Background: an optimization exercise with open tools, aiming at small area, a short achievable clock period and few clock cycles per item. Do not read the settings as production practice. At most, simulation tests tie the RTL to the original design; equivalence was not proved. Some runs may be left out. An edit can pass the tests and still lose a function that they never use. No functional check of the RTL was part of runs 2 to 5.

==> design.v <==
package rv32i_types;
    typedef enum logic [2:0] {
        mult_op_mul    = 3'd0,
        mult_op_mulh   = 3'd1,
        mult_op_mulhsu = 3'd2,
        mult_op_mulhu  = 3'd3,
        mult_op_div    = 3'd4,
        mult_op_divu   = 3'd5,
        mult_op_rem    = 3'd6,
        mult_op_remu   = 3'd7
    } mult_ops;
endpackage
module mdu_thermo (
    input  logic [31:0] x,
    output logic [32:0] t
);
    always_comb begin
        t[32] = 1'b0;
        for (int i = 31; i >= 0; i--) t[i] = t[i+1] | x[i];
    end
endmodule
module mdu_thermo_len #(parameter int W = 33, parameter int LW = 6) (
    input  logic [W-1:0]  t,
    output logic [LW-1:0] len
);
    always_comb begin
        len = '0;
        for (int i = 0; i < W; i++) begin
            if (t[i] && (i == W - 1 || !t[(i == W - 1) ? i : i + 1])) len = len | LW'(i + 1);
        end
    end
endmodule
module mul_unit
(
    input  logic         clk,
    input  logic         rst,
    input  logic         in_valid,
    input  logic [2:0]   in_op,
    input  logic [31:0]  in_rs1,
    input  logic [31:0]  in_rs2,
    output logic         out_valid,
    output logic [31:0]  out_data
);
    localparam logic [1:0] S_IDLE  = 2'd0;
    localparam logic [1:0] S_SETUP = 2'd1;
    localparam logic [1:0] S_ITER  = 2'd2;
    localparam logic [1:0] S_OUT   = 2'd3;
    logic [1:0]  state;
    logic [31:0] H, L, M;
    logic [5:0]  kq;            
    logic [4:0]  cnt;           
    logic [3:0]  nib;           
    logic        is_div, minv, neg, sel_h;
    logic        op_div, signed_a, signed_b, sa, sb;
    assign op_div   = in_op[2];
    assign signed_a = (in_op == 3'd0) || (in_op == 3'd1) || (in_op == 3'd2) ||
                      (in_op == 3'd4) || (in_op == 3'd6);
    assign signed_b = (in_op == 3'd0) || (in_op == 3'd1) ||
                      (in_op == 3'd4) || (in_op == 3'd6);
    assign sa = signed_a & in_rs1[31];
    assign sb = signed_b & in_rs2[31];
    logic [31:0] va, vb;
    assign va = in_rs1 ^ {32{sa}};
    assign vb = in_rs2 ^ {32{sb}};
    logic [32:0] ta, tb, ta_over, tb_over, tm;
    mdu_thermo th_a (.x(va), .t(ta));
    mdu_thermo th_b (.x(vb), .t(tb));
    assign ta_over = sa ? {ta[31:0], 1'b1} : ta;
    assign tb_over = sb ? {tb[31:0], 1'b1} : tb;
    assign tm      = ta_over & tb_over;           
    logic        swap, div_short;
    assign swap      = |(tb_over & ~ta_over);     
    assign div_short = |(tb & ~ta_over);          
    logic [31:0] abs_a, abs_b;
    assign abs_a = va + 32'(sa);
    assign abs_b = vb + 32'(sb);
    logic [8:0]  tk4;
    logic [3:0]  k_mul;
    always_comb for (int j = 0; j <= 8; j++) tk4[j] = tm[4*j];
    mdu_thermo_len #(.W(9), .LW(4)) len_k (.t(tk4), .len(k_mul));
    logic [31:0] h_mul;
    logic [3:0]  nib_mul;
    assign h_mul   = swap ? abs_a : abs_b;
    assign nib_mul = 4'(h_mul >> {k_mul - 4'd1, 2'b00});
    logic [5:0]  la_over, lb;
    mdu_thermo_len #(.W(33), .LW(6)) len_a (.t(ta_over), .len(la_over));
    mdu_thermo_len #(.W(33), .LW(6)) len_b (.t(tb),      .len(lb));
    logic [6:0]  n_div;
    logic [4:0]  k_div;
    logic        in_dz;
    assign n_div = {1'b0, la_over} - {1'b0, lb} + 7'd1;
    assign k_div = (n_div >= 7'd32) ? 5'd16 : 5'((n_div[5:0] + 6'd1) >> 1);
    assign in_dz = (in_rs2 == 32'd0);
    function automatic logic [73:0] csa(input logic [36:0] a, input logic [36:0] b,
                                        input logic [36:0] c);
        csa = {(a & b | a & c | b & c) << 1, a ^ b ^ c};
    endfunction
    logic [36:0] pp0, pp1, pp2, pp3, ol;
    logic [73:0] cs1, cs2, cs3;
    assign ol  = {1'b0, L, 4'b0000};
    assign pp3 = nib[3] ? {2'b00, M, 3'b000} : 37'd0;
    assign pp2 = nib[2] ? {3'b000, M, 2'b00} : 37'd0;
    assign pp1 = nib[1] ? {4'b0000, M, 1'b0} : 37'd0;
    assign pp0 = nib[0] ? {5'b00000, M}      : 37'd0;
    assign cs1 = csa(ol, pp3, pp2);
    assign cs2 = csa(cs1[36:0], cs1[73:37], pp1);
    assign cs3 = csa(cs2[36:0], cs2[73:37], pp0);
    logic [33:0] x1, x2, y, s1;
    logic        q1, q2;
    logic [31:0] l1, l2;
    assign x1 = {1'b0, L, nib[3]};
    assign y  = {2'b11, M};
    assign s1 = x1 + y + 34'(minv);
    assign q1 = ~s1[33];
    assign l1 = q1 ? s1[31:0] : x1[31:0];
    logic [36:0] sa2, sb2, s2;
    assign x2  = {1'b0, l1, nib[2]};
    assign sa2 = is_div ? {3'b000, x2} : cs3[36:0];
    assign sb2 = is_div ? {3'b111, y}  : cs3[73:37];
    assign s2  = sa2 + sb2 + 37'(is_div & minv);
    assign q2  = ~s2[36];
    assign l2  = q2 ? s2[31:0] : x2[31:0];
    logic [31:0] below, below_next, used, hc;
    always_comb begin
        for (int i = 0; i < 32; i++) begin
            below[i]      = (i < 32'(kq));
            below_next[i] = (i < 32'(kq)) && (i + (is_div ? 2 : 4) < 32'(kq));
        end
    end
    assign used = below & ~below_next;
    assign hc   = H & ~used;
    logic [27:0] ones, h_inc;
    always_comb begin
        ones[0] = 1'b1;
        for (int i = 1; i < 28; i++) ones[i] = ones[i-1] & hc[i-1];
    end
    assign h_inc = hc[27:0] ^ (ones & {28{s2[36]}});
    logic [31:0] h_next, l_next;
    assign h_next = is_div ? {hc[29:0], q1, q2} : {h_inc, s2[35:32]};
    assign l_next = is_div ? l2 : s2[31:0];
    logic [5:0]  pn;
    logic [3:0]  nib_next;
    assign pn       = kq - (is_div ? 6'd2 : 6'd4);    
    assign nib_next = 4'({H, 4'b0000} >> pn);         
    logic [31:0] shr;
    assign shr = (kq == 6'd32) ? 32'd0 : (H >> kq[4:0]);
    logic [31:0] v;
    logic        cin_out;
    assign v         = sel_h ? H : L;
    assign cin_out   = (sel_h && !is_div) ? (L == 32'd0) : 1'b1;
    assign out_data  = neg ? (~v + 32'(cin_out)) : v;
    assign out_valid = (state == S_OUT) && in_valid;
    always_ff @(posedge clk) begin
        if (rst || !in_valid) begin
            state <= S_IDLE;
        end else begin
            unique case (state)
                S_IDLE: begin
                    is_div <= op_div;
                    if (op_div) begin
                        kq    <= (in_dz || div_short) ? 6'd0 : {k_div, 1'b0};
                        cnt   <= k_div;
                        H     <= in_dz ? 32'hFFFFFFFF : (div_short ? 32'd0 : abs_a);
                        L     <= abs_a;
                        M     <= in_rs2 ^ {32{~sb}};
                        minv  <= ~sb;
                        neg   <= in_op[1] ? sa : (sa ^ sb) & ~in_dz;
                        sel_h <= ~in_op[1];
                        state <= (in_dz || div_short) ? S_OUT : S_SETUP;
                    end else begin
                        kq    <= {k_mul, 2'b00};
                        cnt   <= 5'(k_mul);
                        H     <= h_mul;
                        L     <= 32'd0;
                        M     <= swap ? abs_b : abs_a;
                        minv  <= 1'b0;
                        neg   <= sa ^ sb;
                        sel_h <= (in_op != 3'd0);
                        nib   <= nib_mul;
                        state <= (k_mul == 4'd0) ? S_OUT : S_ITER;
                    end
                end
                S_SETUP: begin
                    L     <= shr;
                    H     <= H & below;
                    nib   <= 4'({H, 4'b0000} >> kq);
                    state <= S_ITER;
                end
                S_ITER: begin
                    H     <= h_next;
                    L     <= l_next;
                    cnt   <= cnt - 5'd1;
                    nib   <= nib_next;
                    if (cnt == 5'd1) state <= S_OUT;
                end
                S_OUT: begin
                    state <= S_IDLE;
                end
            endcase
        end
    end
endmodule
module mdu_top
(
    input  logic         clk,
    input  logic         rst,
    input  logic         in_valid,
    input  logic [2:0]   in_op,
    input  logic [31:0]  in_rs1,
    input  logic [31:0]  in_rs2,
    input  logic [31:0]  in_pc,
    input  logic [31:0]  in_inst,
    input  logic [4:0]   in_rd_addr,
    input  logic [4:0]   in_rs1_addr,
    input  logic [4:0]   in_rs2_addr,
    input  logic         in_regf_we,
    input  logic [4:0]   in_rob_idx,
    output logic         out_valid,
    output logic [31:0]  out_rd_data,
    output logic [31:0]  out_pc,
    output logic [31:0]  out_inst,
    output logic [4:0]   out_rd_addr,
    output logic [4:0]   out_rs1_addr,
    output logic [4:0]   out_rs2_addr,
    output logic         out_regf_we,
    output logic [4:0]   out_rob_idx
);
    mul_unit mul_inst (
        .clk      (clk),
        .rst      (rst),
        .in_valid (in_valid),
        .in_op    (in_op),
        .in_rs1   (in_rs1),
        .in_rs2   (in_rs2),
        .out_valid(out_valid),
        .out_data (out_rd_data)
    );
    assign out_pc       = in_pc;
    assign out_inst     = in_inst;
    assign out_rd_addr  = in_rd_addr;
    assign out_rs1_addr = in_rs1_addr;
    assign out_rs2_addr = in_rs2_addr;
    assign out_regf_we  = in_regf_we;
    assign out_rob_idx  = in_rob_idx;
endmodule
==> run.sh <==
#!/bin/bash
# synth_recipe.tcl (not shown) runs the flow's synth.tcl, then flattens the netlist and writes it again
# the make line also repeats each setting of config.mk as NAME=value (left out here)
make -C /OpenROAD-flow-scripts/flow DESIGN_CONFIG=/design/flow/config.mk WORK_HOME=/design/flow/orfs CLKGATE_MAP_FILE= SYNTH_SCRIPT=/design/flow/synth_recipe.tcl finish
==> config.mk <==
export PLATFORM = sky130hd
export DESIGN_NAME = mdu_top
export DESIGN_NICKNAME = mdu_top
export VERILOG_FILES = /design/flow/design.v
export SDC_FILE = /design/flow/constraint.sdc
export NUM_CORES = 4
export LEC_CHECK = 0
export ABC_AREA = 1
export CAP_MARGIN = 30
export CORE_MARGIN = 2
export CORE_UTILIZATION = 40
export SETUP_SLACK_MARGIN = 5
export SLEW_MARGIN = 30
==> constraint.sdc <==
create_clock -name core_clock -period 13.0 [get_ports {clk}]
set_input_delay 2.6000 -clock core_clock [delete_from_list [all_inputs] [get_ports {clk}]]
set_output_delay 2.6000 -clock core_clock [all_outputs]
set_load 0.01 [all_outputs]
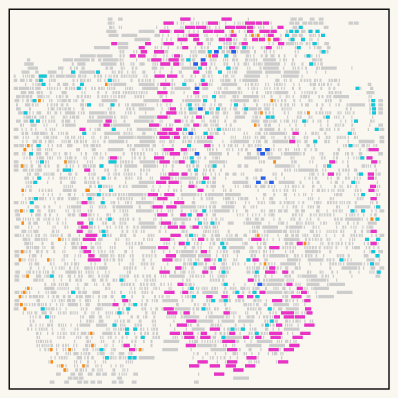
Fig. 1. Logic cells by family (run 1).
Drawn at 1.5 px/um.
Key: AND and OR gates = orange [cells 43, most used or2_2, where all over the die]; adder and majority cells = magenta [cells 213, most used ha_1]; multiplexers = blue [cells 15, most used mux2i_1]; XOR/XNOR gates = cyan [cells 155, most used xor2_1, where all over the die]
most common cell after layout, fill and taps aside: nand2_1
share of cell area taken by multi-input logic gates: 0.656
non-filler cells, final: 4847

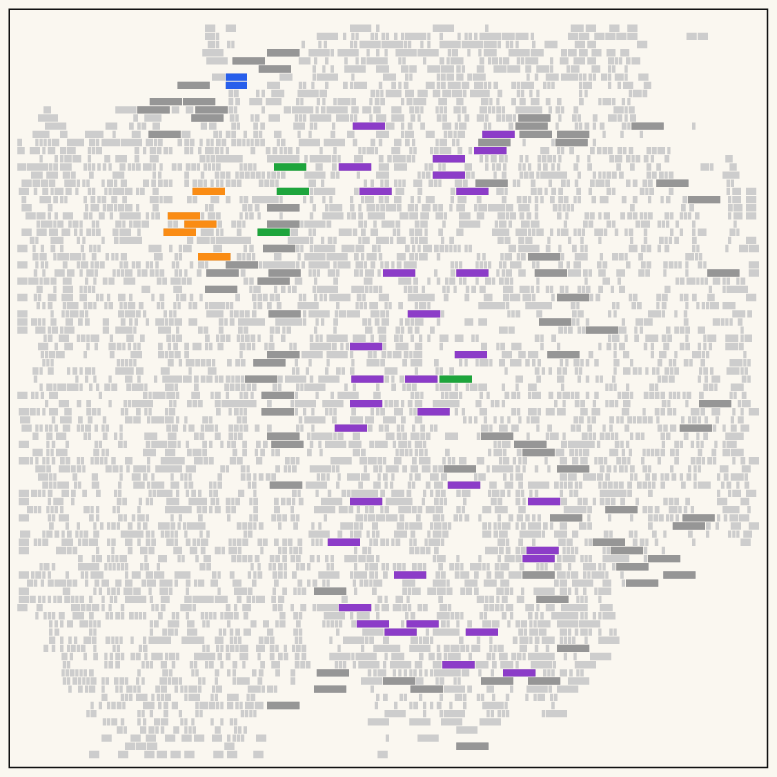
Fig. 2. Register map, names as in the netlist (run 1).
Drawn at 3 px/um.
Key: `mul_inst.state` = blue [sequential cells 2]; `mul_inst.cnt` = orange [sequential cells 5, where top left]; `mul_inst.L` = purple [sequential cells 32, where a vertical strip down the middle]; `mul_inst.nib` = green [sequential cells 4]
Seq area share: 0.124
final core occ: 0.461
Register Area: 0.00346 sq mm

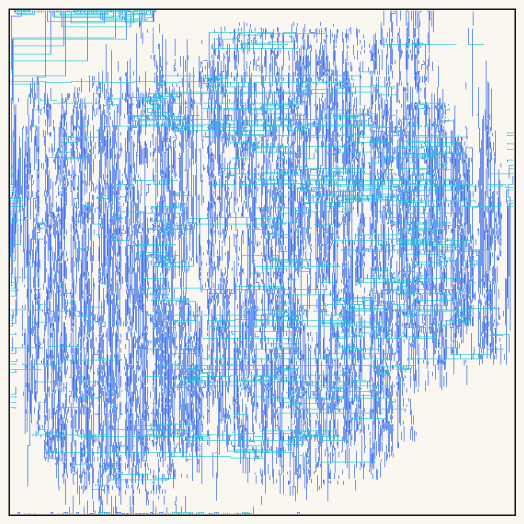
Fig. 3. Signal wires by layer (run 1).
Drawn at 2 px/um. Only two layers are drawn.
Key: met3 = cyan [wire length 9800 um]; met2 = blue [wire length 50.0 mm]
DR WL/cell: 22.4 um
Routed WL: 108 mm

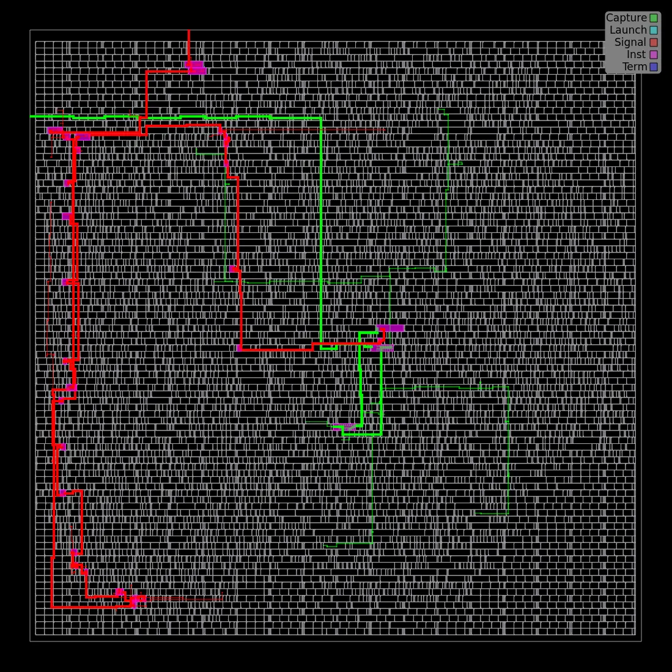
Fig. 4. Critical path on the layout (run 1).
setup tns final: 0 ns
Worst Slack Setup Final: 5.16 ns
Final Critical Period: 7.84 ns

==> impl_metrics.toml, run 1 <==
[clock_tree]
hold_buffers = 0
cts_setup_buffers = 52
clock_path_buffers = 2
cts-root-buf = "clkbuf_16"
cts_tree = "built"

[synthesis]
async_flop_share = 0
synthMuxAreaShare = 0.00609
netlist_top_cells_count = "998 x nand2_1, 571 x inv_1, 411 x o21ai_0"
synthAdderAreaFrac = 0.137
synth-seq-cells = 116
synth.area.top_cells = "nand2_1 15%, edfxtp_1 14%, inv_1 8.7%"
synth-xor-area-share = 0.0551
ys_seq_area_frac = 0.141
syn-num-nets = 4383
syn_area_per_cell_sq_um = 6.14
synth_warnings = 4

[global_routing]
grt_use_total = 0.335
grt_pass1_vias = 26200
busiest_layer = "met2"
grt_antenna_before_repair = 3
grt_max_degree = 74
grt-ovfl-total = 0

[worst_hold_path]
hp-class = "flop to flop"
hold_depth = 2
whs_endpoint = "mul_inst.state[1]$_SDFFE_PN0P_"

[placement]
dp_hpwl_mm = 83.8
placedCellCount = 4689
gp_congestion = 1.03
place_area_sq_mm = 0.0255

[cells_and_area]
largestRegisters = "mul_inst.H: 32 flops, mul_inst.L: 32 flops, mul_inst.M: 32 flops"
finalInstanceArea_sq_mm = 0.0279
nNetsFinal = 4420
buffers_excl_clock = 258
final-nonclk-buf-share = 0.0833
inverters = 587
clock_area_frac = 0.0212
diodes = 0
area_growth_pct = 13.3
seq_cell_count = 116
multiInputGateArea_sq_mm = 0.0183

[setup_path]
worstPathArrival_ns = 8.05
worstSetupPathType = "primary input to flop"
endpoint = "mul_inst.nib[3]$_DFFE_PP_"
rr_endpoint = "mul_inst.H[31]$_DFFE_PP_"
reg2reg_slack_ns = 5.24
ff2ff_path_depth = 49

[detailed_routing]
routed-wl-met2_mm = 50.0
num_vias = 28100
route.detailed.drc = 0
wl_met1_mm = 42.7
top_layer = "met5"
wl_met3_mm = 9.80
via_per_inst = 5.80

[die]
die_w_um = 252
rows = 90
tapCellCount = 782

[sta]
fmax_mhz = 128
hold_slack_ns = 0.623

[run_status]
status = "finished clean"
Testbench counts for the RTL of run 1, summed over its fixed seeds: cycles 142,920, ops 24,000.
==> run 1 -> run 2 <==
--- a/design.v
+++ b/design.v
@@ -105,21 +105,21 @@
     assign cs1 = csa(ol, pp3, pp2);
     assign cs2 = csa(cs1[36:0], cs1[73:37], pp1);
     assign cs3 = csa(cs2[36:0], cs2[73:37], pp0);
-    logic [33:0] x1, x2, y, s1;
+    logic [33:0] x1, x2, y, s2;
+    logic [36:0] sa1, sb1, s1;
+    assign x1  = {1'b0, L, nib[3]};
+    assign y   = {2'b11, M};
+    assign sa1 = is_div ? {3'b000, x1}    : cs3[36:0];
+    assign sb1 = is_div ? {3'b111, y}     : cs3[73:37];
+    assign s1  = sa1 + sb1 + 37'(is_div & minv);
     logic        q1, q2;
     logic [31:0] l1, l2;
-    assign x1 = {1'b0, L, nib[3]};
-    assign y  = {2'b11, M};
-    assign s1 = x1 + y + 34'(minv);
-    assign q1 = ~s1[33];
+    assign q1 = ~s1[36];
     assign l1 = q1 ? s1[31:0] : x1[31:0];
-    logic [36:0] sa2, sb2, s2;
-    assign x2  = {1'b0, l1, nib[2]};
-    assign sa2 = is_div ? {3'b000, x2} : cs3[36:0];
-    assign sb2 = is_div ? {3'b111, y}  : cs3[73:37];
-    assign s2  = sa2 + sb2 + 37'(is_div & minv);
-    assign q2  = ~s2[36];
-    assign l2  = q2 ? s2[31:0] : x2[31:0];
+    assign x2 = {1'b0, l1, nib[2]};
+    assign s2 = x2 + y + 34'(minv);
+    assign q2 = ~s2[33];
+    assign l2 = q2 ? s2[31:0] : x2[31:0];
     logic [31:0] below, below_next, used, hc;
     always_comb begin
         for (int i = 0; i < 32; i++) begin
@@ -134,10 +134,10 @@
         ones[0] = 1'b1;
         for (int i = 1; i < 28; i++) ones[i] = ones[i-1] & hc[i-1];
     end
-    assign h_inc = hc[27:0] ^ (ones & {28{s2[36]}});
+    assign h_inc = hc[27:0] ^ (ones & {28{s1[36]}});
     logic [31:0] h_next, l_next;
-    assign h_next = is_div ? {hc[29:0], q1, q2} : {h_inc, s2[35:32]};
-    assign l_next = is_div ? l2 : s2[31:0];
+    assign h_next = is_div ? {hc[29:0], q1, q2} : {h_inc, s1[35:32]};
+    assign l_next = is_div ? l2 : s1[31:0];
     logic [5:0]  pn;
     logic [3:0]  nib_next;
     assign pn       = kq - (is_div ? 6'd2 : 6'd4);    
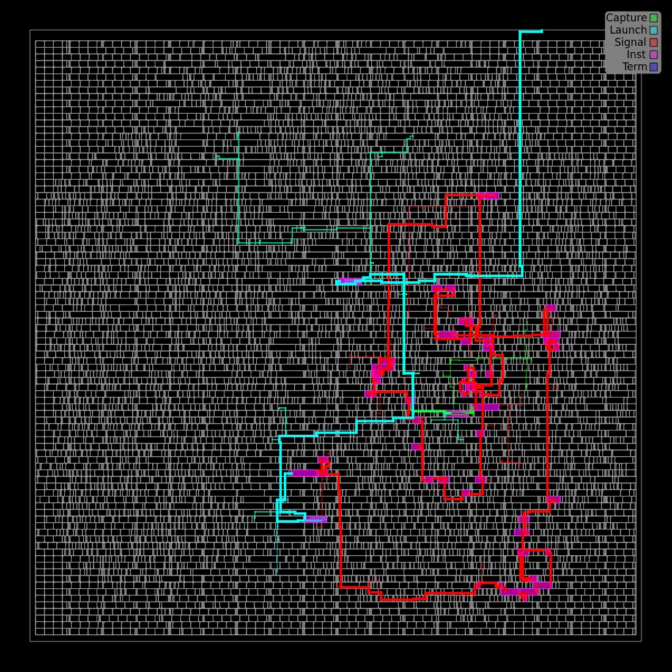
Fig. 5. Critical path on the layout (run 2).
non-filler cells, final: 4898
Worst Slack Setup Final: 4.54 ns
final core occ: 0.475
Final Critical Period: 8.46 ns

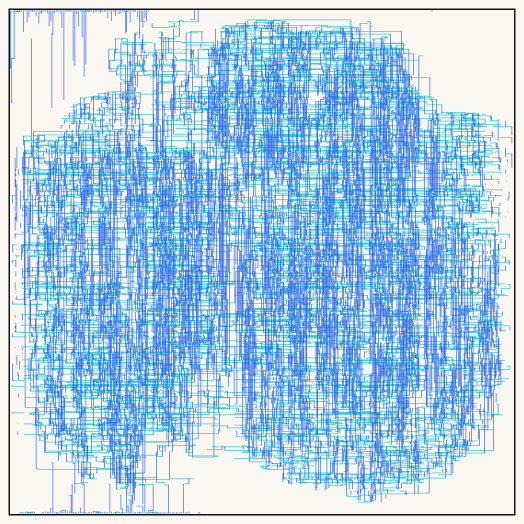
Fig. 6. Signal wires by layer (run 2).
Drawn at 2 px/um. Only two layers are drawn.
GRT Util Overall: 0.324
DR WL/cell: 21.7 um
via count: 28100
Routed WL: 106 mm

==> impl_metrics.toml, run 2 <==
[clock_tree]
clock_path_buffers = 2
cts_setup_buffers = 113
cts-root-buf = "clkbuf_16"
hold_buffers = 0
cts_tree = "built"

[setup_path]
endpoint = "mul_inst.L[25]$_DFFE_PP_"
rr_endpoint = "mul_inst.L[25]$_DFFE_PP_"
crit_cells = 49
crit_slowest_cell = "fa_1"
worstSetupPathType = "flop to flop"
end_kind = "flop"
ff2ff_path_depth = 49
worstPathArrival_ns = 8.66
reg2reg_slack_ns = 4.54

[detailed_routing]
via_per_inst = 5.74
routed-wl-met2_mm = 47.3
wl_met3_mm = 9.59
route.detailed.drc = 0
wl_met1_mm = 42.7
top_layer = "met4"

[global_routing]
grt-ovfl-total = 0
grt_max_degree = 86
grt_pass1_vias = 26000
grt_antenna_before_repair = 0
busiest_layer = "met2"

[synthesis]
synth.area.top_cells = "nand2_1 16%, edfxtp_1 14%, inv_1 8.4%"
synthMuxAreaShare = 0.00448
netlist_top_cells_count = "1050 x nand2_1, 551 x inv_1, 378 x o21ai_0"
async_flop_share = 0
syn-num-nets = 4385
synth_top_cell_by_area = "nand2_1"
synth-xor-area-share = 0.0570
yosysTopAreaCellShare = 0.160
synth_warnings = 4
synthAdderAreaFrac = 0.137
syn_area_per_cell_sq_um = 6.12
synthCells = 4017
ys_seq_area_frac = 0.141
synth-seq-cells = 116

[cells_and_area]
largestRegisters = "mul_inst.H: 32 flops, mul_inst.L: 32 flops, mul_inst.M: 32 flops"
clock_area_frac = 0.0214
multi_input_area_share = 0.642
final-nonclk-buf-share = 0.108
inverters = 563
dominant_cells = "multi-input combinational cells"
buffers_excl_clock = 325
area_growth_pct = 16.9
seq_cell_count = 116
multiInputGateArea_sq_mm = 0.0185
nNetsFinal = 4471
diodes = 0
layout-drive-gt1-share = 0.127
seq_area_sq_mm = 0.00346
sh_seq_area = 0.120
final_common_cell = "nand2_1"
finalInstanceArea_sq_mm = 0.0288

[die]
io_pins = 273
die_w_um = 252
start_util = 0.406
tapCellCount = 782
rows = 90

[worst_hold_path]
whs_endpoint = "mul_inst.state[1]$_SDFFE_PN0P_"
hp-class = "flop to flop"
hold_depth = 2

[sta]
fmax_mhz = 118
post-route-period-util = 0.650
tns_ns = 0
hold_slack_ns = 0.533

[run_status]
status = "finished clean"

[placement]
numPortBuffers = 102
placedCellCount = 4675
dp_hpwl_mm = 80.3
place_area_sq_mm = 0.0255
gp_congestion = 0.996
## Run 3: files that changed since run 2, shown whole
==> design.v <==
package rv32i_types;
    typedef enum logic [2:0] {
        mult_op_mul    = 3'd0,
        mult_op_mulh   = 3'd1,
        mult_op_mulhsu = 3'd2,
        mult_op_mulhu  = 3'd3,
        mult_op_div    = 3'd4,
        mult_op_divu   = 3'd5,
        mult_op_rem    = 3'd6,
        mult_op_remu   = 3'd7
    } mult_ops;
endpackage
module mdu_thermo (
    input  logic [31:0] x,
    output logic [32:0] t
);
    always_comb begin
        t[32] = 1'b0;
        for (int i = 31; i >= 0; i--) t[i] = t[i+1] | x[i];
    end
endmodule
module mdu_thermo_len #(parameter int W = 33, parameter int LW = 6) (
    input  logic [W-1:0]  t,
    output logic [LW-1:0] len
);
    always_comb begin
        len = '0;
        for (int i = 0; i < W; i++) begin
            if (t[i] && (i == W - 1 || !t[(i == W - 1) ? i : i + 1])) len = len | LW'(i + 1);
        end
    end
endmodule
module mul_unit
(
    input  logic         clk,
    input  logic         rst,
    input  logic         in_valid,
    input  logic [2:0]   in_op,
    input  logic [31:0]  in_rs1,
    input  logic [31:0]  in_rs2,
    output logic         out_valid,
    output logic [31:0]  out_data
);
    localparam logic [1:0] S_IDLE  = 2'd0;
    localparam logic [1:0] S_SETUP = 2'd1;
    localparam logic [1:0] S_ITER  = 2'd2;
    localparam logic [1:0] S_OUT   = 2'd3;
    logic [1:0]  state;
    logic [31:0] H, L, M;
    logic [5:0]  kq;            
    logic [4:0]  cnt;           
    logic [4:0]  nb;            
    logic        is_div, minv, neg, sel_h;
    logic        op_div, signed_a, signed_b, sa, sb;
    assign op_div   = in_op[2];
    assign signed_a = (in_op == 3'd0) || (in_op == 3'd1) || (in_op == 3'd2) ||
                      (in_op == 3'd4) || (in_op == 3'd6);
    assign signed_b = (in_op == 3'd0) || (in_op == 3'd1) ||
                      (in_op == 3'd4) || (in_op == 3'd6);
    assign sa = signed_a & in_rs1[31];
    assign sb = signed_b & in_rs2[31];
    logic [31:0] va, vb;
    assign va = in_rs1 ^ {32{sa}};
    assign vb = in_rs2 ^ {32{sb}};
    logic [32:0] ta, tb, ta_over, tb_over, tm;
    mdu_thermo th_a (.x(va), .t(ta));
    mdu_thermo th_b (.x(vb), .t(tb));
    assign ta_over = sa ? {ta[31:0], 1'b1} : ta;
    assign tb_over = sb ? {tb[31:0], 1'b1} : tb;
    assign tm      = ta_over & tb_over;           
    logic        swap, div_short;
    assign swap      = |(tb_over & ~ta_over);     
    assign div_short = |(tb & ~ta_over);          
    logic [31:0] abs_a, abs_b;
    assign abs_a = va + 32'(sa);
    assign abs_b = vb + 32'(sb);
    logic [8:0]  tk4;
    logic [3:0]  k_mul;
    always_comb for (int j = 0; j <= 8; j++) tk4[j] = tm[4*j];
    mdu_thermo_len #(.W(9), .LW(4)) len_k (.t(tk4), .len(k_mul));
    logic [31:0] h_mul, m_mul;
    logic [4:0]  nb_mul;
    assign h_mul  = swap ? abs_a : abs_b;
    assign m_mul  = swap ? abs_b : abs_a;
    assign nb_mul = 5'({h_mul, 1'b0} >> {k_mul - 4'd1, 2'b00});
    logic [5:0]  la_over, lb;
    mdu_thermo_len #(.W(33), .LW(6)) len_a (.t(ta_over), .len(la_over));
    mdu_thermo_len #(.W(33), .LW(6)) len_b (.t(tb),      .len(lb));
    logic [6:0]  n_div;
    logic [4:0]  k_div;
    logic        in_dz;
    assign n_div = {1'b0, la_over} - {1'b0, lb} + 7'd1;
    assign k_div = (n_div >= 7'd32) ? 5'd16 : 5'((n_div[5:0] + 6'd1) >> 1);
    assign in_dz = (in_rs2 == 32'd0);
    function automatic logic [37:0] booth_pp(input logic [2:0] t, input logic [31:0] m);
        logic        one, two, ng;
        logic [35:0] mag;
        one = t[1] ^ t[0];
        two = t[2] ? (~t[1] & ~t[0]) : (t[1] & t[0]);
        ng  = t[2];
        mag = one ? {4'b0000, m} : (two ? {3'b000, m, 1'b0} : 36'd0);
        booth_pp = {{2{ng}}, mag ^ {36{ng}}};
    endfunction
    function automatic logic [75:0] csa(input logic [37:0] a, input logic [37:0] b,
                                        input logic [37:0] c);
        csa = {(a & b | a & c | b & c) << 1, a ^ b ^ c};
    endfunction
    logic [37:0] ph_raw, ph, pl, ol;
    logic [75:0] cs;
    assign ph_raw = booth_pp(nb[4:2], M);
    assign ph = {ph_raw[35:0], 2'b00};
    assign pl = booth_pp(nb[2:0], M);
    assign ol = {2'b00, L, 1'b0, nb[4], 1'b0, nb[2]};    
    assign cs = csa(ol, ph, pl);
    logic [33:0] x1, x2, y, s1;
    logic        q1, q2;
    logic [31:0] l1, l2;
    assign x1 = {1'b0, L, nb[4]};
    assign y  = {2'b11, M};
    assign s1 = x1 + y + 34'(minv);
    assign q1 = ~s1[33];
    assign l1 = q1 ? s1[31:0] : x1[31:0];
    logic [37:0] sa2, sb2, s2;
    assign x2  = {1'b0, l1, nb[3]};
    assign sa2 = is_div ? {4'b0000, x2} : cs[37:0];
    assign sb2 = is_div ? {4'b1111, y}  : cs[75:38];
    assign s2  = sa2 + sb2 + 38'(is_div & minv);
    assign q2  = ~s2[37];
    assign l2  = q2 ? s2[31:0] : x2[31:0];
    logic [31:0] below, below_next, used, hc;
    always_comb begin
        for (int i = 0; i < 32; i++) begin
            below[i]      = (i < 32'(kq));
            below_next[i] = (i < 32'(kq)) && (i + (is_div ? 2 : 4) < 32'(kq));
        end
    end
    assign used = below & ~below_next;
    assign hc   = H & ~used;
    logic [27:0] ones, zeros, h_pm;
    always_comb begin
        ones[0]  = 1'b1;
        zeros[0] = 1'b1;
        for (int i = 1; i < 28; i++) begin
            ones[i]  = ones[i-1] & hc[i-1];
            zeros[i] = zeros[i-1] & ~hc[i-1];
        end
    end
    assign h_pm = hc[27:0] ^ (s2[37] ? zeros : (s2[36] ? ones : 28'd0));
    logic [31:0] h_next, l_next;
    assign h_next = is_div ? {hc[29:0], q1, q2} : {h_pm, s2[35:32]};
    assign l_next = is_div ? l2 : s2[31:0];
    logic [5:0]  pn;
    logic [4:0]  nb_next;
    assign pn      = kq - (is_div ? 6'd2 : 6'd4);     
    logic [4:0]  nb_sel;
    assign nb_sel  = 5'({H, 5'b00000} >> pn);         
    assign nb_next = {nb_sel[4:1], nb_sel[0] & (cnt != 5'd2)};
    logic [31:0] shr;
    assign shr = (kq == 6'd32) ? 32'd0 : (H >> kq[4:0]);
    logic [31:0] v;
    logic        cin_out;
    assign v         = sel_h ? H : L;
    assign cin_out   = (sel_h && !is_div) ? (L == 32'd0) : 1'b1;
    assign out_data  = neg ? (~v + 32'(cin_out)) : v;
    assign out_valid = (state == S_OUT) && in_valid;
    always_ff @(posedge clk) begin
        if (rst || !in_valid) begin
            state <= S_IDLE;
        end else begin
            unique case (state)
                S_IDLE: begin
                    is_div <= op_div;
                    if (op_div) begin
                        kq    <= (in_dz || div_short) ? 6'd0 : {k_div, 1'b0};
                        cnt   <= k_div;
                        H     <= in_dz ? 32'hFFFFFFFF : (div_short ? 32'd0 : abs_a);
                        L     <= abs_a;
                        M     <= in_rs2 ^ {32{~sb}};
                        minv  <= ~sb;
                        neg   <= in_op[1] ? sa : (sa ^ sb) & ~in_dz;
                        sel_h <= ~in_op[1];
                        state <= (in_dz || div_short) ? S_OUT : S_SETUP;
                    end else begin
                        kq    <= {k_mul, 2'b00};
                        cnt   <= 5'(k_mul);
                        H     <= h_mul;
                        L     <= nb_mul[4] ? m_mul : 32'd0;
                        M     <= m_mul;
                        minv  <= 1'b0;
                        neg   <= sa ^ sb;
                        sel_h <= (in_op != 3'd0);
                        nb    <= nb_mul;
                        state <= (k_mul == 4'd0) ? S_OUT : S_ITER;
                    end
                end
                S_SETUP: begin
                    L     <= shr;
                    H     <= H & below;
                    nb    <= 5'({H, 5'b00000} >> kq);
                    state <= S_ITER;
                end
                S_ITER: begin
                    H     <= h_next;
                    L     <= l_next;
                    cnt   <= cnt - 5'd1;
                    nb    <= nb_next;
                    if (cnt == 5'd1) state <= S_OUT;
                end
                S_OUT: begin
                    state <= S_IDLE;
                end
            endcase
        end
    end
endmodule
module mdu_top
(
    input  logic         clk,
    input  logic         rst,
    input  logic         in_valid,
    input  logic [2:0]   in_op,
    input  logic [31:0]  in_rs1,
    input  logic [31:0]  in_rs2,
    input  logic [31:0]  in_pc,
    input  logic [31:0]  in_inst,
    input  logic [4:0]   in_rd_addr,
    input  logic [4:0]   in_rs1_addr,
    input  logic [4:0]   in_rs2_addr,
    input  logic         in_regf_we,
    input  logic [4:0]   in_rob_idx,
    output logic         out_valid,
    output logic [31:0]  out_rd_data,
    output logic [31:0]  out_pc,
    output logic [31:0]  out_inst,
    output logic [4:0]   out_rd_addr,
    output logic [4:0]   out_rs1_addr,
    output logic [4:0]   out_rs2_addr,
    output logic         out_regf_we,
    output logic [4:0]   out_rob_idx
);
    mul_unit mul_inst (
        .clk      (clk),
        .rst      (rst),
        .in_valid (in_valid),
        .in_op    (in_op),
        .in_rs1   (in_rs1),
        .in_rs2   (in_rs2),
        .out_valid(out_valid),
        .out_data (out_rd_data)
    );
    assign out_pc       = in_pc;
    assign out_inst     = in_inst;
    assign out_rd_addr  = in_rd_addr;
    assign out_rs1_addr = in_rs1_addr;
    assign out_rs2_addr = in_rs2_addr;
    assign out_regf_we  = in_regf_we;
    assign out_rob_idx  = in_rob_idx;
endmodule
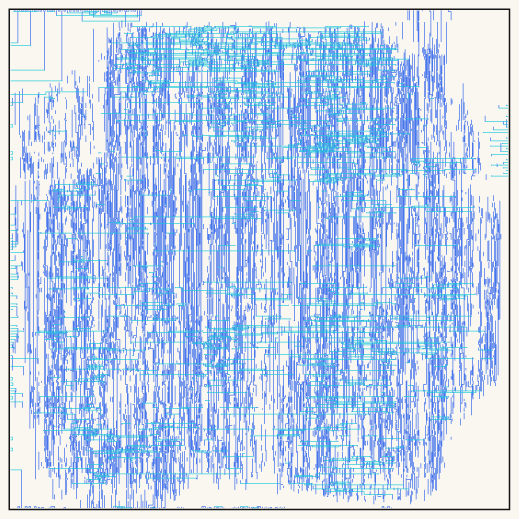
Fig. 7. Signal wires by layer (run 3).
Drawn at 2 px/um. Only two layers are drawn.
Key: met3 = cyan [wire length 11200 um]; met2 = blue [wire length 50.2 mm]

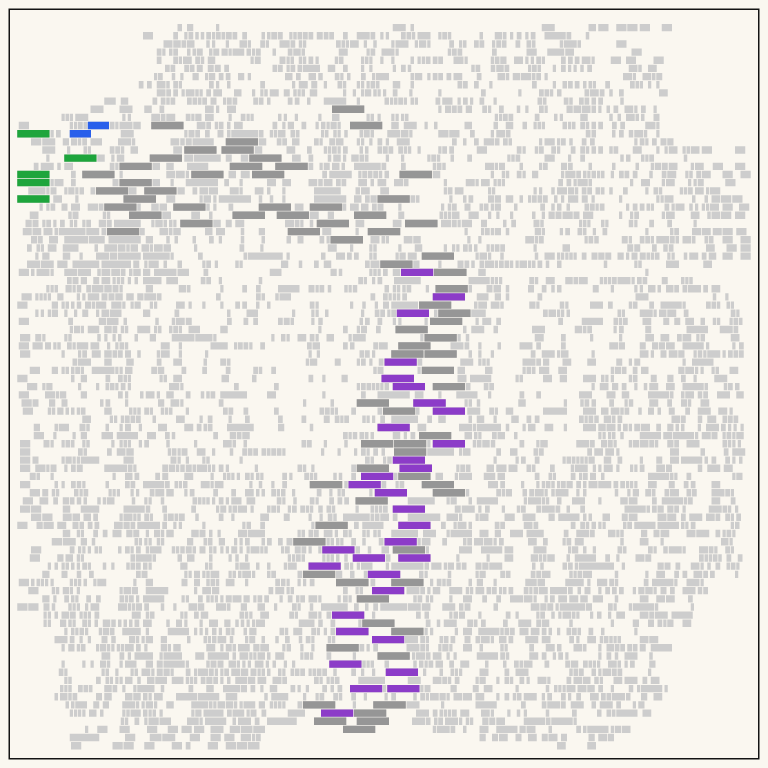
Fig. 8. Register map, names as in the netlist (run 3).
Drawn at 3 px/um.
Key: `mul_inst.L` = purple [sequential cells 32]; `mul_inst.state` = blue [sequential cells 2]; `mul_inst.cnt` = green [sequential cells 5, where top left]
Register Area: 0.00349 sq mm
Seq area share: 0.127
final core occ: 0.463

==> impl_metrics.toml, run 3 <==
[run_status]
status = "finished clean"

[cells_and_area]
layout-drive-gt1-share = 0.108
largestRegisters = "mul_inst.H: 32 flops, mul_inst.L: 32 flops, mul_inst.M: 32 flops"
diodes = 0
finalInstanceArea_sq_mm = 0.0274
buffers_excl_clock = 237
clock_area_frac = 0.0241
inverters = 492
fin_cells = 4716
multiInputGateArea_sq_mm = 0.0182
final-nonclk-buf-share = 0.0796
seq_cell_count = 117
area_growth_pct = 14.0

[detailed_routing]
top_layer = "met5"
route.detailed.drc = 0
via_per_inst = 6.02
num_vias = 28400

[placement]
gp_congestion = 1.06
numPortBuffers = 102
dp_hpwl_mm = 90.5
place_area_sq_mm = 0.0251

[clock_tree]
cts_tree = "built"
hold_buffers = 0
cts_setup_buffers = 35
cts-root-buf = "clkbuf_16"

[sta]
fmax_mhz = 128
min_period_ns = 7.79
hold_slack_ns = 0.538
post-route-period-util = 0.599
timing.final.ws_setup_ns = 5.21

[synthesis]
syn-num-nets = 4235
synth-seq-cells = 117
async_flop_share = 0
synth-xor-area-share = 0.0811
synth.area.top_cells = "edfxtp_1 14%, nand2_1 14%, o21ai_0 8.6%"
synth_warnings = 4
synthMuxAreaShare = 0.00582
syn_area_per_cell_sq_um = 6.13

[die]
io_pins = 273
start_util = 0.406
die_w_um = 249
rows = 89

[setup_path]
crit_slowest_cell = "nor3_4"
reg2reg_slack_ns = 5.24
rr_endpoint = "mul_inst.H[30]$_DFFE_PP_"
crit_cells = 38
ff2ff_path_depth = 35
worstSetupPathType = "primary input to flop"
endpoint = "mul_inst.L[10]$_DFFE_PP_"

[worst_hold_path]
hp-class = "flop to flop"
whs_endpoint = "mul_inst.state[0]$_SDFFE_PN0P_"

[global_routing]
grt_max_degree = 90
==> run 3 -> run 4 <==
--- a/design.v
+++ b/design.v
@@ -28,6 +28,58 @@
         for (int i = 0; i < W; i++) begin
             if (t[i] && (i == W - 1 || !t[(i == W - 1) ? i : i + 1])) len = len | LW'(i + 1);
         end
+    end
+endmodule
+module mdu_bk_add #(parameter int W = 32) (
+    input  logic [W-1:0] a,
+    input  logic [W-1:0] b,
+    input  logic         cin,
+    output logic [W-1:0] sum,
+    output logic         cout
+);
+    logic [W-1:0] p, g, gg, pp;
+    always_comb begin
+        p  = a ^ b;
+        g  = a & b;
+        gg = g;
+        pp = p;
+        gg[0] = g[0] | (p[0] & cin);
+        for (int d = 1; d < W; d = d * 2) begin
+            for (int i = 2 * d - 1; i < W; i = i + 2 * d) begin
+                gg[i] = gg[i] | (pp[i] & gg[i - d]);
+                pp[i] = pp[i] & pp[i - d];
+            end
+        end
+        for (int d = 1 << ($clog2(W) - 1); d >= 1; d = d / 2) begin
+            for (int i = 3 * d - 1; i < W; i = i + 2 * d) begin
+                gg[i] = gg[i] | (pp[i] & gg[i - d]);
+                pp[i] = pp[i] & pp[i - d];
+            end
+        end
+        sum[0] = p[0] ^ cin;
+        for (int i = 1; i < W; i++) sum[i] = p[i] ^ gg[i-1];
+        cout = gg[W-1];
+    end
+endmodule
+module mdu_bk_inc #(parameter int W = 32) (
+    input  logic [W-1:0] a,
+    input  logic         cin,
+    output logic [W-1:0] sum
+);
+    logic [W-1:0] pp;
+    always_comb begin
+        pp = a;
+        pp[0] = a[0] & cin;
+        for (int d = 1; d < W; d = d * 2) begin
+            for (int i = 2 * d - 1; i < W; i = i + 2 * d)
+                pp[i] = pp[i] & pp[i - d];
+        end
+        for (int d = 1 << ($clog2(W) - 1); d >= 1; d = d / 2) begin
+            for (int i = 3 * d - 1; i < W; i = i + 2 * d)
+                pp[i] = pp[i] & pp[i - d];
+        end
+        sum[0] = a[0] ^ cin;
+        for (int i = 1; i < W; i++) sum[i] = a[i] ^ pp[i-1];
     end
 endmodule
 module mul_unit
@@ -72,8 +124,8 @@
     assign swap      = |(tb_over & ~ta_over);     
     assign div_short = |(tb & ~ta_over);          
     logic [31:0] abs_a, abs_b;
-    assign abs_a = va + 32'(sa);
-    assign abs_b = vb + 32'(sb);
+    mdu_bk_inc #(.W(32)) inc_a (.a(va), .cin(sa), .sum(abs_a));
+    mdu_bk_inc #(.W(32)) inc_b (.a(vb), .cin(sb), .sum(abs_b));
     logic [8:0]  tk4;
     logic [3:0]  k_mul;
     always_comb for (int j = 0; j <= 8; j++) tk4[j] = tm[4*j];
@@ -117,14 +169,14 @@
     logic [31:0] l1, l2;
     assign x1 = {1'b0, L, nb[4]};
     assign y  = {2'b11, M};
-    assign s1 = x1 + y + 34'(minv);
+    mdu_bk_add #(.W(34)) add1 (.a(x1), .b(y), .cin(minv), .sum(s1), .cout());
     assign q1 = ~s1[33];
     assign l1 = q1 ? s1[31:0] : x1[31:0];
     logic [37:0] sa2, sb2, s2;
     assign x2  = {1'b0, l1, nb[3]};
     assign sa2 = is_div ? {4'b0000, x2} : cs[37:0];
     assign sb2 = is_div ? {4'b1111, y}  : cs[75:38];
-    assign s2  = sa2 + sb2 + 38'(is_div & minv);
+    mdu_bk_add #(.W(38)) add2 (.a(sa2), .b(sb2), .cin(is_div & minv), .sum(s2), .cout());
     assign q2  = ~s2[37];
     assign l2  = q2 ? s2[31:0] : x2[31:0];
     logic [31:0] below, below_next, used, hc;
@@ -161,34 +213,39 @@
     logic        cin_out;
     assign v         = sel_h ? H : L;
     assign cin_out   = (sel_h && !is_div) ? (L == 32'd0) : 1'b1;
-    assign out_data  = neg ? (~v + 32'(cin_out)) : v;
+    mdu_bk_inc #(.W(32)) inc_o (.a(v ^ {32{neg}}), .cin(neg & cin_out), .sum(out_data));
     assign out_valid = (state == S_OUT) && in_valid;
+    always_ff @(posedge clk) begin
+        is_div <= op_div;
+        if (op_div) begin
+            kq    <= (in_dz || div_short) ? 6'd0 : {k_div, 1'b0};
+            M     <= in_rs2 ^ {32{~sb}};
+            minv  <= ~sb;
+            neg   <= in_op[1] ? sa : (sa ^ sb) & ~in_dz;
+            sel_h <= ~in_op[1];
+        end else begin
+            kq    <= {k_mul, 2'b00};
+            M     <= m_mul;
+            minv  <= 1'b0;
+            neg   <= sa ^ sb;
+            sel_h <= (in_op != 3'd0);
+        end
+    end
     always_ff @(posedge clk) begin
         if (rst || !in_valid) begin
             state <= S_IDLE;
         end else begin
             unique case (state)
                 S_IDLE: begin
-                    is_div <= op_div;
                     if (op_div) begin
-                        kq    <= (in_dz || div_short) ? 6'd0 : {k_div, 1'b0};
                         cnt   <= k_div;
                         H     <= in_dz ? 32'hFFFFFFFF : (div_short ? 32'd0 : abs_a);
                         L     <= abs_a;
-                        M     <= in_rs2 ^ {32{~sb}};
-                        minv  <= ~sb;
-                        neg   <= in_op[1] ? sa : (sa ^ sb) & ~in_dz;
-                        sel_h <= ~in_op[1];
                         state <= (in_dz || div_short) ? S_OUT : S_SETUP;
                     end else begin
-                        kq    <= {k_mul, 2'b00};
                         cnt   <= 5'(k_mul);
                         H     <= h_mul;
                         L     <= nb_mul[4] ? m_mul : 32'd0;
-                        M     <= m_mul;
-                        minv  <= 1'b0;
-                        neg   <= sa ^ sb;
-                        sel_h <= (in_op != 3'd0);
                         nb    <= nb_mul;
                         state <= (k_mul == 4'd0) ? S_OUT : S_ITER;
                     end
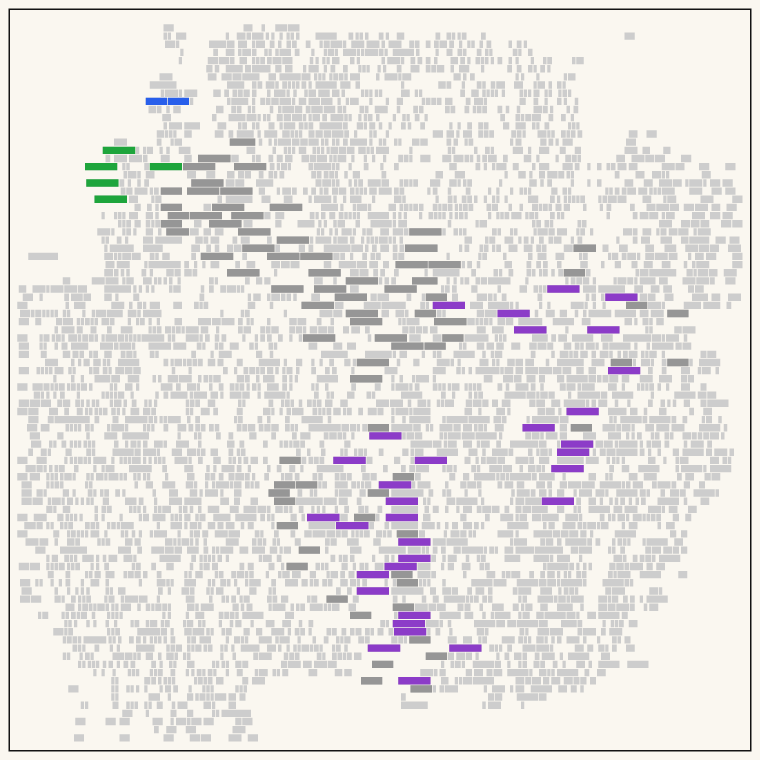
Fig. 9. Register map, names as in the netlist (run 4).
Drawn at 3 px/um.
Key: `mul_inst.cnt` = green [sequential cells 5, where top left]; `mul_inst.L` = purple [sequential cells 32]; `mul_inst.state` = blue [sequential cells 2]

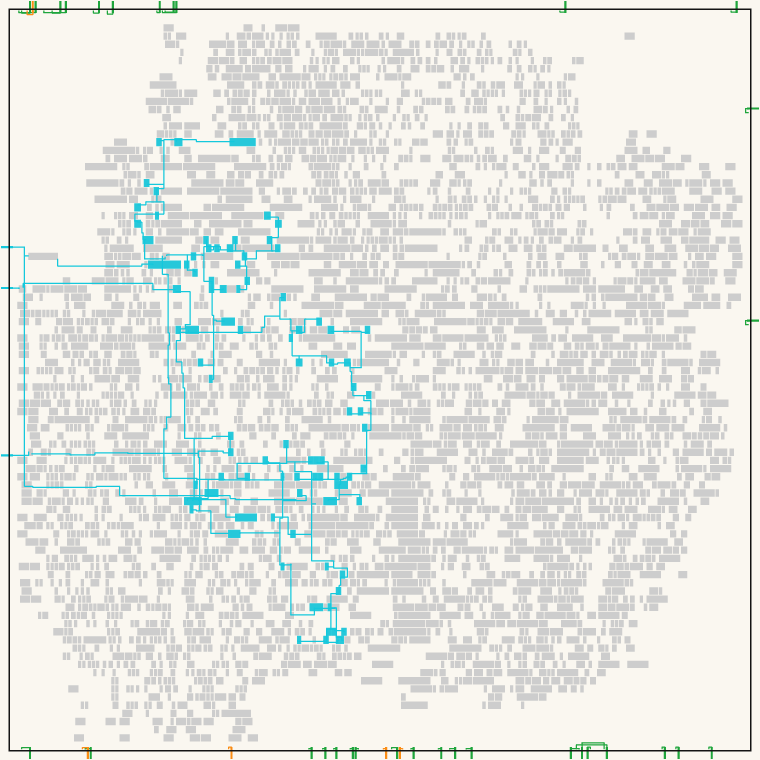
Fig. 10. Wires at chosen ports, followed through buffers (run 4).
Drawn at 3 px/um.
Key: `out_pc` = green [bits 32, direction output, end cells 0, buffers 0, wire 115 um]; `in_op` = cyan [bits 3, direction input, end cells 91, buffers 5, wire 1440 um]; `out_rob_idx` = orange [bits 5, direction output, end cells 0, buffers 0, wire 12.2 um]
port bufs: 102
Ports: 273

==> impl_metrics.toml, run 4 <==
[global_routing]
grt_max_degree = 74
met3_usage = 0.0685
grt_pass1_vias = 24300
busiest_layer = "met2"

[detailed_routing]
via_per_inst = 6.00
routed_wirelength_mm = 104
num_vias = 26800
top_layer = "met4"
drt_iter0_drc = 3413
route.detailed.drc = 0
routed-wl-met2_mm = 44.2

[cells_and_area]
fillers = 6047
multiInputGateArea_sq_mm = 0.0182
final-nonclk-buf-share = 0.0931
inverters = 550
largestRegisters = "mul_inst.H: 32 flops, mul_inst.L: 32 flops, mul_inst.M: 32 flops"
clock_area_frac = 0.0214
finalInstanceArea_sq_mm = 0.0276
fin_util = 0.476
fin_cells = 4471
nNetsFinal = 4073
sh_seq_area = 0.112
dominant_cells = "multi-input combinational cells"
diodes = 0
area_growth_pct = 17.0
seq_cell_count = 117
seq_area_sq_mm = 0.00309
layout-drive-gt1-share = 0.150
buffers_excl_clock = 277

[placement]
place_area_sq_mm = 0.0244
gp_congestion = 1.06
placedCellCount = 4296
dp_hpwl_mm = 78.6

[setup_path]
crit_path_start_kind = "flop"
worstSetupStartpoint = "mul_inst.nb[4]$_DFFE_PP_"
worst_path_largest_cell_delay_ns = 0.42
endpoint = "mul_inst.H[21]$_DFFE_PP_"
worstSetupPathType = "flop to flop"
reg2reg_slack_ns = 3.58
rr_startpoint = "mul_inst.nb[4]$_DFFE_PP_"
crit_family = "compound AO/OA/AOI/OAI gates"
crit_slowest_cell = "edfxtp_1"
worstPathArrival_ns = 9.60
crit_fanout = 7
path_buf_inv = 14
crit_cells = 62
critPathRequiredTime_ns = 13.18
ff2ff_path_depth = 62
rr_endpoint = "mul_inst.H[21]$_DFFE_PP_"

[run_status]
status = "finished clean"

[sta]
skew_ns = 0.0123
post-route-period-util = 0.724
tns_ns = 0
min_period_ns = 9.42
slew-limit-headroom = 0.249
worst-slew-pin-transition_ns = 1.11
timing.final.ws_setup_ns = 3.58
fmax_mhz = 106
hold_slack_ns = 0.509
rsz0062_at_grt = "true"

[die]
core_area_sq_mm = 0.0579
die_w_um = 247
start_util = 0.407
rows = 88
die_area_sq_mm = 0.0609

[clock_tree]
cts-root-buf = "clkbuf_16"
clock_path_buffers = 2
cts_tree = "built"
cts_buffers = 17
worstSkewPairLatency_ns = 0.46
ctsResizeCount = 223
cts_setup_buffers = 70
hold_buffers = 0

[worst_hold_path]
hold_depth = 2
whs_endpoint = "mul_inst.state[1]$_SDFFE_PN0P_"
hp-class = "flop to flop"

[synthesis]
synth.area.top_cells = "nand2_1 11%, edfxtp_1 9.4%, inv_1 8.5%"
synth_edf_count = 74
synth_ff_type = "edfxtp_1"
synth_compound_area_frac = 0.225
synthAdderAreaFrac = 0.142
yosysTopAreaCellShare = 0.112
netlist_area_sq_mm = 0.0236
async_flop_share = 0
synth-seq-cells = 117
synth_top_family_by_area = "simple AND/OR/NAND/NOR gates"
syn-num-nets = 4037
synth_warnings = 7
synthMuxAreaShare = 0.00552
synth-xor-area-share = 0.0736
syn_area_per_cell_sq_um = 6.44
ys_types = 72

[run]
cap_violations = 0
==> run 4 -> run 5 <==
--- a/design.v
+++ b/design.v
@@ -14,9 +14,15 @@
     input  logic [31:0] x,
     output logic [32:0] t
 );
+    logic [31:0] r;
     always_comb begin
+        for (int i = 0; i < 32; i++) r[i] = x[31 - i];
+        for (int d = 1; d < 32; d = d * 2)
+            for (int i = 2 * d - 1; i < 32; i = i + 2 * d) r[i] = r[i] | r[i - d];
+        for (int d = 16; d >= 1; d = d / 2)
+            for (int i = 3 * d - 1; i < 32; i = i + 2 * d) r[i] = r[i] | r[i - d];
         t[32] = 1'b0;
-        for (int i = 31; i >= 0; i--) t[i] = t[i+1] | x[i];
+        for (int i = 0; i < 32; i++) t[i] = r[31 - i];
     end
 endmodule
 module mdu_thermo_len #(parameter int W = 33, parameter int LW = 6) (
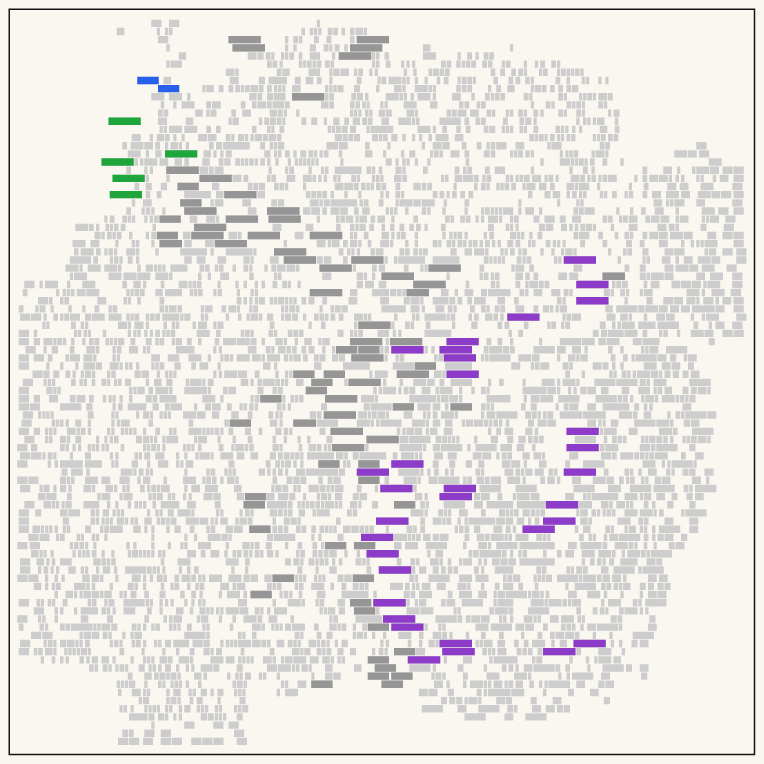
Fig. 11. Register map, names as in the netlist (run 5).
Drawn at 3 px/um.
Key: `mul_inst.cnt` = green [sequential cells 5, where top left]; `mul_inst.state` = blue [sequential cells 2]; `mul_inst.L` = purple [sequential cells 32]
final core occ: 0.447
Register Area: 0.00309 sq mm
Seq area share: 0.117

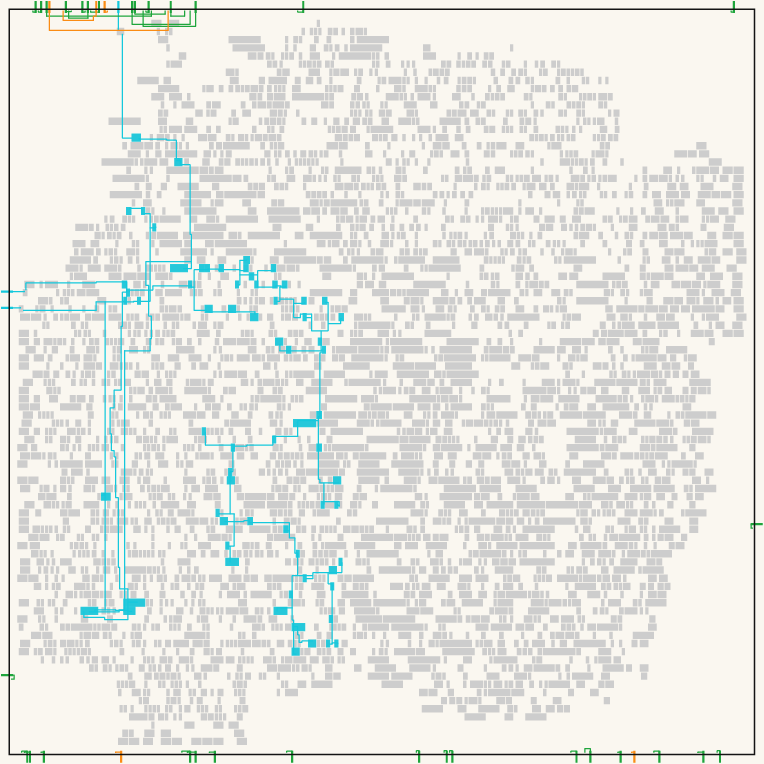
Fig. 12. Wires at chosen ports, followed through buffers (run 5).
Drawn at 3 px/um.

==> impl_metrics.toml, run 5 <==
[synthesis]
synthAdderAreaFrac = 0.141
synthMuxAreaShare = 0.00421
synth.area.top_cells = "nand2_1 13%, edfxtp_1 9.3%, ha_1 8.1%"
synth_edf_count = 74
async_flop_share = 0
netlist_area_sq_mm = 0.0238

[sta]
rsz0062_at_grt = "true"
hold_slack_ns = 0.522
skew_ns = 0.0158
fmax_mhz = 129
tns_ns = 0
timing.final.ws_setup_ns = 5.24

[worst_hold_path]
whs_endpoint = "mul_inst.state[1]$_SDFFE_PN0P_"
hp-class = "flop to flop"

[die]
start_util = 0.404
die_w_um = 248
io_pins = 273
core_area_sq_mm = 0.0589

[global_routing]
grt_pass1_vias = 24300
met3_usage = 0.0613

[setup_path]
ff2ff_path_depth = 48
crit_fanout = 32
crit_family = "simple AND/OR/NAND/NOR gates"
worstSetupStartpoint = "in_op[2]"
worstPathArrival_ns = 8.05

[run]
cap_violations = 0

[cells_and_area]
multiInputGateArea_sq_mm = 0.0178
nNetsFinal = 4080
seq_cell_count = 117
fillers = 6216
final-nonclk-buf-share = 0.0736
fin_cells = 4486
largestRegisters = "mul_inst.H: 32 flops, mul_inst.L: 32 flops, mul_inst.M: 32 flops"
finalInstanceArea_sq_mm = 0.0263

[detailed_routing]
routed-wl-met2_mm = 43.3
num_vias = 26700
routed_wirelength_mm = 104
top_layer = "met4"

[placement]
dp_hpwl_mm = 80.5
numPortBuffers = 102

[clock_tree]
cts_tree = "built"
ctsResizeCount = 76

[run_status]
status = "finished clean"
==> run 5 -> run 6 <==
--- a/design.v
+++ b/design.v
@@ -175,14 +175,14 @@
     logic [31:0] l1, l2;
     assign x1 = {1'b0, L, nb[4]};
     assign y  = {2'b11, M};
-    mdu_bk_add #(.W(34)) add1 (.a(x1), .b(y), .cin(minv), .sum(s1), .cout());
+    assign s1 = x1 + y + 34'(minv);
     assign q1 = ~s1[33];
     assign l1 = q1 ? s1[31:0] : x1[31:0];
     logic [37:0] sa2, sb2, s2;
     assign x2  = {1'b0, l1, nb[3]};
     assign sa2 = is_div ? {4'b0000, x2} : cs[37:0];
     assign sb2 = is_div ? {4'b1111, y}  : cs[75:38];
-    mdu_bk_add #(.W(38)) add2 (.a(sa2), .b(sb2), .cin(is_div & minv), .sum(s2), .cout());
+    assign s2  = sa2 + sb2 + 38'(is_div & minv);
     assign q2  = ~s2[37];
     assign l2  = q2 ? s2[31:0] : x2[31:0];
     logic [31:0] below, below_next, used, hc;
@@ -208,18 +208,16 @@
     assign h_next = is_div ? {hc[29:0], q1, q2} : {h_pm, s2[35:32]};
     assign l_next = is_div ? l2 : s2[31:0];
     logic [5:0]  pn;
-    logic [4:0]  nb_next;
-    assign pn      = kq - (is_div ? 6'd2 : 6'd4);     
     logic [4:0]  nb_sel;
-    assign nb_sel  = 5'({H, 5'b00000} >> pn);         
-    assign nb_next = {nb_sel[4:1], nb_sel[0] & (cnt != 5'd2)};
+    assign pn     = (state == S_SETUP) ? kq : kq - (is_div ? 6'd2 : 6'd4);
+    assign nb_sel = 5'({H, 5'b00000} >> pn);          
     logic [31:0] shr;
     assign shr = (kq == 6'd32) ? 32'd0 : (H >> kq[4:0]);
     logic [31:0] v;
     logic        cin_out;
     assign v         = sel_h ? H : L;
     assign cin_out   = (sel_h && !is_div) ? (L == 32'd0) : 1'b1;
-    mdu_bk_inc #(.W(32)) inc_o (.a(v ^ {32{neg}}), .cin(neg & cin_out), .sum(out_data));
+    assign out_data  = neg ? (~v + 32'(cin_out)) : v;
     assign out_valid = (state == S_OUT) && in_valid;
     always_ff @(posedge clk) begin
         is_div <= op_div;
@@ -238,40 +236,40 @@
         end
     end
     always_ff @(posedge clk) begin
+        unique case (state)
+            S_SETUP: begin
+                L <= shr;
+                H <= H & below;
+            end
+            S_ITER: begin
+                H <= h_next;
+                L <= l_next;
+            end
+            default: begin
+                if (op_div) begin
+                    H <= in_dz ? 32'hFFFFFFFF : (div_short ? 32'd0 : abs_a);
+                    L <= abs_a;
+                end else begin
+                    H <= h_mul;
+                    L <= nb_mul[4] ? m_mul : 32'd0;
+                end
+            end
+        endcase
+        nb  <= (state == S_IDLE) ? nb_mul : {nb_sel[4:1], nb_sel[0] & (cnt != 5'd2)};
+        cnt <= (state == S_ITER) ? cnt - 5'd1 : (op_div ? k_div : 5'(k_mul));
+    end
+    always_ff @(posedge clk) begin
         if (rst || !in_valid) begin
             state <= S_IDLE;
         end else begin
             unique case (state)
                 S_IDLE: begin
-                    if (op_div) begin
-                        cnt   <= k_div;
-                        H     <= in_dz ? 32'hFFFFFFFF : (div_short ? 32'd0 : abs_a);
-                        L     <= abs_a;
-                        state <= (in_dz || div_short) ? S_OUT : S_SETUP;
-                    end else begin
-                        cnt   <= 5'(k_mul);
-                        H     <= h_mul;
-                        L     <= nb_mul[4] ? m_mul : 32'd0;
-                        nb    <= nb_mul;
-                        state <= (k_mul == 4'd0) ? S_OUT : S_ITER;
-                    end
-                end
-                S_SETUP: begin
-                    L     <= shr;
-                    H     <= H & below;
-                    nb    <= 5'({H, 5'b00000} >> kq);
-                    state <= S_ITER;
-                end
-                S_ITER: begin
-                    H     <= h_next;
-                    L     <= l_next;
-                    cnt   <= cnt - 5'd1;
-                    nb    <= nb_next;
-                    if (cnt == 5'd1) state <= S_OUT;
-                end
-                S_OUT: begin
-                    state <= S_IDLE;
+                    if (op_div) state <= (in_dz || div_short) ? S_OUT : S_SETUP;
+                    else        state <= (k_mul == 4'd0) ? S_OUT : S_ITER;
                 end
+                S_SETUP: state <= S_ITER;
+                S_ITER:  if (cnt == 5'd1) state <= S_OUT;
+                S_OUT:   state <= S_IDLE;
             endcase
         end
     end
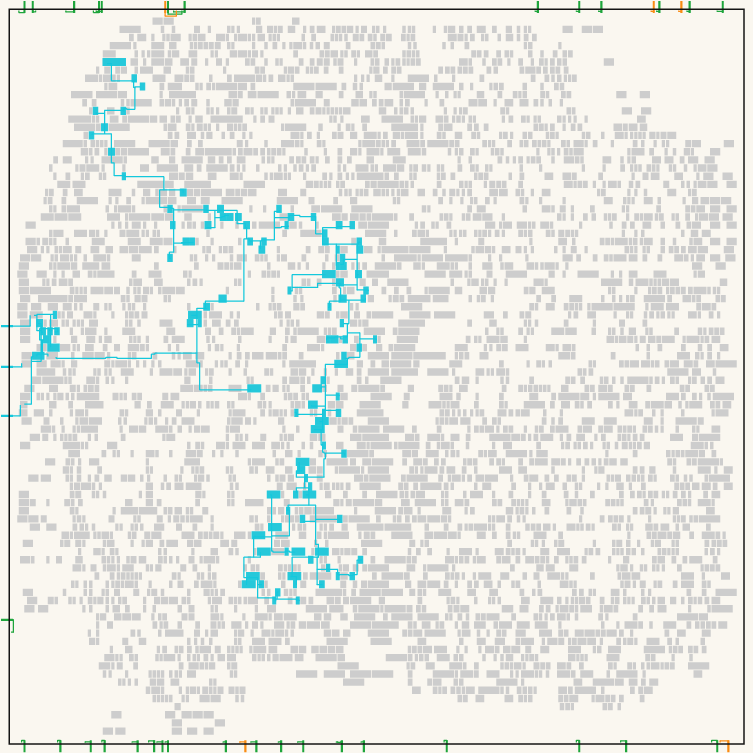
Fig. 13. Wires at chosen ports, followed through buffers (run 6).
Drawn at 3 px/um.
Key: `in_op` = cyan [bits 3, direction input, end cells 110, buffers 4, wire 980 um]; `out_rob_idx` = orange [bits 5, direction output, end cells 0, buffers 0, wire 16.0 um]; `out_pc` = green [bits 32, direction output, end cells 0, buffers 0, wire 78.7 um]

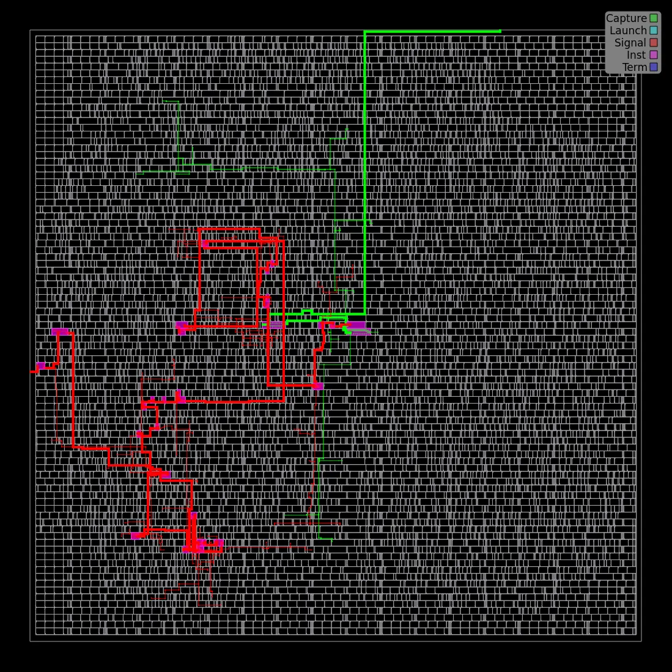
Fig. 14. Critical path on the layout (run 6).
final core occ: 0.436
Worst Slack Setup Final: 5.28 ns
Final Critical Period: 7.72 ns

==> impl_metrics.toml, run 6 <==
[detailed_routing]
drt_iter0_drc = 3399
top_layer = "met4"
ant_nets = 0
wl_met3_mm = 11.4
routed_wirelength_mm = 113
num_vias = 27900
route.detailed.drc = 0
wire_per_inst_um = 24.7
routed-wl-met2_mm = 47.6

[cells_and_area]
final-nonclk-buf-share = 0.0587
fin_cells = 4574
fillers = 6440
sh_seq_area = 0.0937
final_common_cell = "nand2_1"
nMultiInputCombCells = 3063
largestRegisters = "mul_inst.H: 32 flops, mul_inst.L: 32 flops, mul_inst.M: 32 flops"
layout_common_cells = "804 x nand2_1, 416 x o21ai_0, 402 x inv_1"
multiInputGateArea_sq_mm = 0.0180
seq_cell_count = 117
seq_area_sq_mm = 0.00235
nNetsFinal = 4131
multi_input_area_share = 0.718
nClkBuffers = 19
area_growth_pct = 8.40
diodes = 0
finalInstanceArea_sq_mm = 0.0251

[die]
die_w_um = 244
tapCellCount = 765
io_pins = 273
rows = 88
start_util = 0.402
die_y_um = 244
core_area_sq_mm = 0.0575

[setup_path]
reg2reg_slack_ns = 5.55
path_buf_inv = 9
worstPathArrival_ns = 8.01
ff2ff_path_depth = 36
cpMostUsedCell = "nor2_1"
crit_cells = 28
crit_slowest_cell = "dlygate4sd2_1"
worstSetupStartpoint = "in_rs2[31]"
worstSetupPathType = "primary input to flop"
end_kind = "flop"
rr_endpoint = "mul_inst.H[28]$_DFF_P_"
crit_fanout = 16
crit_family = "simple AND/OR/NAND/NOR gates"

[global_routing]
busiest_layer = "met2"
met3_usage = 0.0507
grt_antenna_before_repair = 1
grt_pass1_vias = 25300

[synthesis]
synth.area.top_cells = "nand2_1 13%, dfxtp_1 10%, o21ai_0 9.1%"
async_flop_share = 0
syn-num-nets = 4222
yosys.area_share.simple = 0.316
synthMuxAreaShare = 0.00606
synth_top_family_by_area = "simple AND/OR/NAND/NOR gates"
ys_types = 73
synth_edf_count = 0
synthAdderAreaFrac = 0.110
netlist_area_sq_mm = 0.0231
synth-seq-cells = 117

[placement]
dp_hpwl_mm = 89.9
dp_slack_ns = 3.39
place_area_sq_mm = 0.0240
numPortBuffers = 102

[clock_tree]
cts_setup_buffers = 4
ctsResizeCount = 26
cts_sinks = 117
cts_tree = "built"
cts_buffers = 17
hold_buffers = 0
htree_levels = 4
cts-root-buf = "clkbuf_16"

[sta]
hold_slack_ns = 0.468
fmax_mhz = 130
slew_viol_final = 0
slew-limit-headroom = 0.295
rsz0062_at_grt = "true"
skew_ns = 0.0134
tns_ns = 0

[worst_hold_path]
hp-class = "flop to flop"
hold_depth = 2
hp-start = "mul_inst.cnt[3]$_DFF_P_"
whs_endpoint = "mul_inst.cnt[3]$_DFF_P_"

[run_status]
status = "finished clean"

[run]
cap_violations = 0
Testbench counts for the RTL of run 6, summed over its fixed seeds: cycles 142,920, ops 24,000.
==> run 6 -> run 7 <==
--- a/config.mk
+++ b/config.mk
@@ -6,6 +6,7 @@
 export NUM_CORES = 4
 export LEC_CHECK = 0
 export ABC_AREA = 1
+export ABC_CLOCK_PERIOD_IN_PS = 7000
 export CAP_MARGIN = 30
 export CORE_MARGIN = 2
 export CORE_UTILIZATION = 40
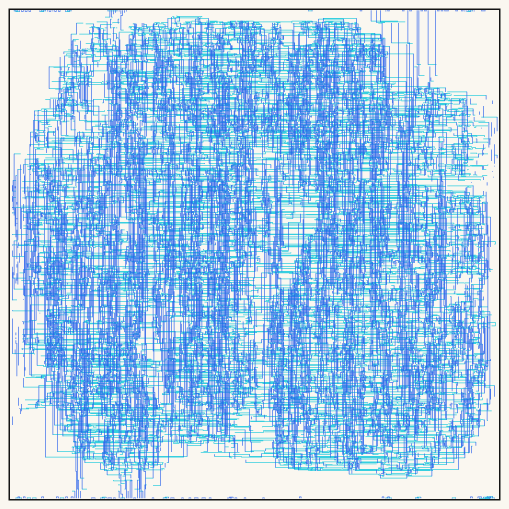
Fig. 15. Signal wires by layer (run 7).
Drawn at 2 px/um. Only two layers are drawn.
GRT Util Overall: 0.363
DR WL/cell: 24.7 um
Routed WL: 113 mm
via count: 27900

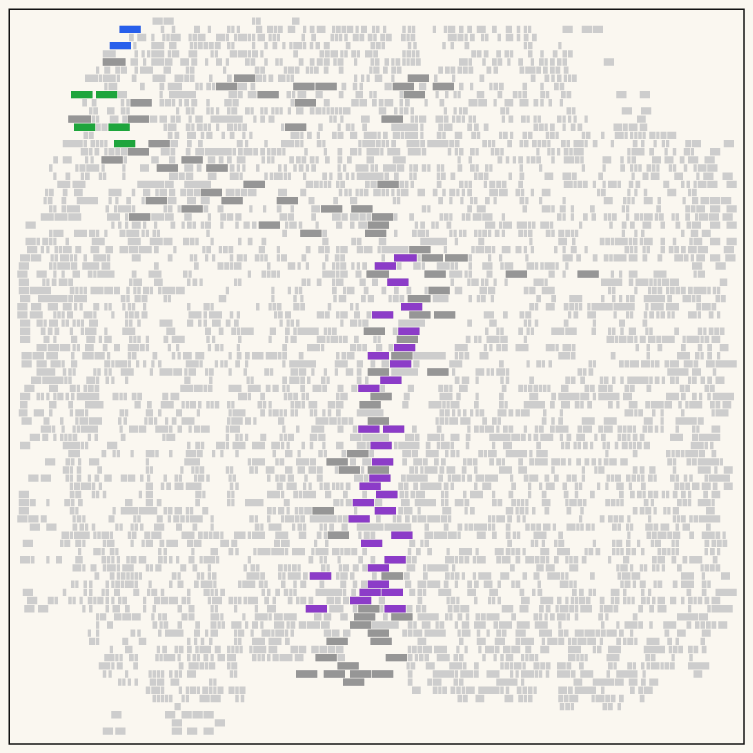
Fig. 16. Register map, names as in the netlist (run 7).
Drawn at 3 px/um.
Seq area share: 0.0937
Register Area: 0.00235 sq mm

==> impl_metrics.toml, run 7 <==
[die]
die_y_um = 244
start_util = 0.402
die_w_um = 244
tapCellCount = 765
io_pins = 273
rows = 88
core_area_sq_mm = 0.0575

[placement]
dp_hpwl_mm = 89.9
numPortBuffers = 102
dp_slack_ns = 3.39
place_area_sq_mm = 0.0240

[setup_path]
reg2reg_slack_ns = 5.55
worstSetupStartpoint = "in_rs2[31]"
crit_cells = 28
crit_family = "simple AND/OR/NAND/NOR gates"
crit_fanout = 16
ff2ff_path_depth = 36
worstPathArrival_ns = 8.01
cpMostUsedCell = "nor2_1"
path_buf_inv = 9
crit_slowest_cell = "dlygate4sd2_1"
worstSetupPathType = "primary input to flop"
end_kind = "flop"

[synthesis]
syn-num-nets = 4222
yosys.area_share.simple = 0.316
async_flop_share = 0
synth-seq-cells = 117
synthAdderAreaFrac = 0.110
ys_types = 73
synth_edf_count = 0
netlist_area_sq_mm = 0.0231
synth.area.top_cells = "nand2_1 13%, dfxtp_1 10%, o21ai_0 9.1%"
synthMuxAreaShare = 0.00606

[detailed_routing]
route.detailed.drc = 0
routed-wl-met2_mm = 47.6
wl_met3_mm = 11.4
drt_iter0_drc = 3399
top_layer = "met4"

[cells_and_area]
multi_input_area_share = 0.718
diodes = 0
final-nonclk-buf-share = 0.0587
fin_cells = 4574
nNetsFinal = 4131
largestRegisters = "mul_inst.H: 32 flops, mul_inst.L: 32 flops, mul_inst.M: 32 flops"
fin_util = 0.436
nClkBuffers = 19
area_growth_pct = 8.40
nMultiInputCombCells = 3063
multiInputGateArea_sq_mm = 0.0180
finalInstanceArea_sq_mm = 0.0251

[clock_tree]
htree_levels = 4
cts_setup_buffers = 4
hold_buffers = 0
ctsResizeCount = 26
cts_buffers = 17
cts_sinks = 117
cts_tree = "built"

[sta]
min_period_ns = 7.72
fmax_mhz = 130
skew_ns = 0.0134
timing.final.ws_setup_ns = 5.28
rsz0062_at_grt = "true"
tns_ns = 0
slew_viol_final = 0
slew-limit-headroom = 0.295

[global_routing]
met3_usage = 0.0507
busiest_layer = "met2"
grt_antenna_before_repair = 1
grt_pass1_vias = 25300

[worst_hold_path]
hold_depth = 2
hp-class = "flop to flop"
whs_endpoint = "mul_inst.cnt[3]$_DFF_P_"
hp-start = "mul_inst.cnt[3]$_DFF_P_"

[run_status]
status = "finished clean"

[run]
cap_violations = 0
==> run 7 -> run 8 <==
--- a/config.mk
+++ b/config.mk
@@ -6,9 +6,8 @@
 export NUM_CORES = 4
 export LEC_CHECK = 0
 export ABC_AREA = 1
-export ABC_CLOCK_PERIOD_IN_PS = 7000
 export CAP_MARGIN = 30
 export CORE_MARGIN = 2
-export CORE_UTILIZATION = 40
+export CORE_UTILIZATION = 55
 export SETUP_SLACK_MARGIN = 5
 export SLEW_MARGIN = 30
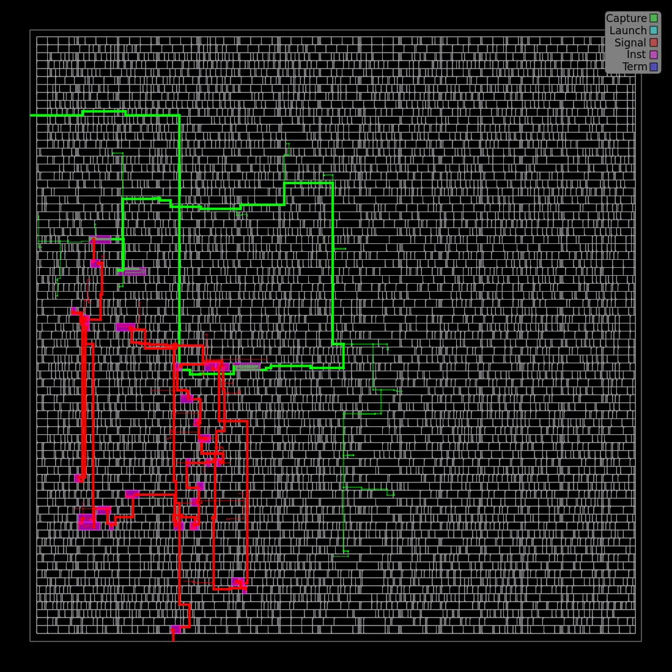
Fig. 17. Critical path on the layout (run 8).
final core occ: 0.597
Final Critical Period: 7.86 ns
Worst Slack Setup Final: 5.14 ns
non-filler cells, final: 4365

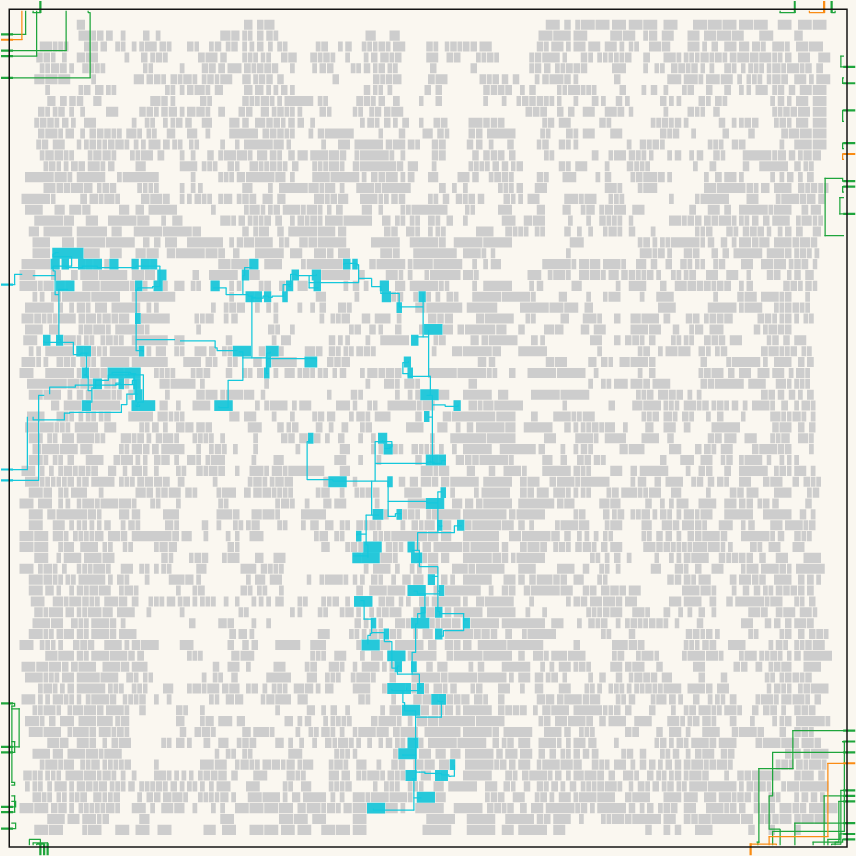
Fig. 18. Wires at chosen ports, followed through buffers (run 8).
Drawn at 4 px/um.

==> impl_metrics.toml, run 8 <==
[run_status]
status = "finished clean"

[clock_tree]
htree_levels = 4
ctsResizeCount = 22
cts_buffers = 17

[setup_path]
cpMostUsedCell = "nand2_1"
crit_family = "simple AND/OR/NAND/NOR gates"
crit_cells = 29
reg2reg_slack_ns = 5.42
ff2ff_path_depth = 31
worstPathArrival_ns = 8.16
end_kind = "flop"
path_buf_inv = 6
worstSetupPathType = "primary input to flop"
crit_fanout = 8
worstSetupStartpoint = "in_rs2[31]"

[placement]
dp_slack_ns = 3.68
dp_hpwl_mm = 86.0
numPortBuffers = 102

[cells_and_area]
final-nonclk-buf-share = 0.0624
multiInputGateArea_sq_mm = 0.0180
diodes = 3
nMultiInputCombCells = 3064
multi_input_area_share = 0.721
finalInstanceArea_sq_mm = 0.0249
nClkBuffers = 20

[die]
tapCellCount = 539
die_y_um = 209
die_w_um = 209
rows = 75
start_util = 0.554
core_area_sq_mm = 0.0418

[global_routing]
busiest_layer = "met2"
grt_antenna_before_repair = 4
met3_usage = 0.131
grt_pass1_vias = 26200
grt_use_total = 0.479

[detailed_routing]
wl_met3_mm = 15.5
wire_per_inst_um = 25.3
routed_wirelength_mm = 111
drt_iter0_drc = 5244
top_layer = "met5"
num_vias = 29200
route.detailed.drc = 0

[synthesis]
synthAdderAreaFrac = 0.110
syn-num-nets = 4222
netlist_area_sq_mm = 0.0231
synth_edf_count = 0
synth.area.top_cells = "nand2_1 13%, dfxtp_1 10%, o21ai_0 9.1%"
synth-seq-cells = 117
ys_types = 73
yosys.area_share.simple = 0.316

[sta]
rsz0062_at_grt = "true"
tns_ns = 0
slew_viol_final = 0

[worst_hold_path]
hold_depth = 2
hp-start = "mul_inst.cnt[3]$_DFF_P_"
hp-class = "flop to flop"

[run]
cap_violations = 0
==> run 8 -> run 9 <==
--- a/config.mk
+++ b/config.mk
@@ -8,6 +8,8 @@
 export ABC_AREA = 1
 export CAP_MARGIN = 30
 export CORE_MARGIN = 2
-export CORE_UTILIZATION = 55
+export CORE_UTILIZATION = 45
+export CTS_BUF_LIST = sky130_fd_sc_hd__clkbuf_4 sky130_fd_sc_hd__clkbuf_8
+export CTS_CLUSTER_SIZE = 30
 export SETUP_SLACK_MARGIN = 5
 export SLEW_MARGIN = 30
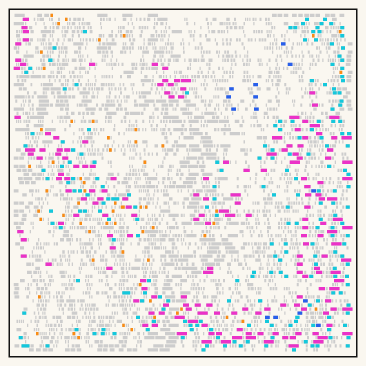
Fig. 19. Logic cells by family (run 9).
Drawn at 1.5 px/um.
Key: AND and OR gates = orange [cells 60, most used or2_2]; multiplexers = blue [cells 14, most used mux2i_1]; XOR/XNOR gates = cyan [cells 205, most used xor2_1, where all over the die]; adder and majority cells = magenta [cells 180, most used ha_1, where all over the die]

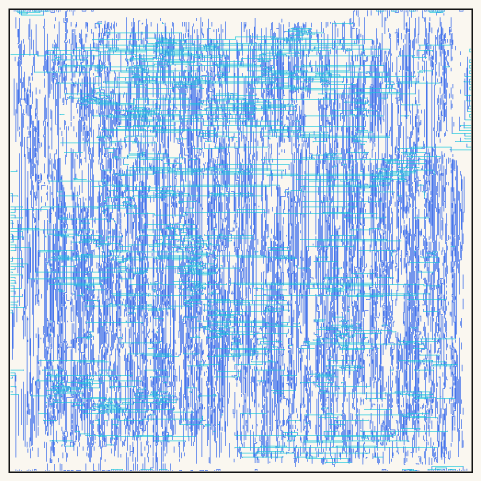
Fig. 20. Signal wires by layer (run 9).
Drawn at 2 px/um. Only two layers are drawn.
Routed WL: 115 mm
DR WL/cell: 25.6 um

==> impl_metrics.toml, run 9 <==
[run_status]
status = "finished clean"

[sta]
tns_ns = 0
min_period_ns = 7.71
rsz0062_at_grt = "false"
slew_viol_final = 0
timing.final.ws_setup_ns = 5.29

[cells_and_area]
nMultiInputCombCells = 3065
diodes = 1
nClkBuffers = 18
fin_util = 0.486
multi_input_area_share = 0.724
finalInstanceArea_sq_mm = 0.0248
multiInputGateArea_sq_mm = 0.0180
final-nonclk-buf-share = 0.0605

[placement]
dp_hpwl_mm = 91.7
placedCellCount = 4443
numPortBuffers = 102

[synthesis]
synth.area.top_cells = "nand2_1 13%, dfxtp_1 10%, o21ai_0 9.1%"
syn-num-nets = 4222
synth_edf_count = 0
synthAdderAreaFrac = 0.110
netlist_area_sq_mm = 0.0231
synth-seq-cells = 117
ys_types = 73
netlist_top_cells_count = "807 x nand2_1, 422 x o21ai_0, 406 x inv_1"

[setup_path]
worstSetupPathType = "primary input to flop"
path_buf_inv = 3
cpMostUsedCell = "nand2_1"
crit_cells = 27
crit_family = "simple AND/OR/NAND/NOR gates"
ff2ff_path_depth = 29
worstSetupStartpoint = "in_op[0]"
reg2reg_slack_ns = 5.42
end_kind = "flop"
crit_fanout = 8

[detailed_routing]
route.detailed.drc = 0
wl_met3_mm = 11.9
top_layer = "met5"
drt_iter0_drc = 3840

[run]
cap_violations = 0

[clock_tree]
ctsResizeCount = 29
cts_buffers = 17
htree_levels = 4

[global_routing]
busiest_layer = "met2"
met3_usage = 0.0856
grt_use_total = 0.417
grt_pass1_vias = 25600
grt_antenna_before_repair = 2

[worst_hold_path]
hp-start = "mul_inst.cnt[3]$_DFF_P_"
hp-class = "flop to flop"

[die]
core_area_sq_mm = 0.0511
die_w_um = 231
rows = 83
tapCellCount = 680
die_y_um = 231
==> run 9 -> run 10 <==
--- a/config.mk
+++ b/config.mk
@@ -8,7 +8,7 @@
 export ABC_AREA = 1
 export CAP_MARGIN = 30
 export CORE_MARGIN = 2
-export CORE_UTILIZATION = 45
+export CORE_UTILIZATION = 40
 export CTS_BUF_LIST = sky130_fd_sc_hd__clkbuf_4 sky130_fd_sc_hd__clkbuf_8
 export CTS_CLUSTER_SIZE = 30
 export SETUP_SLACK_MARGIN = 5
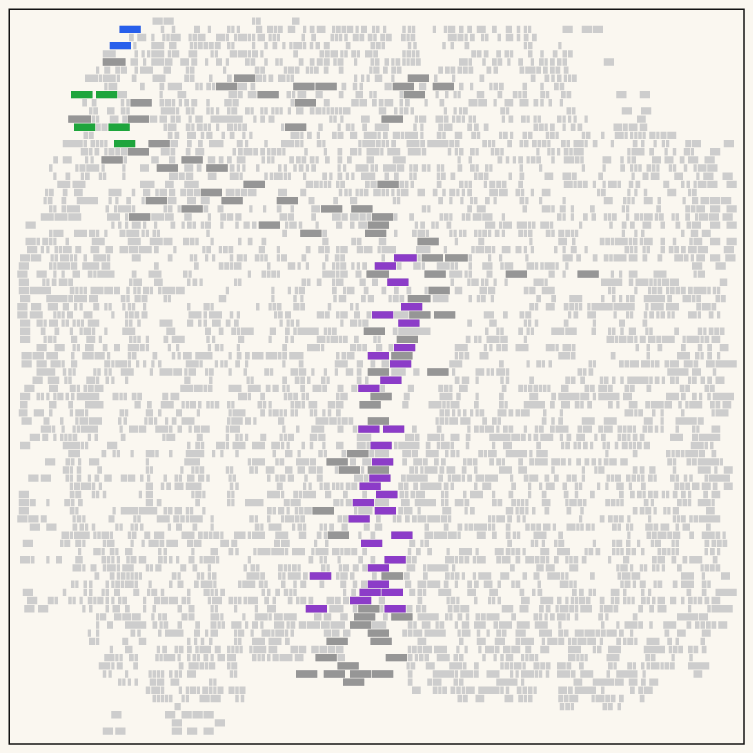
Fig. 21. Register map, names as in the netlist (run 10).
Drawn at 3 px/um.
Key: `mul_inst.state` = blue [sequential cells 2]; `mul_inst.cnt` = green [sequential cells 5, where top left]; `mul_inst.L` = purple [sequential cells 32]
Another 78 sequential cells are not coloured.

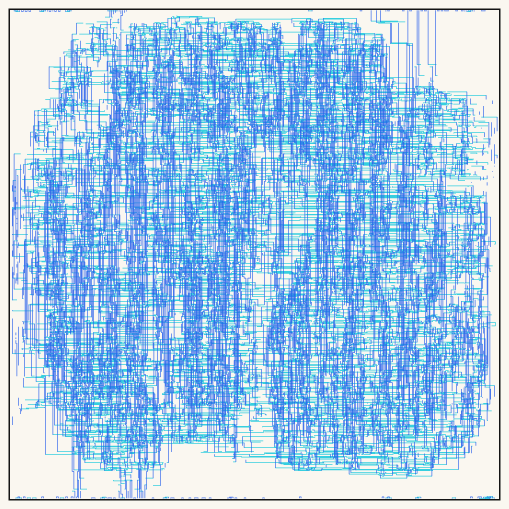
Fig. 22. Signal wires by layer (run 10).
Drawn at 2 px/um. Only two layers are drawn.
Routed WL: 112 mm
DR WL/cell: 24.5 um

==> impl_metrics.toml, run 10 <==
[run_status]
status = "finished clean"

[synthesis]
ys_types = 73
syn-num-nets = 4222
synth.area.top_cells = "nand2_1 13%, dfxtp_1 10%, o21ai_0 9.1%"
netlist_area_sq_mm = 0.0231

[global_routing]
met3_usage = 0.0508
grt_antenna_before_repair = 2
grt_use_total = 0.362
grt_pass1_vias = 25300
busiest_layer = "met2"

[sta]
rsz0062_at_grt = "true"
min_period_ns = 7.67
slew_viol_final = 0
timing.final.ws_setup_ns = 5.33
tns_ns = 0

[die]
die_y_um = 244
core_area_sq_mm = 0.0575
die_w_um = 244
rows = 88

[detailed_routing]
drt_iter0_drc = 3456
wl_met3_mm = 11.4
top_layer = "met4"
route.detailed.drc = 0

[cells_and_area]
multi_input_area_share = 0.725
fin_util = 0.432
nClkBuffers = 19
diodes = 2

[run]
cap_violations = 0

[setup_path]
end_kind = "flop"
crit_family = "simple AND/OR/NAND/NOR gates"
ff2ff_path_depth = 36
worstSetupStartpoint = "in_rs1[31]"
path_buf_inv = 1
crit_cells = 25
crit_fanout = 13
reg2reg_slack_ns = 5.49

[placement]
placedCellCount = 4522
numPortBuffers = 102

[worst_hold_path]
hp-start = "mul_inst.cnt[3]$_DFF_P_"
==> run 10 -> run 11 <==
--- a/config.mk
+++ b/config.mk
@@ -5,7 +5,6 @@
 export SDC_FILE = /design/flow/constraint.sdc
 export NUM_CORES = 4
 export LEC_CHECK = 0
-export ABC_AREA = 1
 export CAP_MARGIN = 30
 export CORE_MARGIN = 2
 export CORE_UTILIZATION = 40
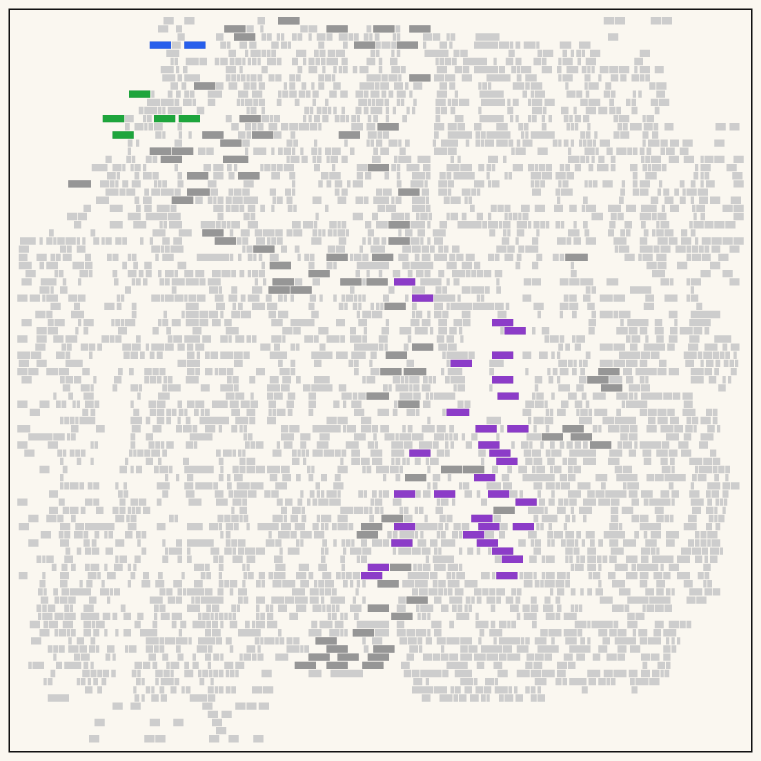
Fig. 23. Register map, names as in the netlist (run 11).
Drawn at 3 px/um.
Key: `mul_inst.state` = blue [sequential cells 2]; `mul_inst.cnt` = green [sequential cells 5, where top left]; `mul_inst.L` = purple [sequential cells 32]
Register Area: 0.00235 sq mm
Seq area share: 0.0910
final core occ: 0.441

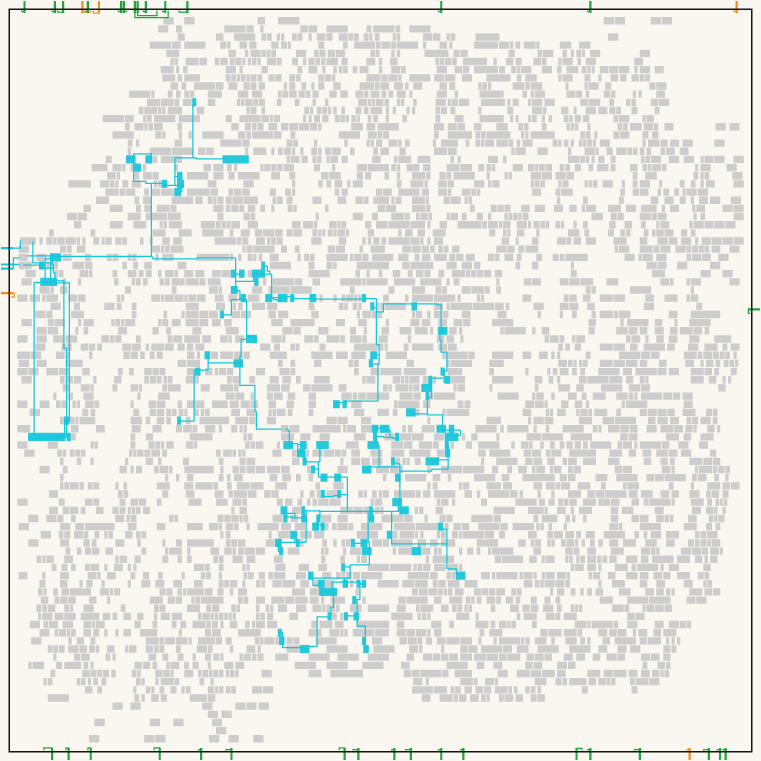
Fig. 24. Wires at chosen ports, followed through buffers (run 11).
Drawn at 3 px/um.

==> impl_metrics.toml, run 11 <==
[setup_path]
crit_family = "simple AND/OR/NAND/NOR gates"
reg2reg_slack_ns = 5.35
worstSetupPathType = "primary input to flop"
worst_path_largest_cell_delay_ns = 0.69
path_buf_inv = 2
rr_endpoint = "mul_inst.H[23]$_DFF_P_"
endpoint = "mul_inst.nb[1]$_DFF_P_"
ff2ff_path_depth = 29
crit_cells = 14
crit_fanout = 39
crit_path_start_kind = "primary input"
worstSetupStartpoint = "in_rs2[13]"
end_kind = "flop"

[synthesis]
netlist_top_cells_count = "321 x nor2_1, 320 x nand2_1, 238 x a21oi_1"
synth_compound_area_frac = 0.276
netlist_area_sq_mm = 0.0236
async_flop_share = 0
ys_types = 95
synth_top_cell_by_area = "dfxtp_1"
yosysTopAreaCellShare = 0.0992
synthCells = 3339
synth_edf_count = 0
ys_seq_area_frac = 0.0992
synth.area.top_cells = "dfxtp_1 9.9%, xnor2_1 7.8%, ha_1 7.5%"
syn-num-nets = 3674
synth-xor-area-share = 0.0983
yosys.area_share.simple = 0.222
synthAdderAreaFrac = 0.107

[sta]
tns_ns = 0
slew_viol_final = 0
finalHoldViolCount = 0
rsz0062_at_grt = "false"
min_period_ns = 7.77
setup_viol = 0
timing.final.ws_setup_ns = 5.23

[cells_and_area]
nClkBuffers = 20
multiInputGateArea_sq_mm = 0.0198
fillers = 6088
dominant_cells = "multi-input combinational cells"
layout-drive-gt1-share = 0.106
buffers_excl_clock = 200
diodes = 1
inverters = 109
multi_input_area_share = 0.764
seq_cell_count = 117
clock_area_frac = 0.0181
largestRegisters = "mul_inst.H: 32 flops, mul_inst.L: 32 flops, mul_inst.M: 32 flops"

[detailed_routing]
routed_wirelength_mm = 112
route.detailed.drc = 0
ant_nets = 0
top_layer = "met5"
first_pass_iters = 9
drt_iter0_drc = 3553
wire_per_inst_um = 27.9
routed-wl-met2_mm = 47.5
wl_met3_mm = 10.8

[global_routing]
grt_use_total = 0.357
grt-ovfl-total = 0
busiest_layer = "met2"
met1_usage = 0.469
met3_usage = 0.0581
grt_pass1_vias = 24300
grt_antenna_before_repair = 1
grt_max_degree = 68

[run_status]
status = "finished clean"

[clock_tree]
clock_path_buffers = 2
htree_levels = 4

[placement]
placedCellCount = 3956
gp_congestion = 1.06
numPortBuffers = 102
dp_slack_ns = 3.14
place_area_sq_mm = 0.0247

[die]
die_w_um = 247
rows = 89
tapCellCount = 773
die_y_um = 247
io_pins = 273
core_area_sq_mm = 0.0587

[run]
cap_violations = 0

[worst_hold_path]
hp-start = "mul_inst.cnt[0]$_DFF_P_"
==> run 11 -> run 12 <==
--- a/config.mk
+++ b/config.mk
@@ -5,10 +5,12 @@
 export SDC_FILE = /design/flow/constraint.sdc
 export NUM_CORES = 4
 export LEC_CHECK = 0
+export ABC_AREA = 1
 export CAP_MARGIN = 30
 export CORE_MARGIN = 2
 export CORE_UTILIZATION = 40
 export CTS_BUF_LIST = sky130_fd_sc_hd__clkbuf_4 sky130_fd_sc_hd__clkbuf_8
 export CTS_CLUSTER_SIZE = 30
+export PLACE_DENSITY = 0.7
 export SETUP_SLACK_MARGIN = 5
 export SLEW_MARGIN = 30
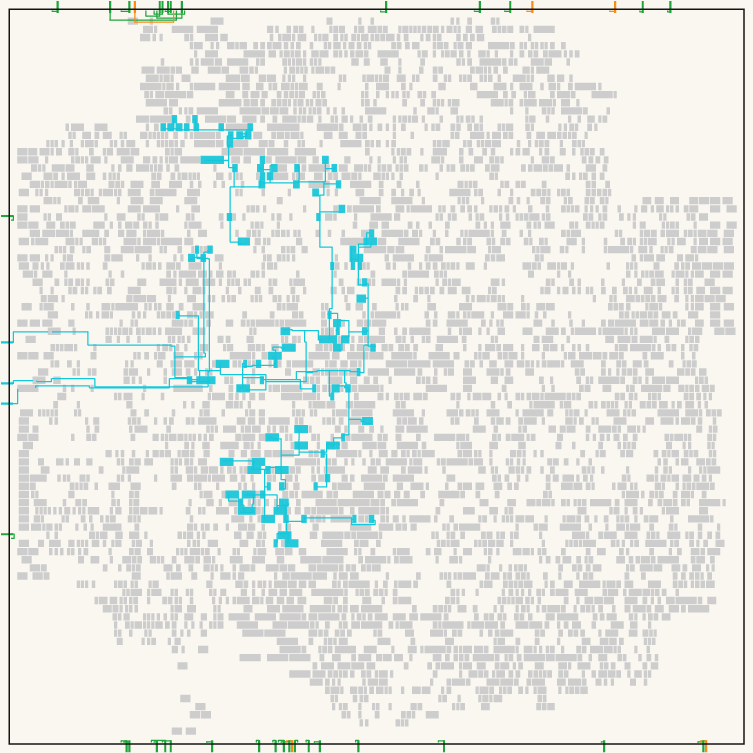
Fig. 25. Wires at chosen ports, followed through buffers (run 12).
Drawn at 3 px/um.

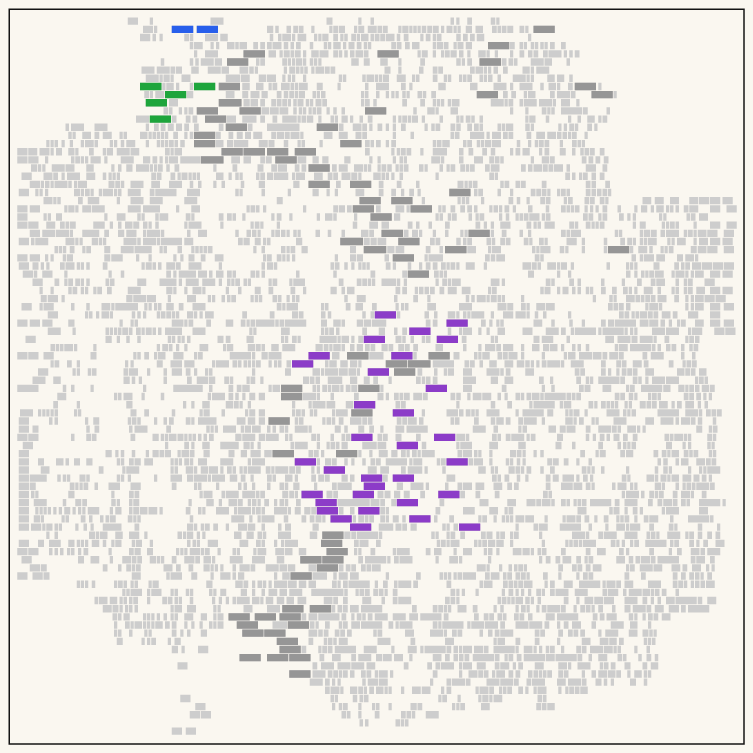
Fig. 26. Register map, names as in the netlist (run 12).
Drawn at 3 px/um.
Key: `mul_inst.cnt` = green [sequential cells 5, where top left]; `mul_inst.L` = purple [sequential cells 32]; `mul_inst.state` = blue [sequential cells 2]
Another 78 sequential cells are not coloured.

==> impl_metrics.toml, run 12 <==
[detailed_routing]
routed_wirelength_mm = 112
top_layer = "met5"
wire_per_inst_um = 24.5
wl_met3_mm = 11.7
num_vias = 28100
ant_nets = 0
drt_iter0_drc = 3509
first_pass_iters = 7
routed-wl-met2_mm = 47.0

[run_status]
status = "finished clean"

[cells_and_area]
fillers = 6328
multiInputGateArea_sq_mm = 0.0180
multi_input_area_share = 0.725
sh_seq_area = 0.0946
largestRegisters = "mul_inst.H: 32 flops, mul_inst.L: 32 flops, mul_inst.M: 32 flops"
seq_cell_count = 117
nClkBuffers = 18
inverters = 444
buffers_excl_clock = 144
dominant_cells = "multi-input combinational cells"
layout-drive-gt1-share = 0.0666
clock_area_frac = 0.0171
seq_area_sq_mm = 0.00235
diodes = 4

[synthesis]
ys_types = 73
netlist_top_cells_count = "807 x nand2_1, 422 x o21ai_0, 406 x inv_1"
synthAdderAreaFrac = 0.110
syn-num-nets = 4222
synth_compound_area_frac = 0.254
synth_edf_count = 0
yosysTopAreaCellShare = 0.131
synth.area.top_cells = "nand2_1 13%, dfxtp_1 10%, o21ai_0 9.1%"
synth-xor-area-share = 0.0783
ys_seq_area_frac = 0.101
async_flop_share = 0
synthCells = 3887
netlist_area_sq_mm = 0.0231
synth_top_cell_by_area = "nand2_1"
yosys.area_share.simple = 0.316

[placement]
gp_congestion = 1.11
placedCellCount = 4516
numPortBuffers = 102
place_area_sq_mm = 0.0239
dp_slack_ns = 3.33

[setup_path]
worstSetupPathType = "primary input to flop"
crit_fanout = 41
crit_cells = 25
rr_endpoint = "mul_inst.H[18]$_DFF_P_"
endpoint = "mul_inst.cnt[4]$_DFF_P_"
end_kind = "flop"
path_buf_inv = 5
crit_family = "compound AO/OA/AOI/OAI gates"
worst_path_largest_cell_delay_ns = 0.62
worstSetupStartpoint = "in_op[2]"
ff2ff_path_depth = 28

[worst_hold_path]
hp-start = "mul_inst.cnt[3]$_DFF_P_"

[global_routing]
grt_use_total = 0.361
busiest_layer = "met2"
grt_max_degree = 71
grt-ovfl-total = 0
grt_antenna_before_repair = 5
met1_usage = 0.465
met3_usage = 0.0635
grt_pass1_vias = 25500

[clock_tree]
clock_path_buffers = 2
htree_levels = 4
cts_setup_buffers = 4

[sta]
min_period_ns = 7.80
slew_viol_final = 0
finalHoldViolCount = 0
timing.final.ws_setup_ns = 5.20
setup_viol = 0
rsz0062_at_grt = "false"
skew_ns = 0.0193
tns_ns = 0

[die]
io_pins = 273
core_area_sq_mm = 0.0575
rows = 88
die_y_um = 244
tapCellCount = 765

[run]
cap_violations = 0
==> run 12 -> run 13 <==
--- a/config.mk
+++ b/config.mk
@@ -11,6 +11,6 @@
 export CORE_UTILIZATION = 40
 export CTS_BUF_LIST = sky130_fd_sc_hd__clkbuf_4 sky130_fd_sc_hd__clkbuf_8
 export CTS_CLUSTER_SIZE = 30
-export PLACE_DENSITY = 0.7
 export SETUP_SLACK_MARGIN = 5
 export SLEW_MARGIN = 30
+export TNS_END_PERCENT = 20
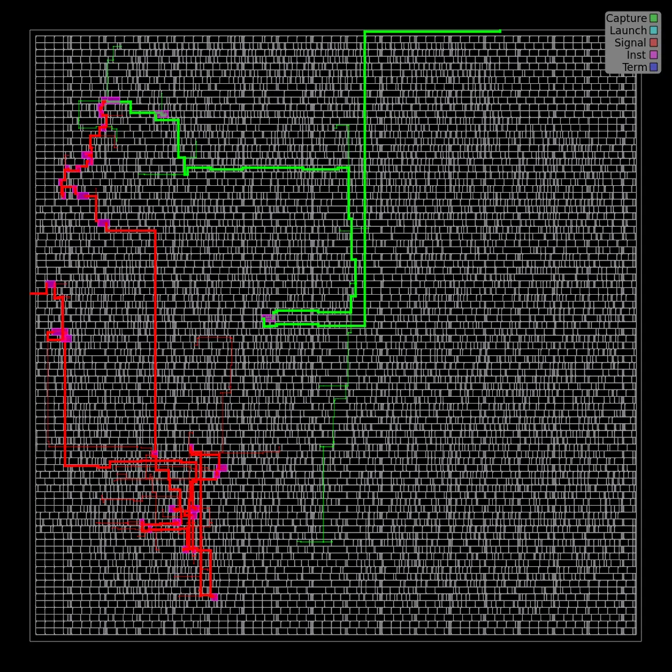
Fig. 27. Critical path on the layout (run 13).
non-filler cells, final: 4575
Final Critical Period: 7.97 ns
final core occ: 0.432
Worst Slack Setup Final: 5.03 ns

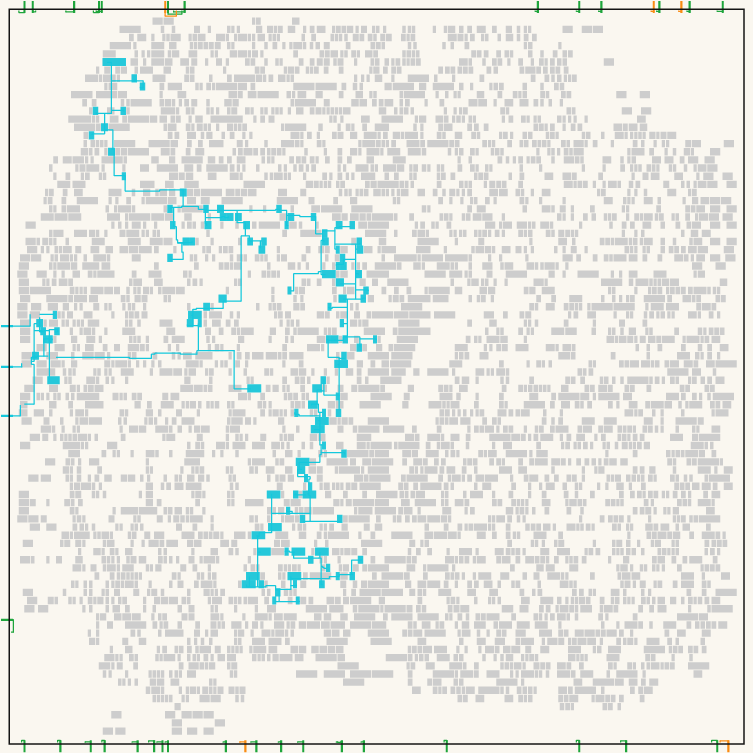
Fig. 28. Wires at chosen ports, followed through buffers (run 13).
Drawn at 3 px/um.
Key: `out_rob_idx` = orange [bits 5, direction output, end cells 0, buffers 0, wire 16.0 um]; `in_op` = cyan [bits 3, direction input, end cells 110, buffers 4, wire 935 um]; `out_pc` = green [bits 32, direction output, end cells 0, buffers 0, wire 78.7 um]

==> impl_metrics.toml, run 13 <==
[placement]
placedCellCount = 4522
numPortBuffers = 102
place_area_sq_mm = 0.0240
gp_congestion = 1.06

[die]
tapCellCount = 765
io_pins = 273
core_area_sq_mm = 0.0575
die_y_um = 244
rows = 88

[cells_and_area]
sh_seq_area = 0.0946
diodes = 2
multi_input_area_share = 0.724
inverters = 443
layout-drive-gt1-share = 0.0693
dominant_cells = "multi-input combinational cells"
nClkBuffers = 19
buffers_excl_clock = 153
seq_cell_count = 117
seq_area_sq_mm = 0.00235

[global_routing]
grt_use_total = 0.362
grt_antenna_before_repair = 2
grt-ovfl-total = 0
grt_max_degree = 103

[synthesis]
synth.area.top_cells = "nand2_1 13%, dfxtp_1 10%, o21ai_0 9.1%"
yosys.area_share.simple = 0.316
syn-num-nets = 4222
netlist_top_cells_count = "807 x nand2_1, 422 x o21ai_0, 406 x inv_1"
synth_edf_count = 0
netlist_area_sq_mm = 0.0231
synthAdderAreaFrac = 0.110
synthCells = 3887
synth-xor-area-share = 0.0783
yosysTopAreaCellShare = 0.131
synth_top_cell_by_area = "nand2_1"
synth_compound_area_frac = 0.254
ys_types = 73

[detailed_routing]
top_layer = "met4"
first_pass_iters = 6
num_vias = 27900
routed_wirelength_mm = 112
drt_iter0_drc = 3525
routed-wl-met2_mm = 47.4

[setup_path]
worstSetupPathType = "primary input to flop"
worstSetupStartpoint = "in_op[1]"
crit_cells = 29
endpoint = "mul_inst.cnt[4]$_DFF_P_"
path_buf_inv = 4
ff2ff_path_depth = 36
worst_path_largest_cell_delay_ns = 0.80
rr_endpoint = "mul_inst.H[28]$_DFF_P_"
crit_fanout = 12
end_kind = "flop"
crit_family = "simple AND/OR/NAND/NOR gates"

[sta]
setup_viol = 0
finalHoldViolCount = 0
skew_ns = 0.0180
tns_ns = 0
slew_viol_final = 0

[clock_tree]
htree_levels = 4
cts_setup_buffers = 4
clock_path_buffers = 2

[run_status]
status = "finished clean"

[run]
cap_violations = 0
==> run 13 -> run 14 <==
--- a/config.mk
+++ b/config.mk
@@ -11,6 +11,6 @@
 export CORE_UTILIZATION = 40
 export CTS_BUF_LIST = sky130_fd_sc_hd__clkbuf_4 sky130_fd_sc_hd__clkbuf_8
 export CTS_CLUSTER_SIZE = 30
+export GPL_ROUTABILITY_DRIVEN = 0
 export SETUP_SLACK_MARGIN = 5
 export SLEW_MARGIN = 30
-export TNS_END_PERCENT = 20
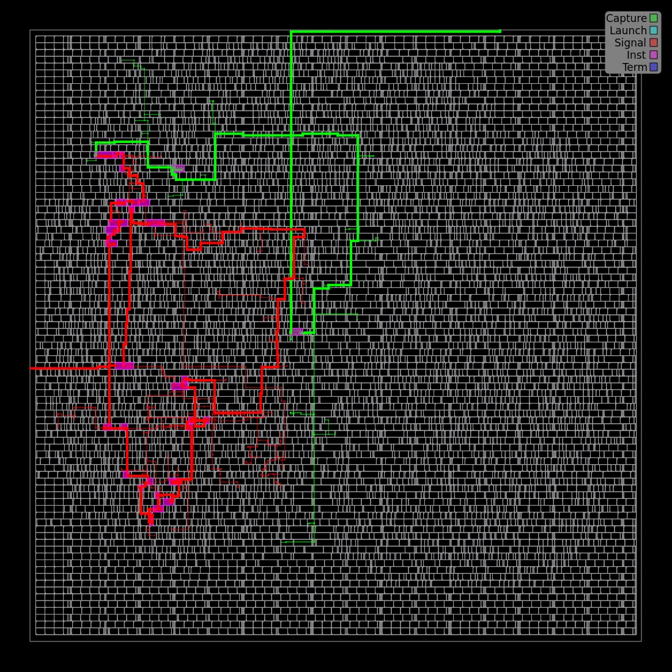
Fig. 29. Critical path on the layout (run 14).
non-filler cells, final: 4570
Final Critical Period: 7.71 ns

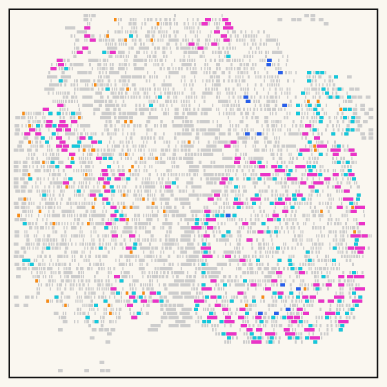
Fig. 30. Logic cells by family (run 14).
Drawn at 1.5 px/um.
Key: multiplexers = blue [cells 14, most used mux2i_1]; XOR/XNOR gates = cyan [cells 205, most used xor2_1]; AND and OR gates = orange [cells 60, most used or2_2]; adder and majority cells = magenta [cells 180, most used ha_1, where all over the die]

==> impl_metrics.toml, run 14 <==
[synthesis]
netlist_area_sq_mm = 0.0231
synthCells = 3887
synth_edf_count = 0
netlist_top_cells_count = "807 x nand2_1, 422 x o21ai_0, 406 x inv_1"
ys_seq_area_frac = 0.101
syn-num-nets = 4222
ys_types = 73
yosys.area_share.simple = 0.316
synth_compound_area_frac = 0.254
synth_top_cell_by_area = "nand2_1"
yosysTopAreaCellShare = 0.131
synthAdderAreaFrac = 0.110
synth-xor-area-share = 0.0783
synth.area.top_cells = "nand2_1 13%, dfxtp_1 10%, o21ai_0 9.1%"

[setup_path]
crit_family = "simple AND/OR/NAND/NOR gates"
crit_cells = 32
endpoint = "mul_inst.cnt[4]$_DFF_P_"
worst_path_largest_cell_delay_ns = 0.41
worstSetupPathType = "primary input to flop"
path_buf_inv = 6
end_kind = "flop"
ff2ff_path_depth = 38
rr_endpoint = "mul_inst.L[25]$_DFF_P_"
worstSetupStartpoint = "in_op[2]"
crit_fanout = 40

[placement]
placedCellCount = 4515
place_area_sq_mm = 0.0239
numPortBuffers = 102

[cells_and_area]
fin_util = 0.432
sh_seq_area = 0.0948
layout-drive-gt1-share = 0.0676
dominant_cells = "multi-input combinational cells"
seq_area_sq_mm = 0.00235
multi_input_area_share = 0.724
diodes = 1
seq_cell_count = 117
final_common_cell = "nand2_1"
buffers_excl_clock = 151

[sta]
setup_viol = 0
skew_ns = 0.0235
finalHoldViolCount = 0
tns_ns = 0
timing.final.ws_setup_ns = 5.29
slew_viol_final = 0

[global_routing]
grt_pass1_vias = 24800
grt-ovfl-total = 0
grt_antenna_before_repair = 3

[die]
core_area_sq_mm = 0.0575
tapCellCount = 765
io_pins = 273
die_y_um = 244
rows = 88

[detailed_routing]
top_layer = "met5"
num_vias = 27800
ant_nets = 0
routed_wirelength_mm = 106
drt_iter0_drc = 4432
first_pass_iters = 7
route.detailed.drc = 0

[clock_tree]
cts_sinks = 117
htree_levels = 4

[run]
cap_violations = 0

[run_status]
status = "finished clean"
==> run 14 -> run 15 <==
--- a/config.mk
+++ b/config.mk
@@ -10,7 +10,6 @@
 export CORE_MARGIN = 2
 export CORE_UTILIZATION = 40
 export CTS_BUF_LIST = sky130_fd_sc_hd__clkbuf_4 sky130_fd_sc_hd__clkbuf_8
-export CTS_CLUSTER_SIZE = 30
-export GPL_ROUTABILITY_DRIVEN = 0
+export CTS_CLUSTER_SIZE = 50
 export SETUP_SLACK_MARGIN = 5
 export SLEW_MARGIN = 30
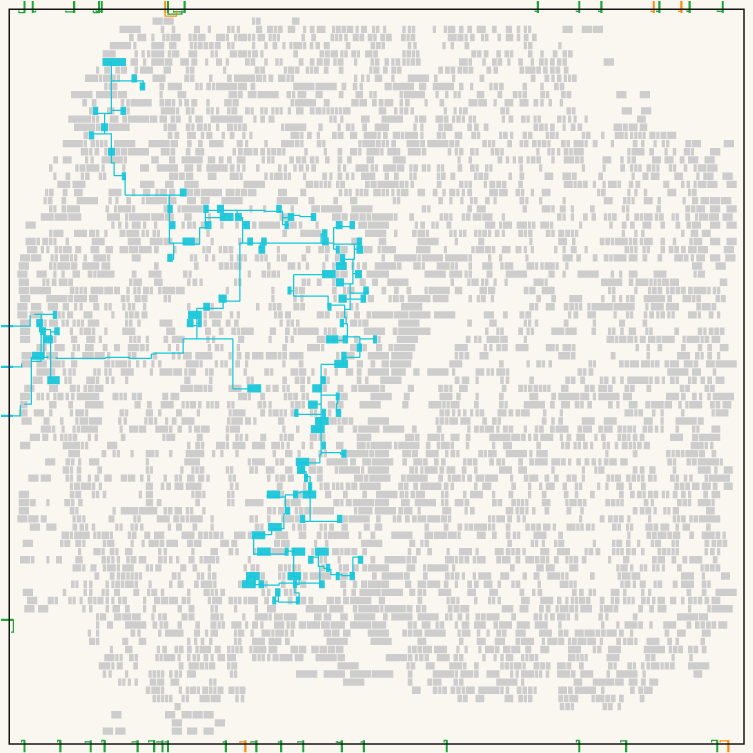
Fig. 31. Wires at chosen ports, followed through buffers (run 15).
Drawn at 3 px/um.
Key: `out_pc` = green [bits 32, direction output, end cells 0, buffers 0, wire 78.7 um]; `out_rob_idx` = orange [bits 5, direction output, end cells 0, buffers 0, wire 16.0 um]; `in_op` = cyan [bits 3, direction input, end cells 110, buffers 4, wire 953 um]

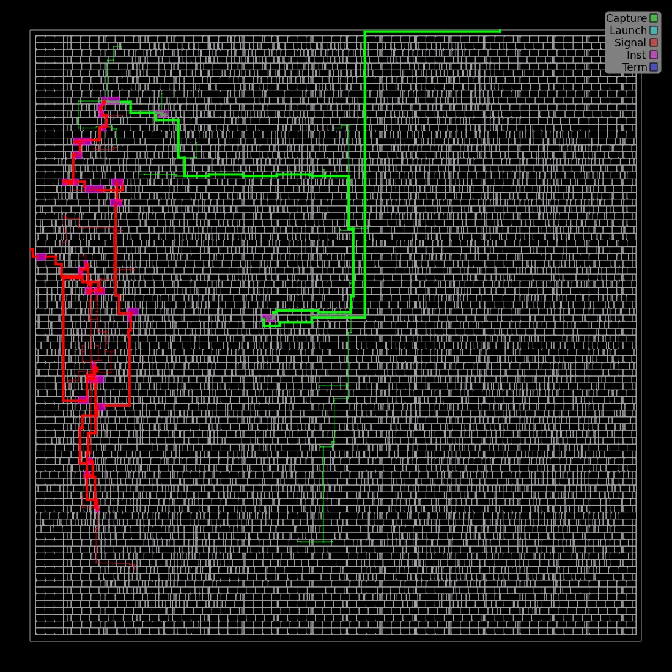
Fig. 32. Critical path on the layout (run 15).
non-filler cells, final: 4575
Worst Slack Setup Final: 5.33 ns
Final Critical Period: 7.67 ns
final core occ: 0.432

==> impl_metrics.toml, run 15 <==
[placement]
dp_slack_ns = 3.39
placedCellCount = 4522
numPortBuffers = 102
gp_congestion = 1.06
place_area_sq_mm = 0.0240

[clock_tree]
htree_levels = 4
cts-root-buf = "clkbuf_8"
cts_buffers = 17
clock_path_buffers = 2
cts_sinks = 117

[detailed_routing]
routed_wirelength_mm = 112
ant_nets = 0
route.detailed.drc = 0
num_vias = 27900
top_layer = "met4"
wl_met3_mm = 11.4
first_pass_iters = 6
drt_iter0_drc = 3456

[sta]
setup_viol = 0
skew_ns = 0.0210
finalHoldViolCount = 0
slew_viol_final = 0
slew-limit-headroom = 0.342
tns_ns = 0

[setup_path]
worstSetupStartpoint = "in_rs1[31]"
reg2reg_slack_ns = 5.49
crit_cells = 25
rr_endpoint = "mul_inst.H[28]$_DFF_P_"
ff2ff_path_depth = 36
path_buf_inv = 1
crit_family = "simple AND/OR/NAND/NOR gates"
worstSetupPathType = "primary input to flop"
end_kind = "flop"
worst_path_largest_cell_delay_ns = 0.75
endpoint = "mul_inst.cnt[4]$_DFF_P_"
crit_fanout = 13

[synthesis]
synth_top_cell_by_area = "nand2_1"
yosys.area_share.simple = 0.316
synth-seq-cells = 117
synthCells = 3887
ys_types = 73
ys_seq_area_frac = 0.101
synthAdderAreaFrac = 0.110
synth.area.top_cells = "nand2_1 13%, dfxtp_1 10%, o21ai_0 9.1%"
syn_area_per_cell_sq_um = 5.95
yosysTopAreaCellShare = 0.131
netlist_top_cells_count = "807 x nand2_1, 422 x o21ai_0, 406 x inv_1"
syn-num-nets = 4222
synth_compound_area_frac = 0.254
synth-xor-area-share = 0.0783
netlist_area_sq_mm = 0.0231
synth_edf_count = 0

[cells_and_area]
dominant_cells = "multi-input combinational cells"
final_common_cell = "nand2_1"
diodes = 2
seq_cell_count = 117
nMultiInputCombCells = 3063
buffers_excl_clock = 153
multi_input_area_share = 0.725
layout-drive-gt1-share = 0.0699
seq_area_sq_mm = 0.00235
sh_seq_area = 0.0945

[global_routing]
busiest_layer = "met2"
grt_antenna_before_repair = 2
grt-ovfl-total = 0
grt_pass1_vias = 25300
met1_usage = 0.484
grt_max_degree = 103

[die]
io_pins = 273
die_y_um = 244
tapCellCount = 765
core_area_sq_mm = 0.0575
rows = 88

[run_status]
status = "finished clean"

[run]
cap_violations = 0

==> gallery <==
Critical path on the layout.
picture 1
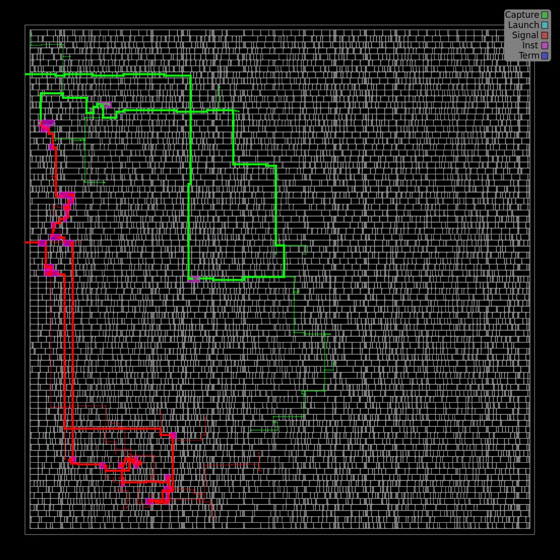
picture 2
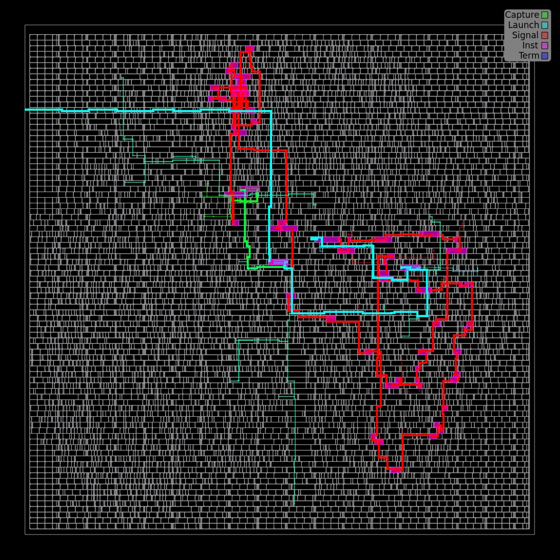
picture 2 -> run 4
picture 1 -> run 9


==> layout pictures side by side <==
Wires at chosen ports, followed through buffers.
Drawn at 3 px/um.
panel A
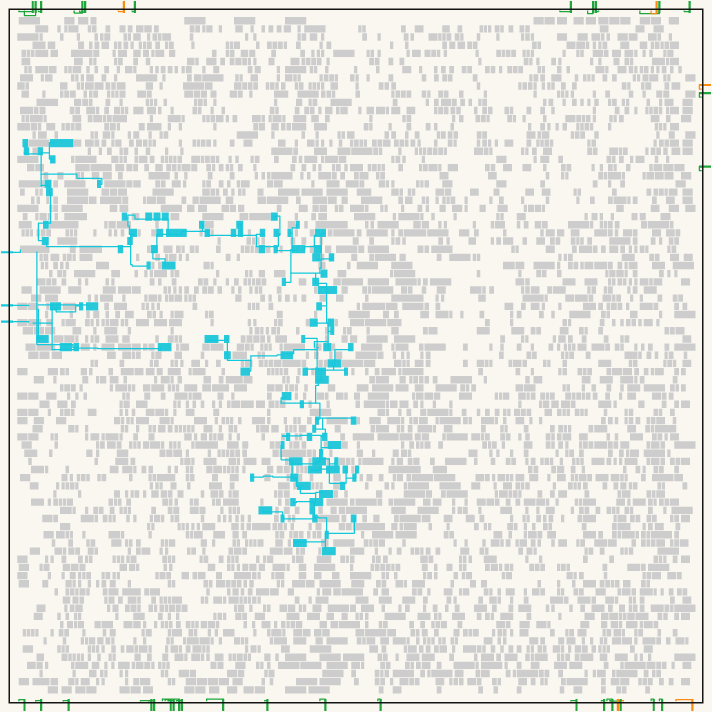
panel B
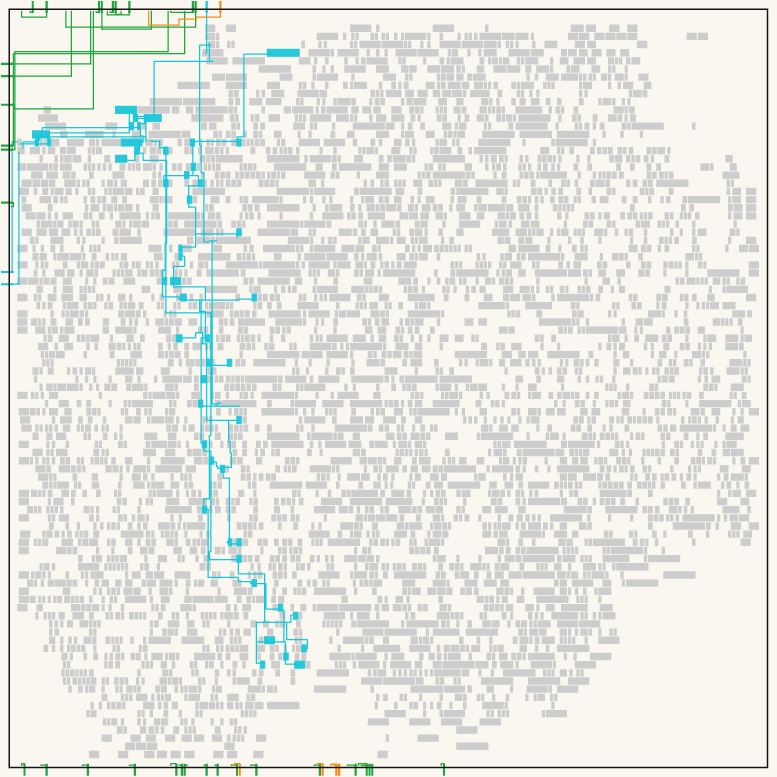
panel C
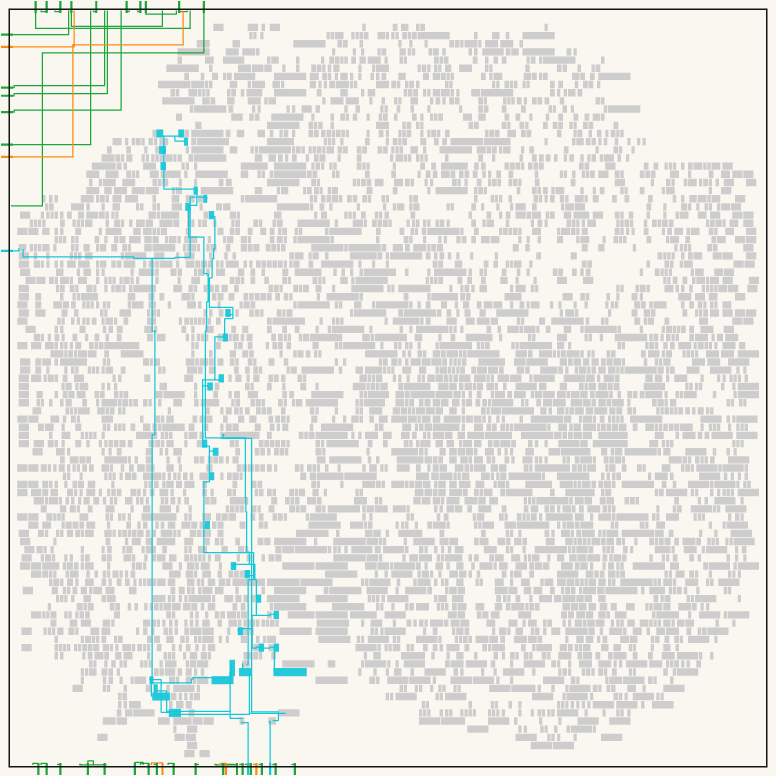
panel D
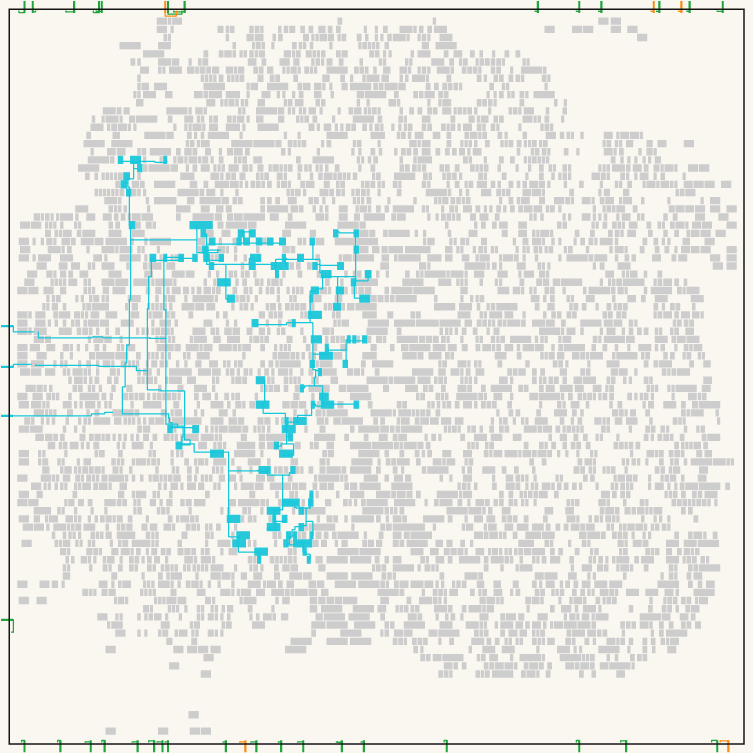
panel E
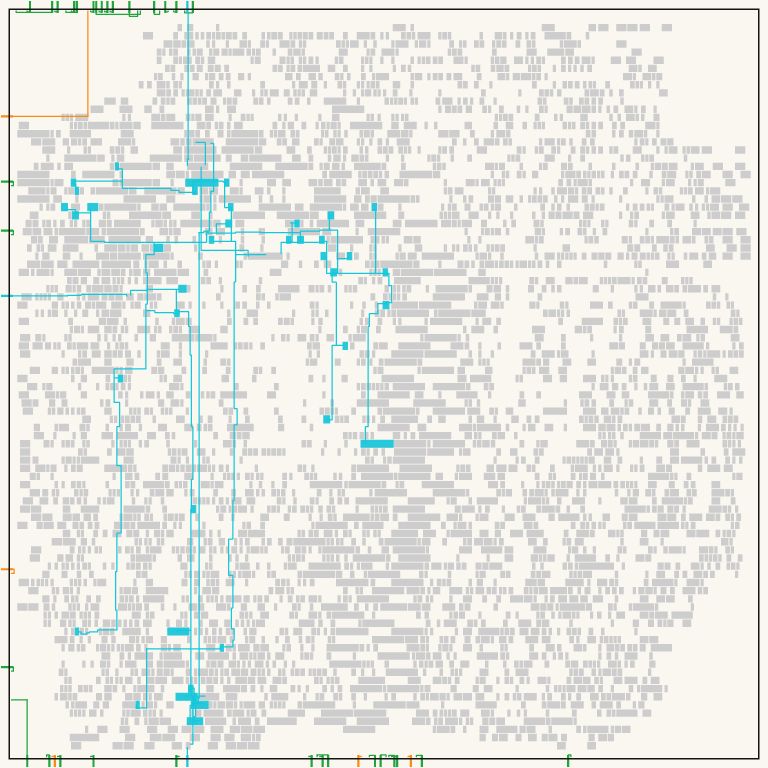
Panel D is run 14.
Panel E is run 3.
Panel C is run 2.
Panel B is run 1.
Panel A is run 9.

Key to panel A:
Key: `in_op` = cyan [bits 3, direction input, end cells 110, buffers 4, wire 886 um]; `out_rob_idx` = orange [bits 5, direction output, end cells 0, buffers 0, wire 17.6 um]; `out_pc` = green [bits 32, direction output, end cells 0, buffers 0, wire 104 um]

-- separate check: timing with driven ports --
In the flow no input, the clock included, has a driving cell. The finished layouts below were timed again as built, in two steps. Step 1 assumes that a clkbuf_16 drives the clock port and a buf_2 every other input. Step 2 adds t to the input delays and takes it off the output delays; t is the mean of the earliest and latest rising clock arrival at the registers after step 1. Input paths then give back, and output paths get back, about the clock's delay inside the block. Slacks: ideal ports / drivers / drivers and shift; pairs: ideal ports / drivers.
run	shift t [ns]	setup WS [ns]	worst hold slack (ns)	worst register clock-pin slew, ns	worst slew at a driven data input, ns
run 1	0.526	5.161 / 5.177 / 4.650	0.623 / 0.623 / 0.623	0.07 / 0.07	0.14
run 2	0.508	4.544 / 4.544 / 4.544	0.533 / 0.533 / 0.533	0.07 / 0.07	0.13
run 3	0.491	5.213 / 5.180 / 4.689	0.538 / 0.538 / 0.538	0.06 / 0.06	0.10
run 4	0.515	3.582 / 3.582 / 3.582	0.509 / 0.509 / 0.509	0.06 / 0.06	0.24
run 5	0.500	5.240 / 5.275 / 4.774	0.522 / 0.522 / 0.522	0.07 / 0.07	0.10
run 6	0.492	5.280 / 5.322 / 4.830	0.468 / 0.468 / 0.468	0.06 / 0.06	0.06
run 7	0.492	5.280 / 5.322 / 4.830	0.468 / 0.468 / 0.468	0.06 / 0.06	0.06
run 8	0.494	5.138 / 5.171 / 4.676	0.473 / 0.473 / 0.473	0.06 / 0.06	0.10
run 9	0.538	5.294 / 5.275 / 4.737	0.474 / 0.474 / 0.474	0.09 / 0.09	0.08
run 10	0.524	5.332 / 5.352 / 4.841	0.471 / 0.471 / 0.471	0.09 / 0.09	0.06
run 11	0.549	5.234 / 5.270 / 4.721	0.523 / 0.523 / 0.523	0.09 / 0.09	0.07
run 12	0.542	5.200 / 5.207 / 4.665	0.468 / 0.468 / 0.468	0.09 / 0.09	0.08
run 13	0.520	5.026 / 5.055 / 4.535	0.471 / 0.471 / 0.471	0.09 / 0.09	0.06
run 14	0.518	5.292 / 5.255 / 4.737	0.467 / 0.467 / 0.467	0.09 / 0.09	0.08
run 15	0.524	5.332 / 5.352 / 4.841	0.471 / 0.471 / 0.471	0.09 / 0.09	0.06
After both steps setup and hold are still met in every run listed. For run 9, which loses most, drivers alone change the setup slack by -0.019 ns; drivers and shift together by -0.557 ns.
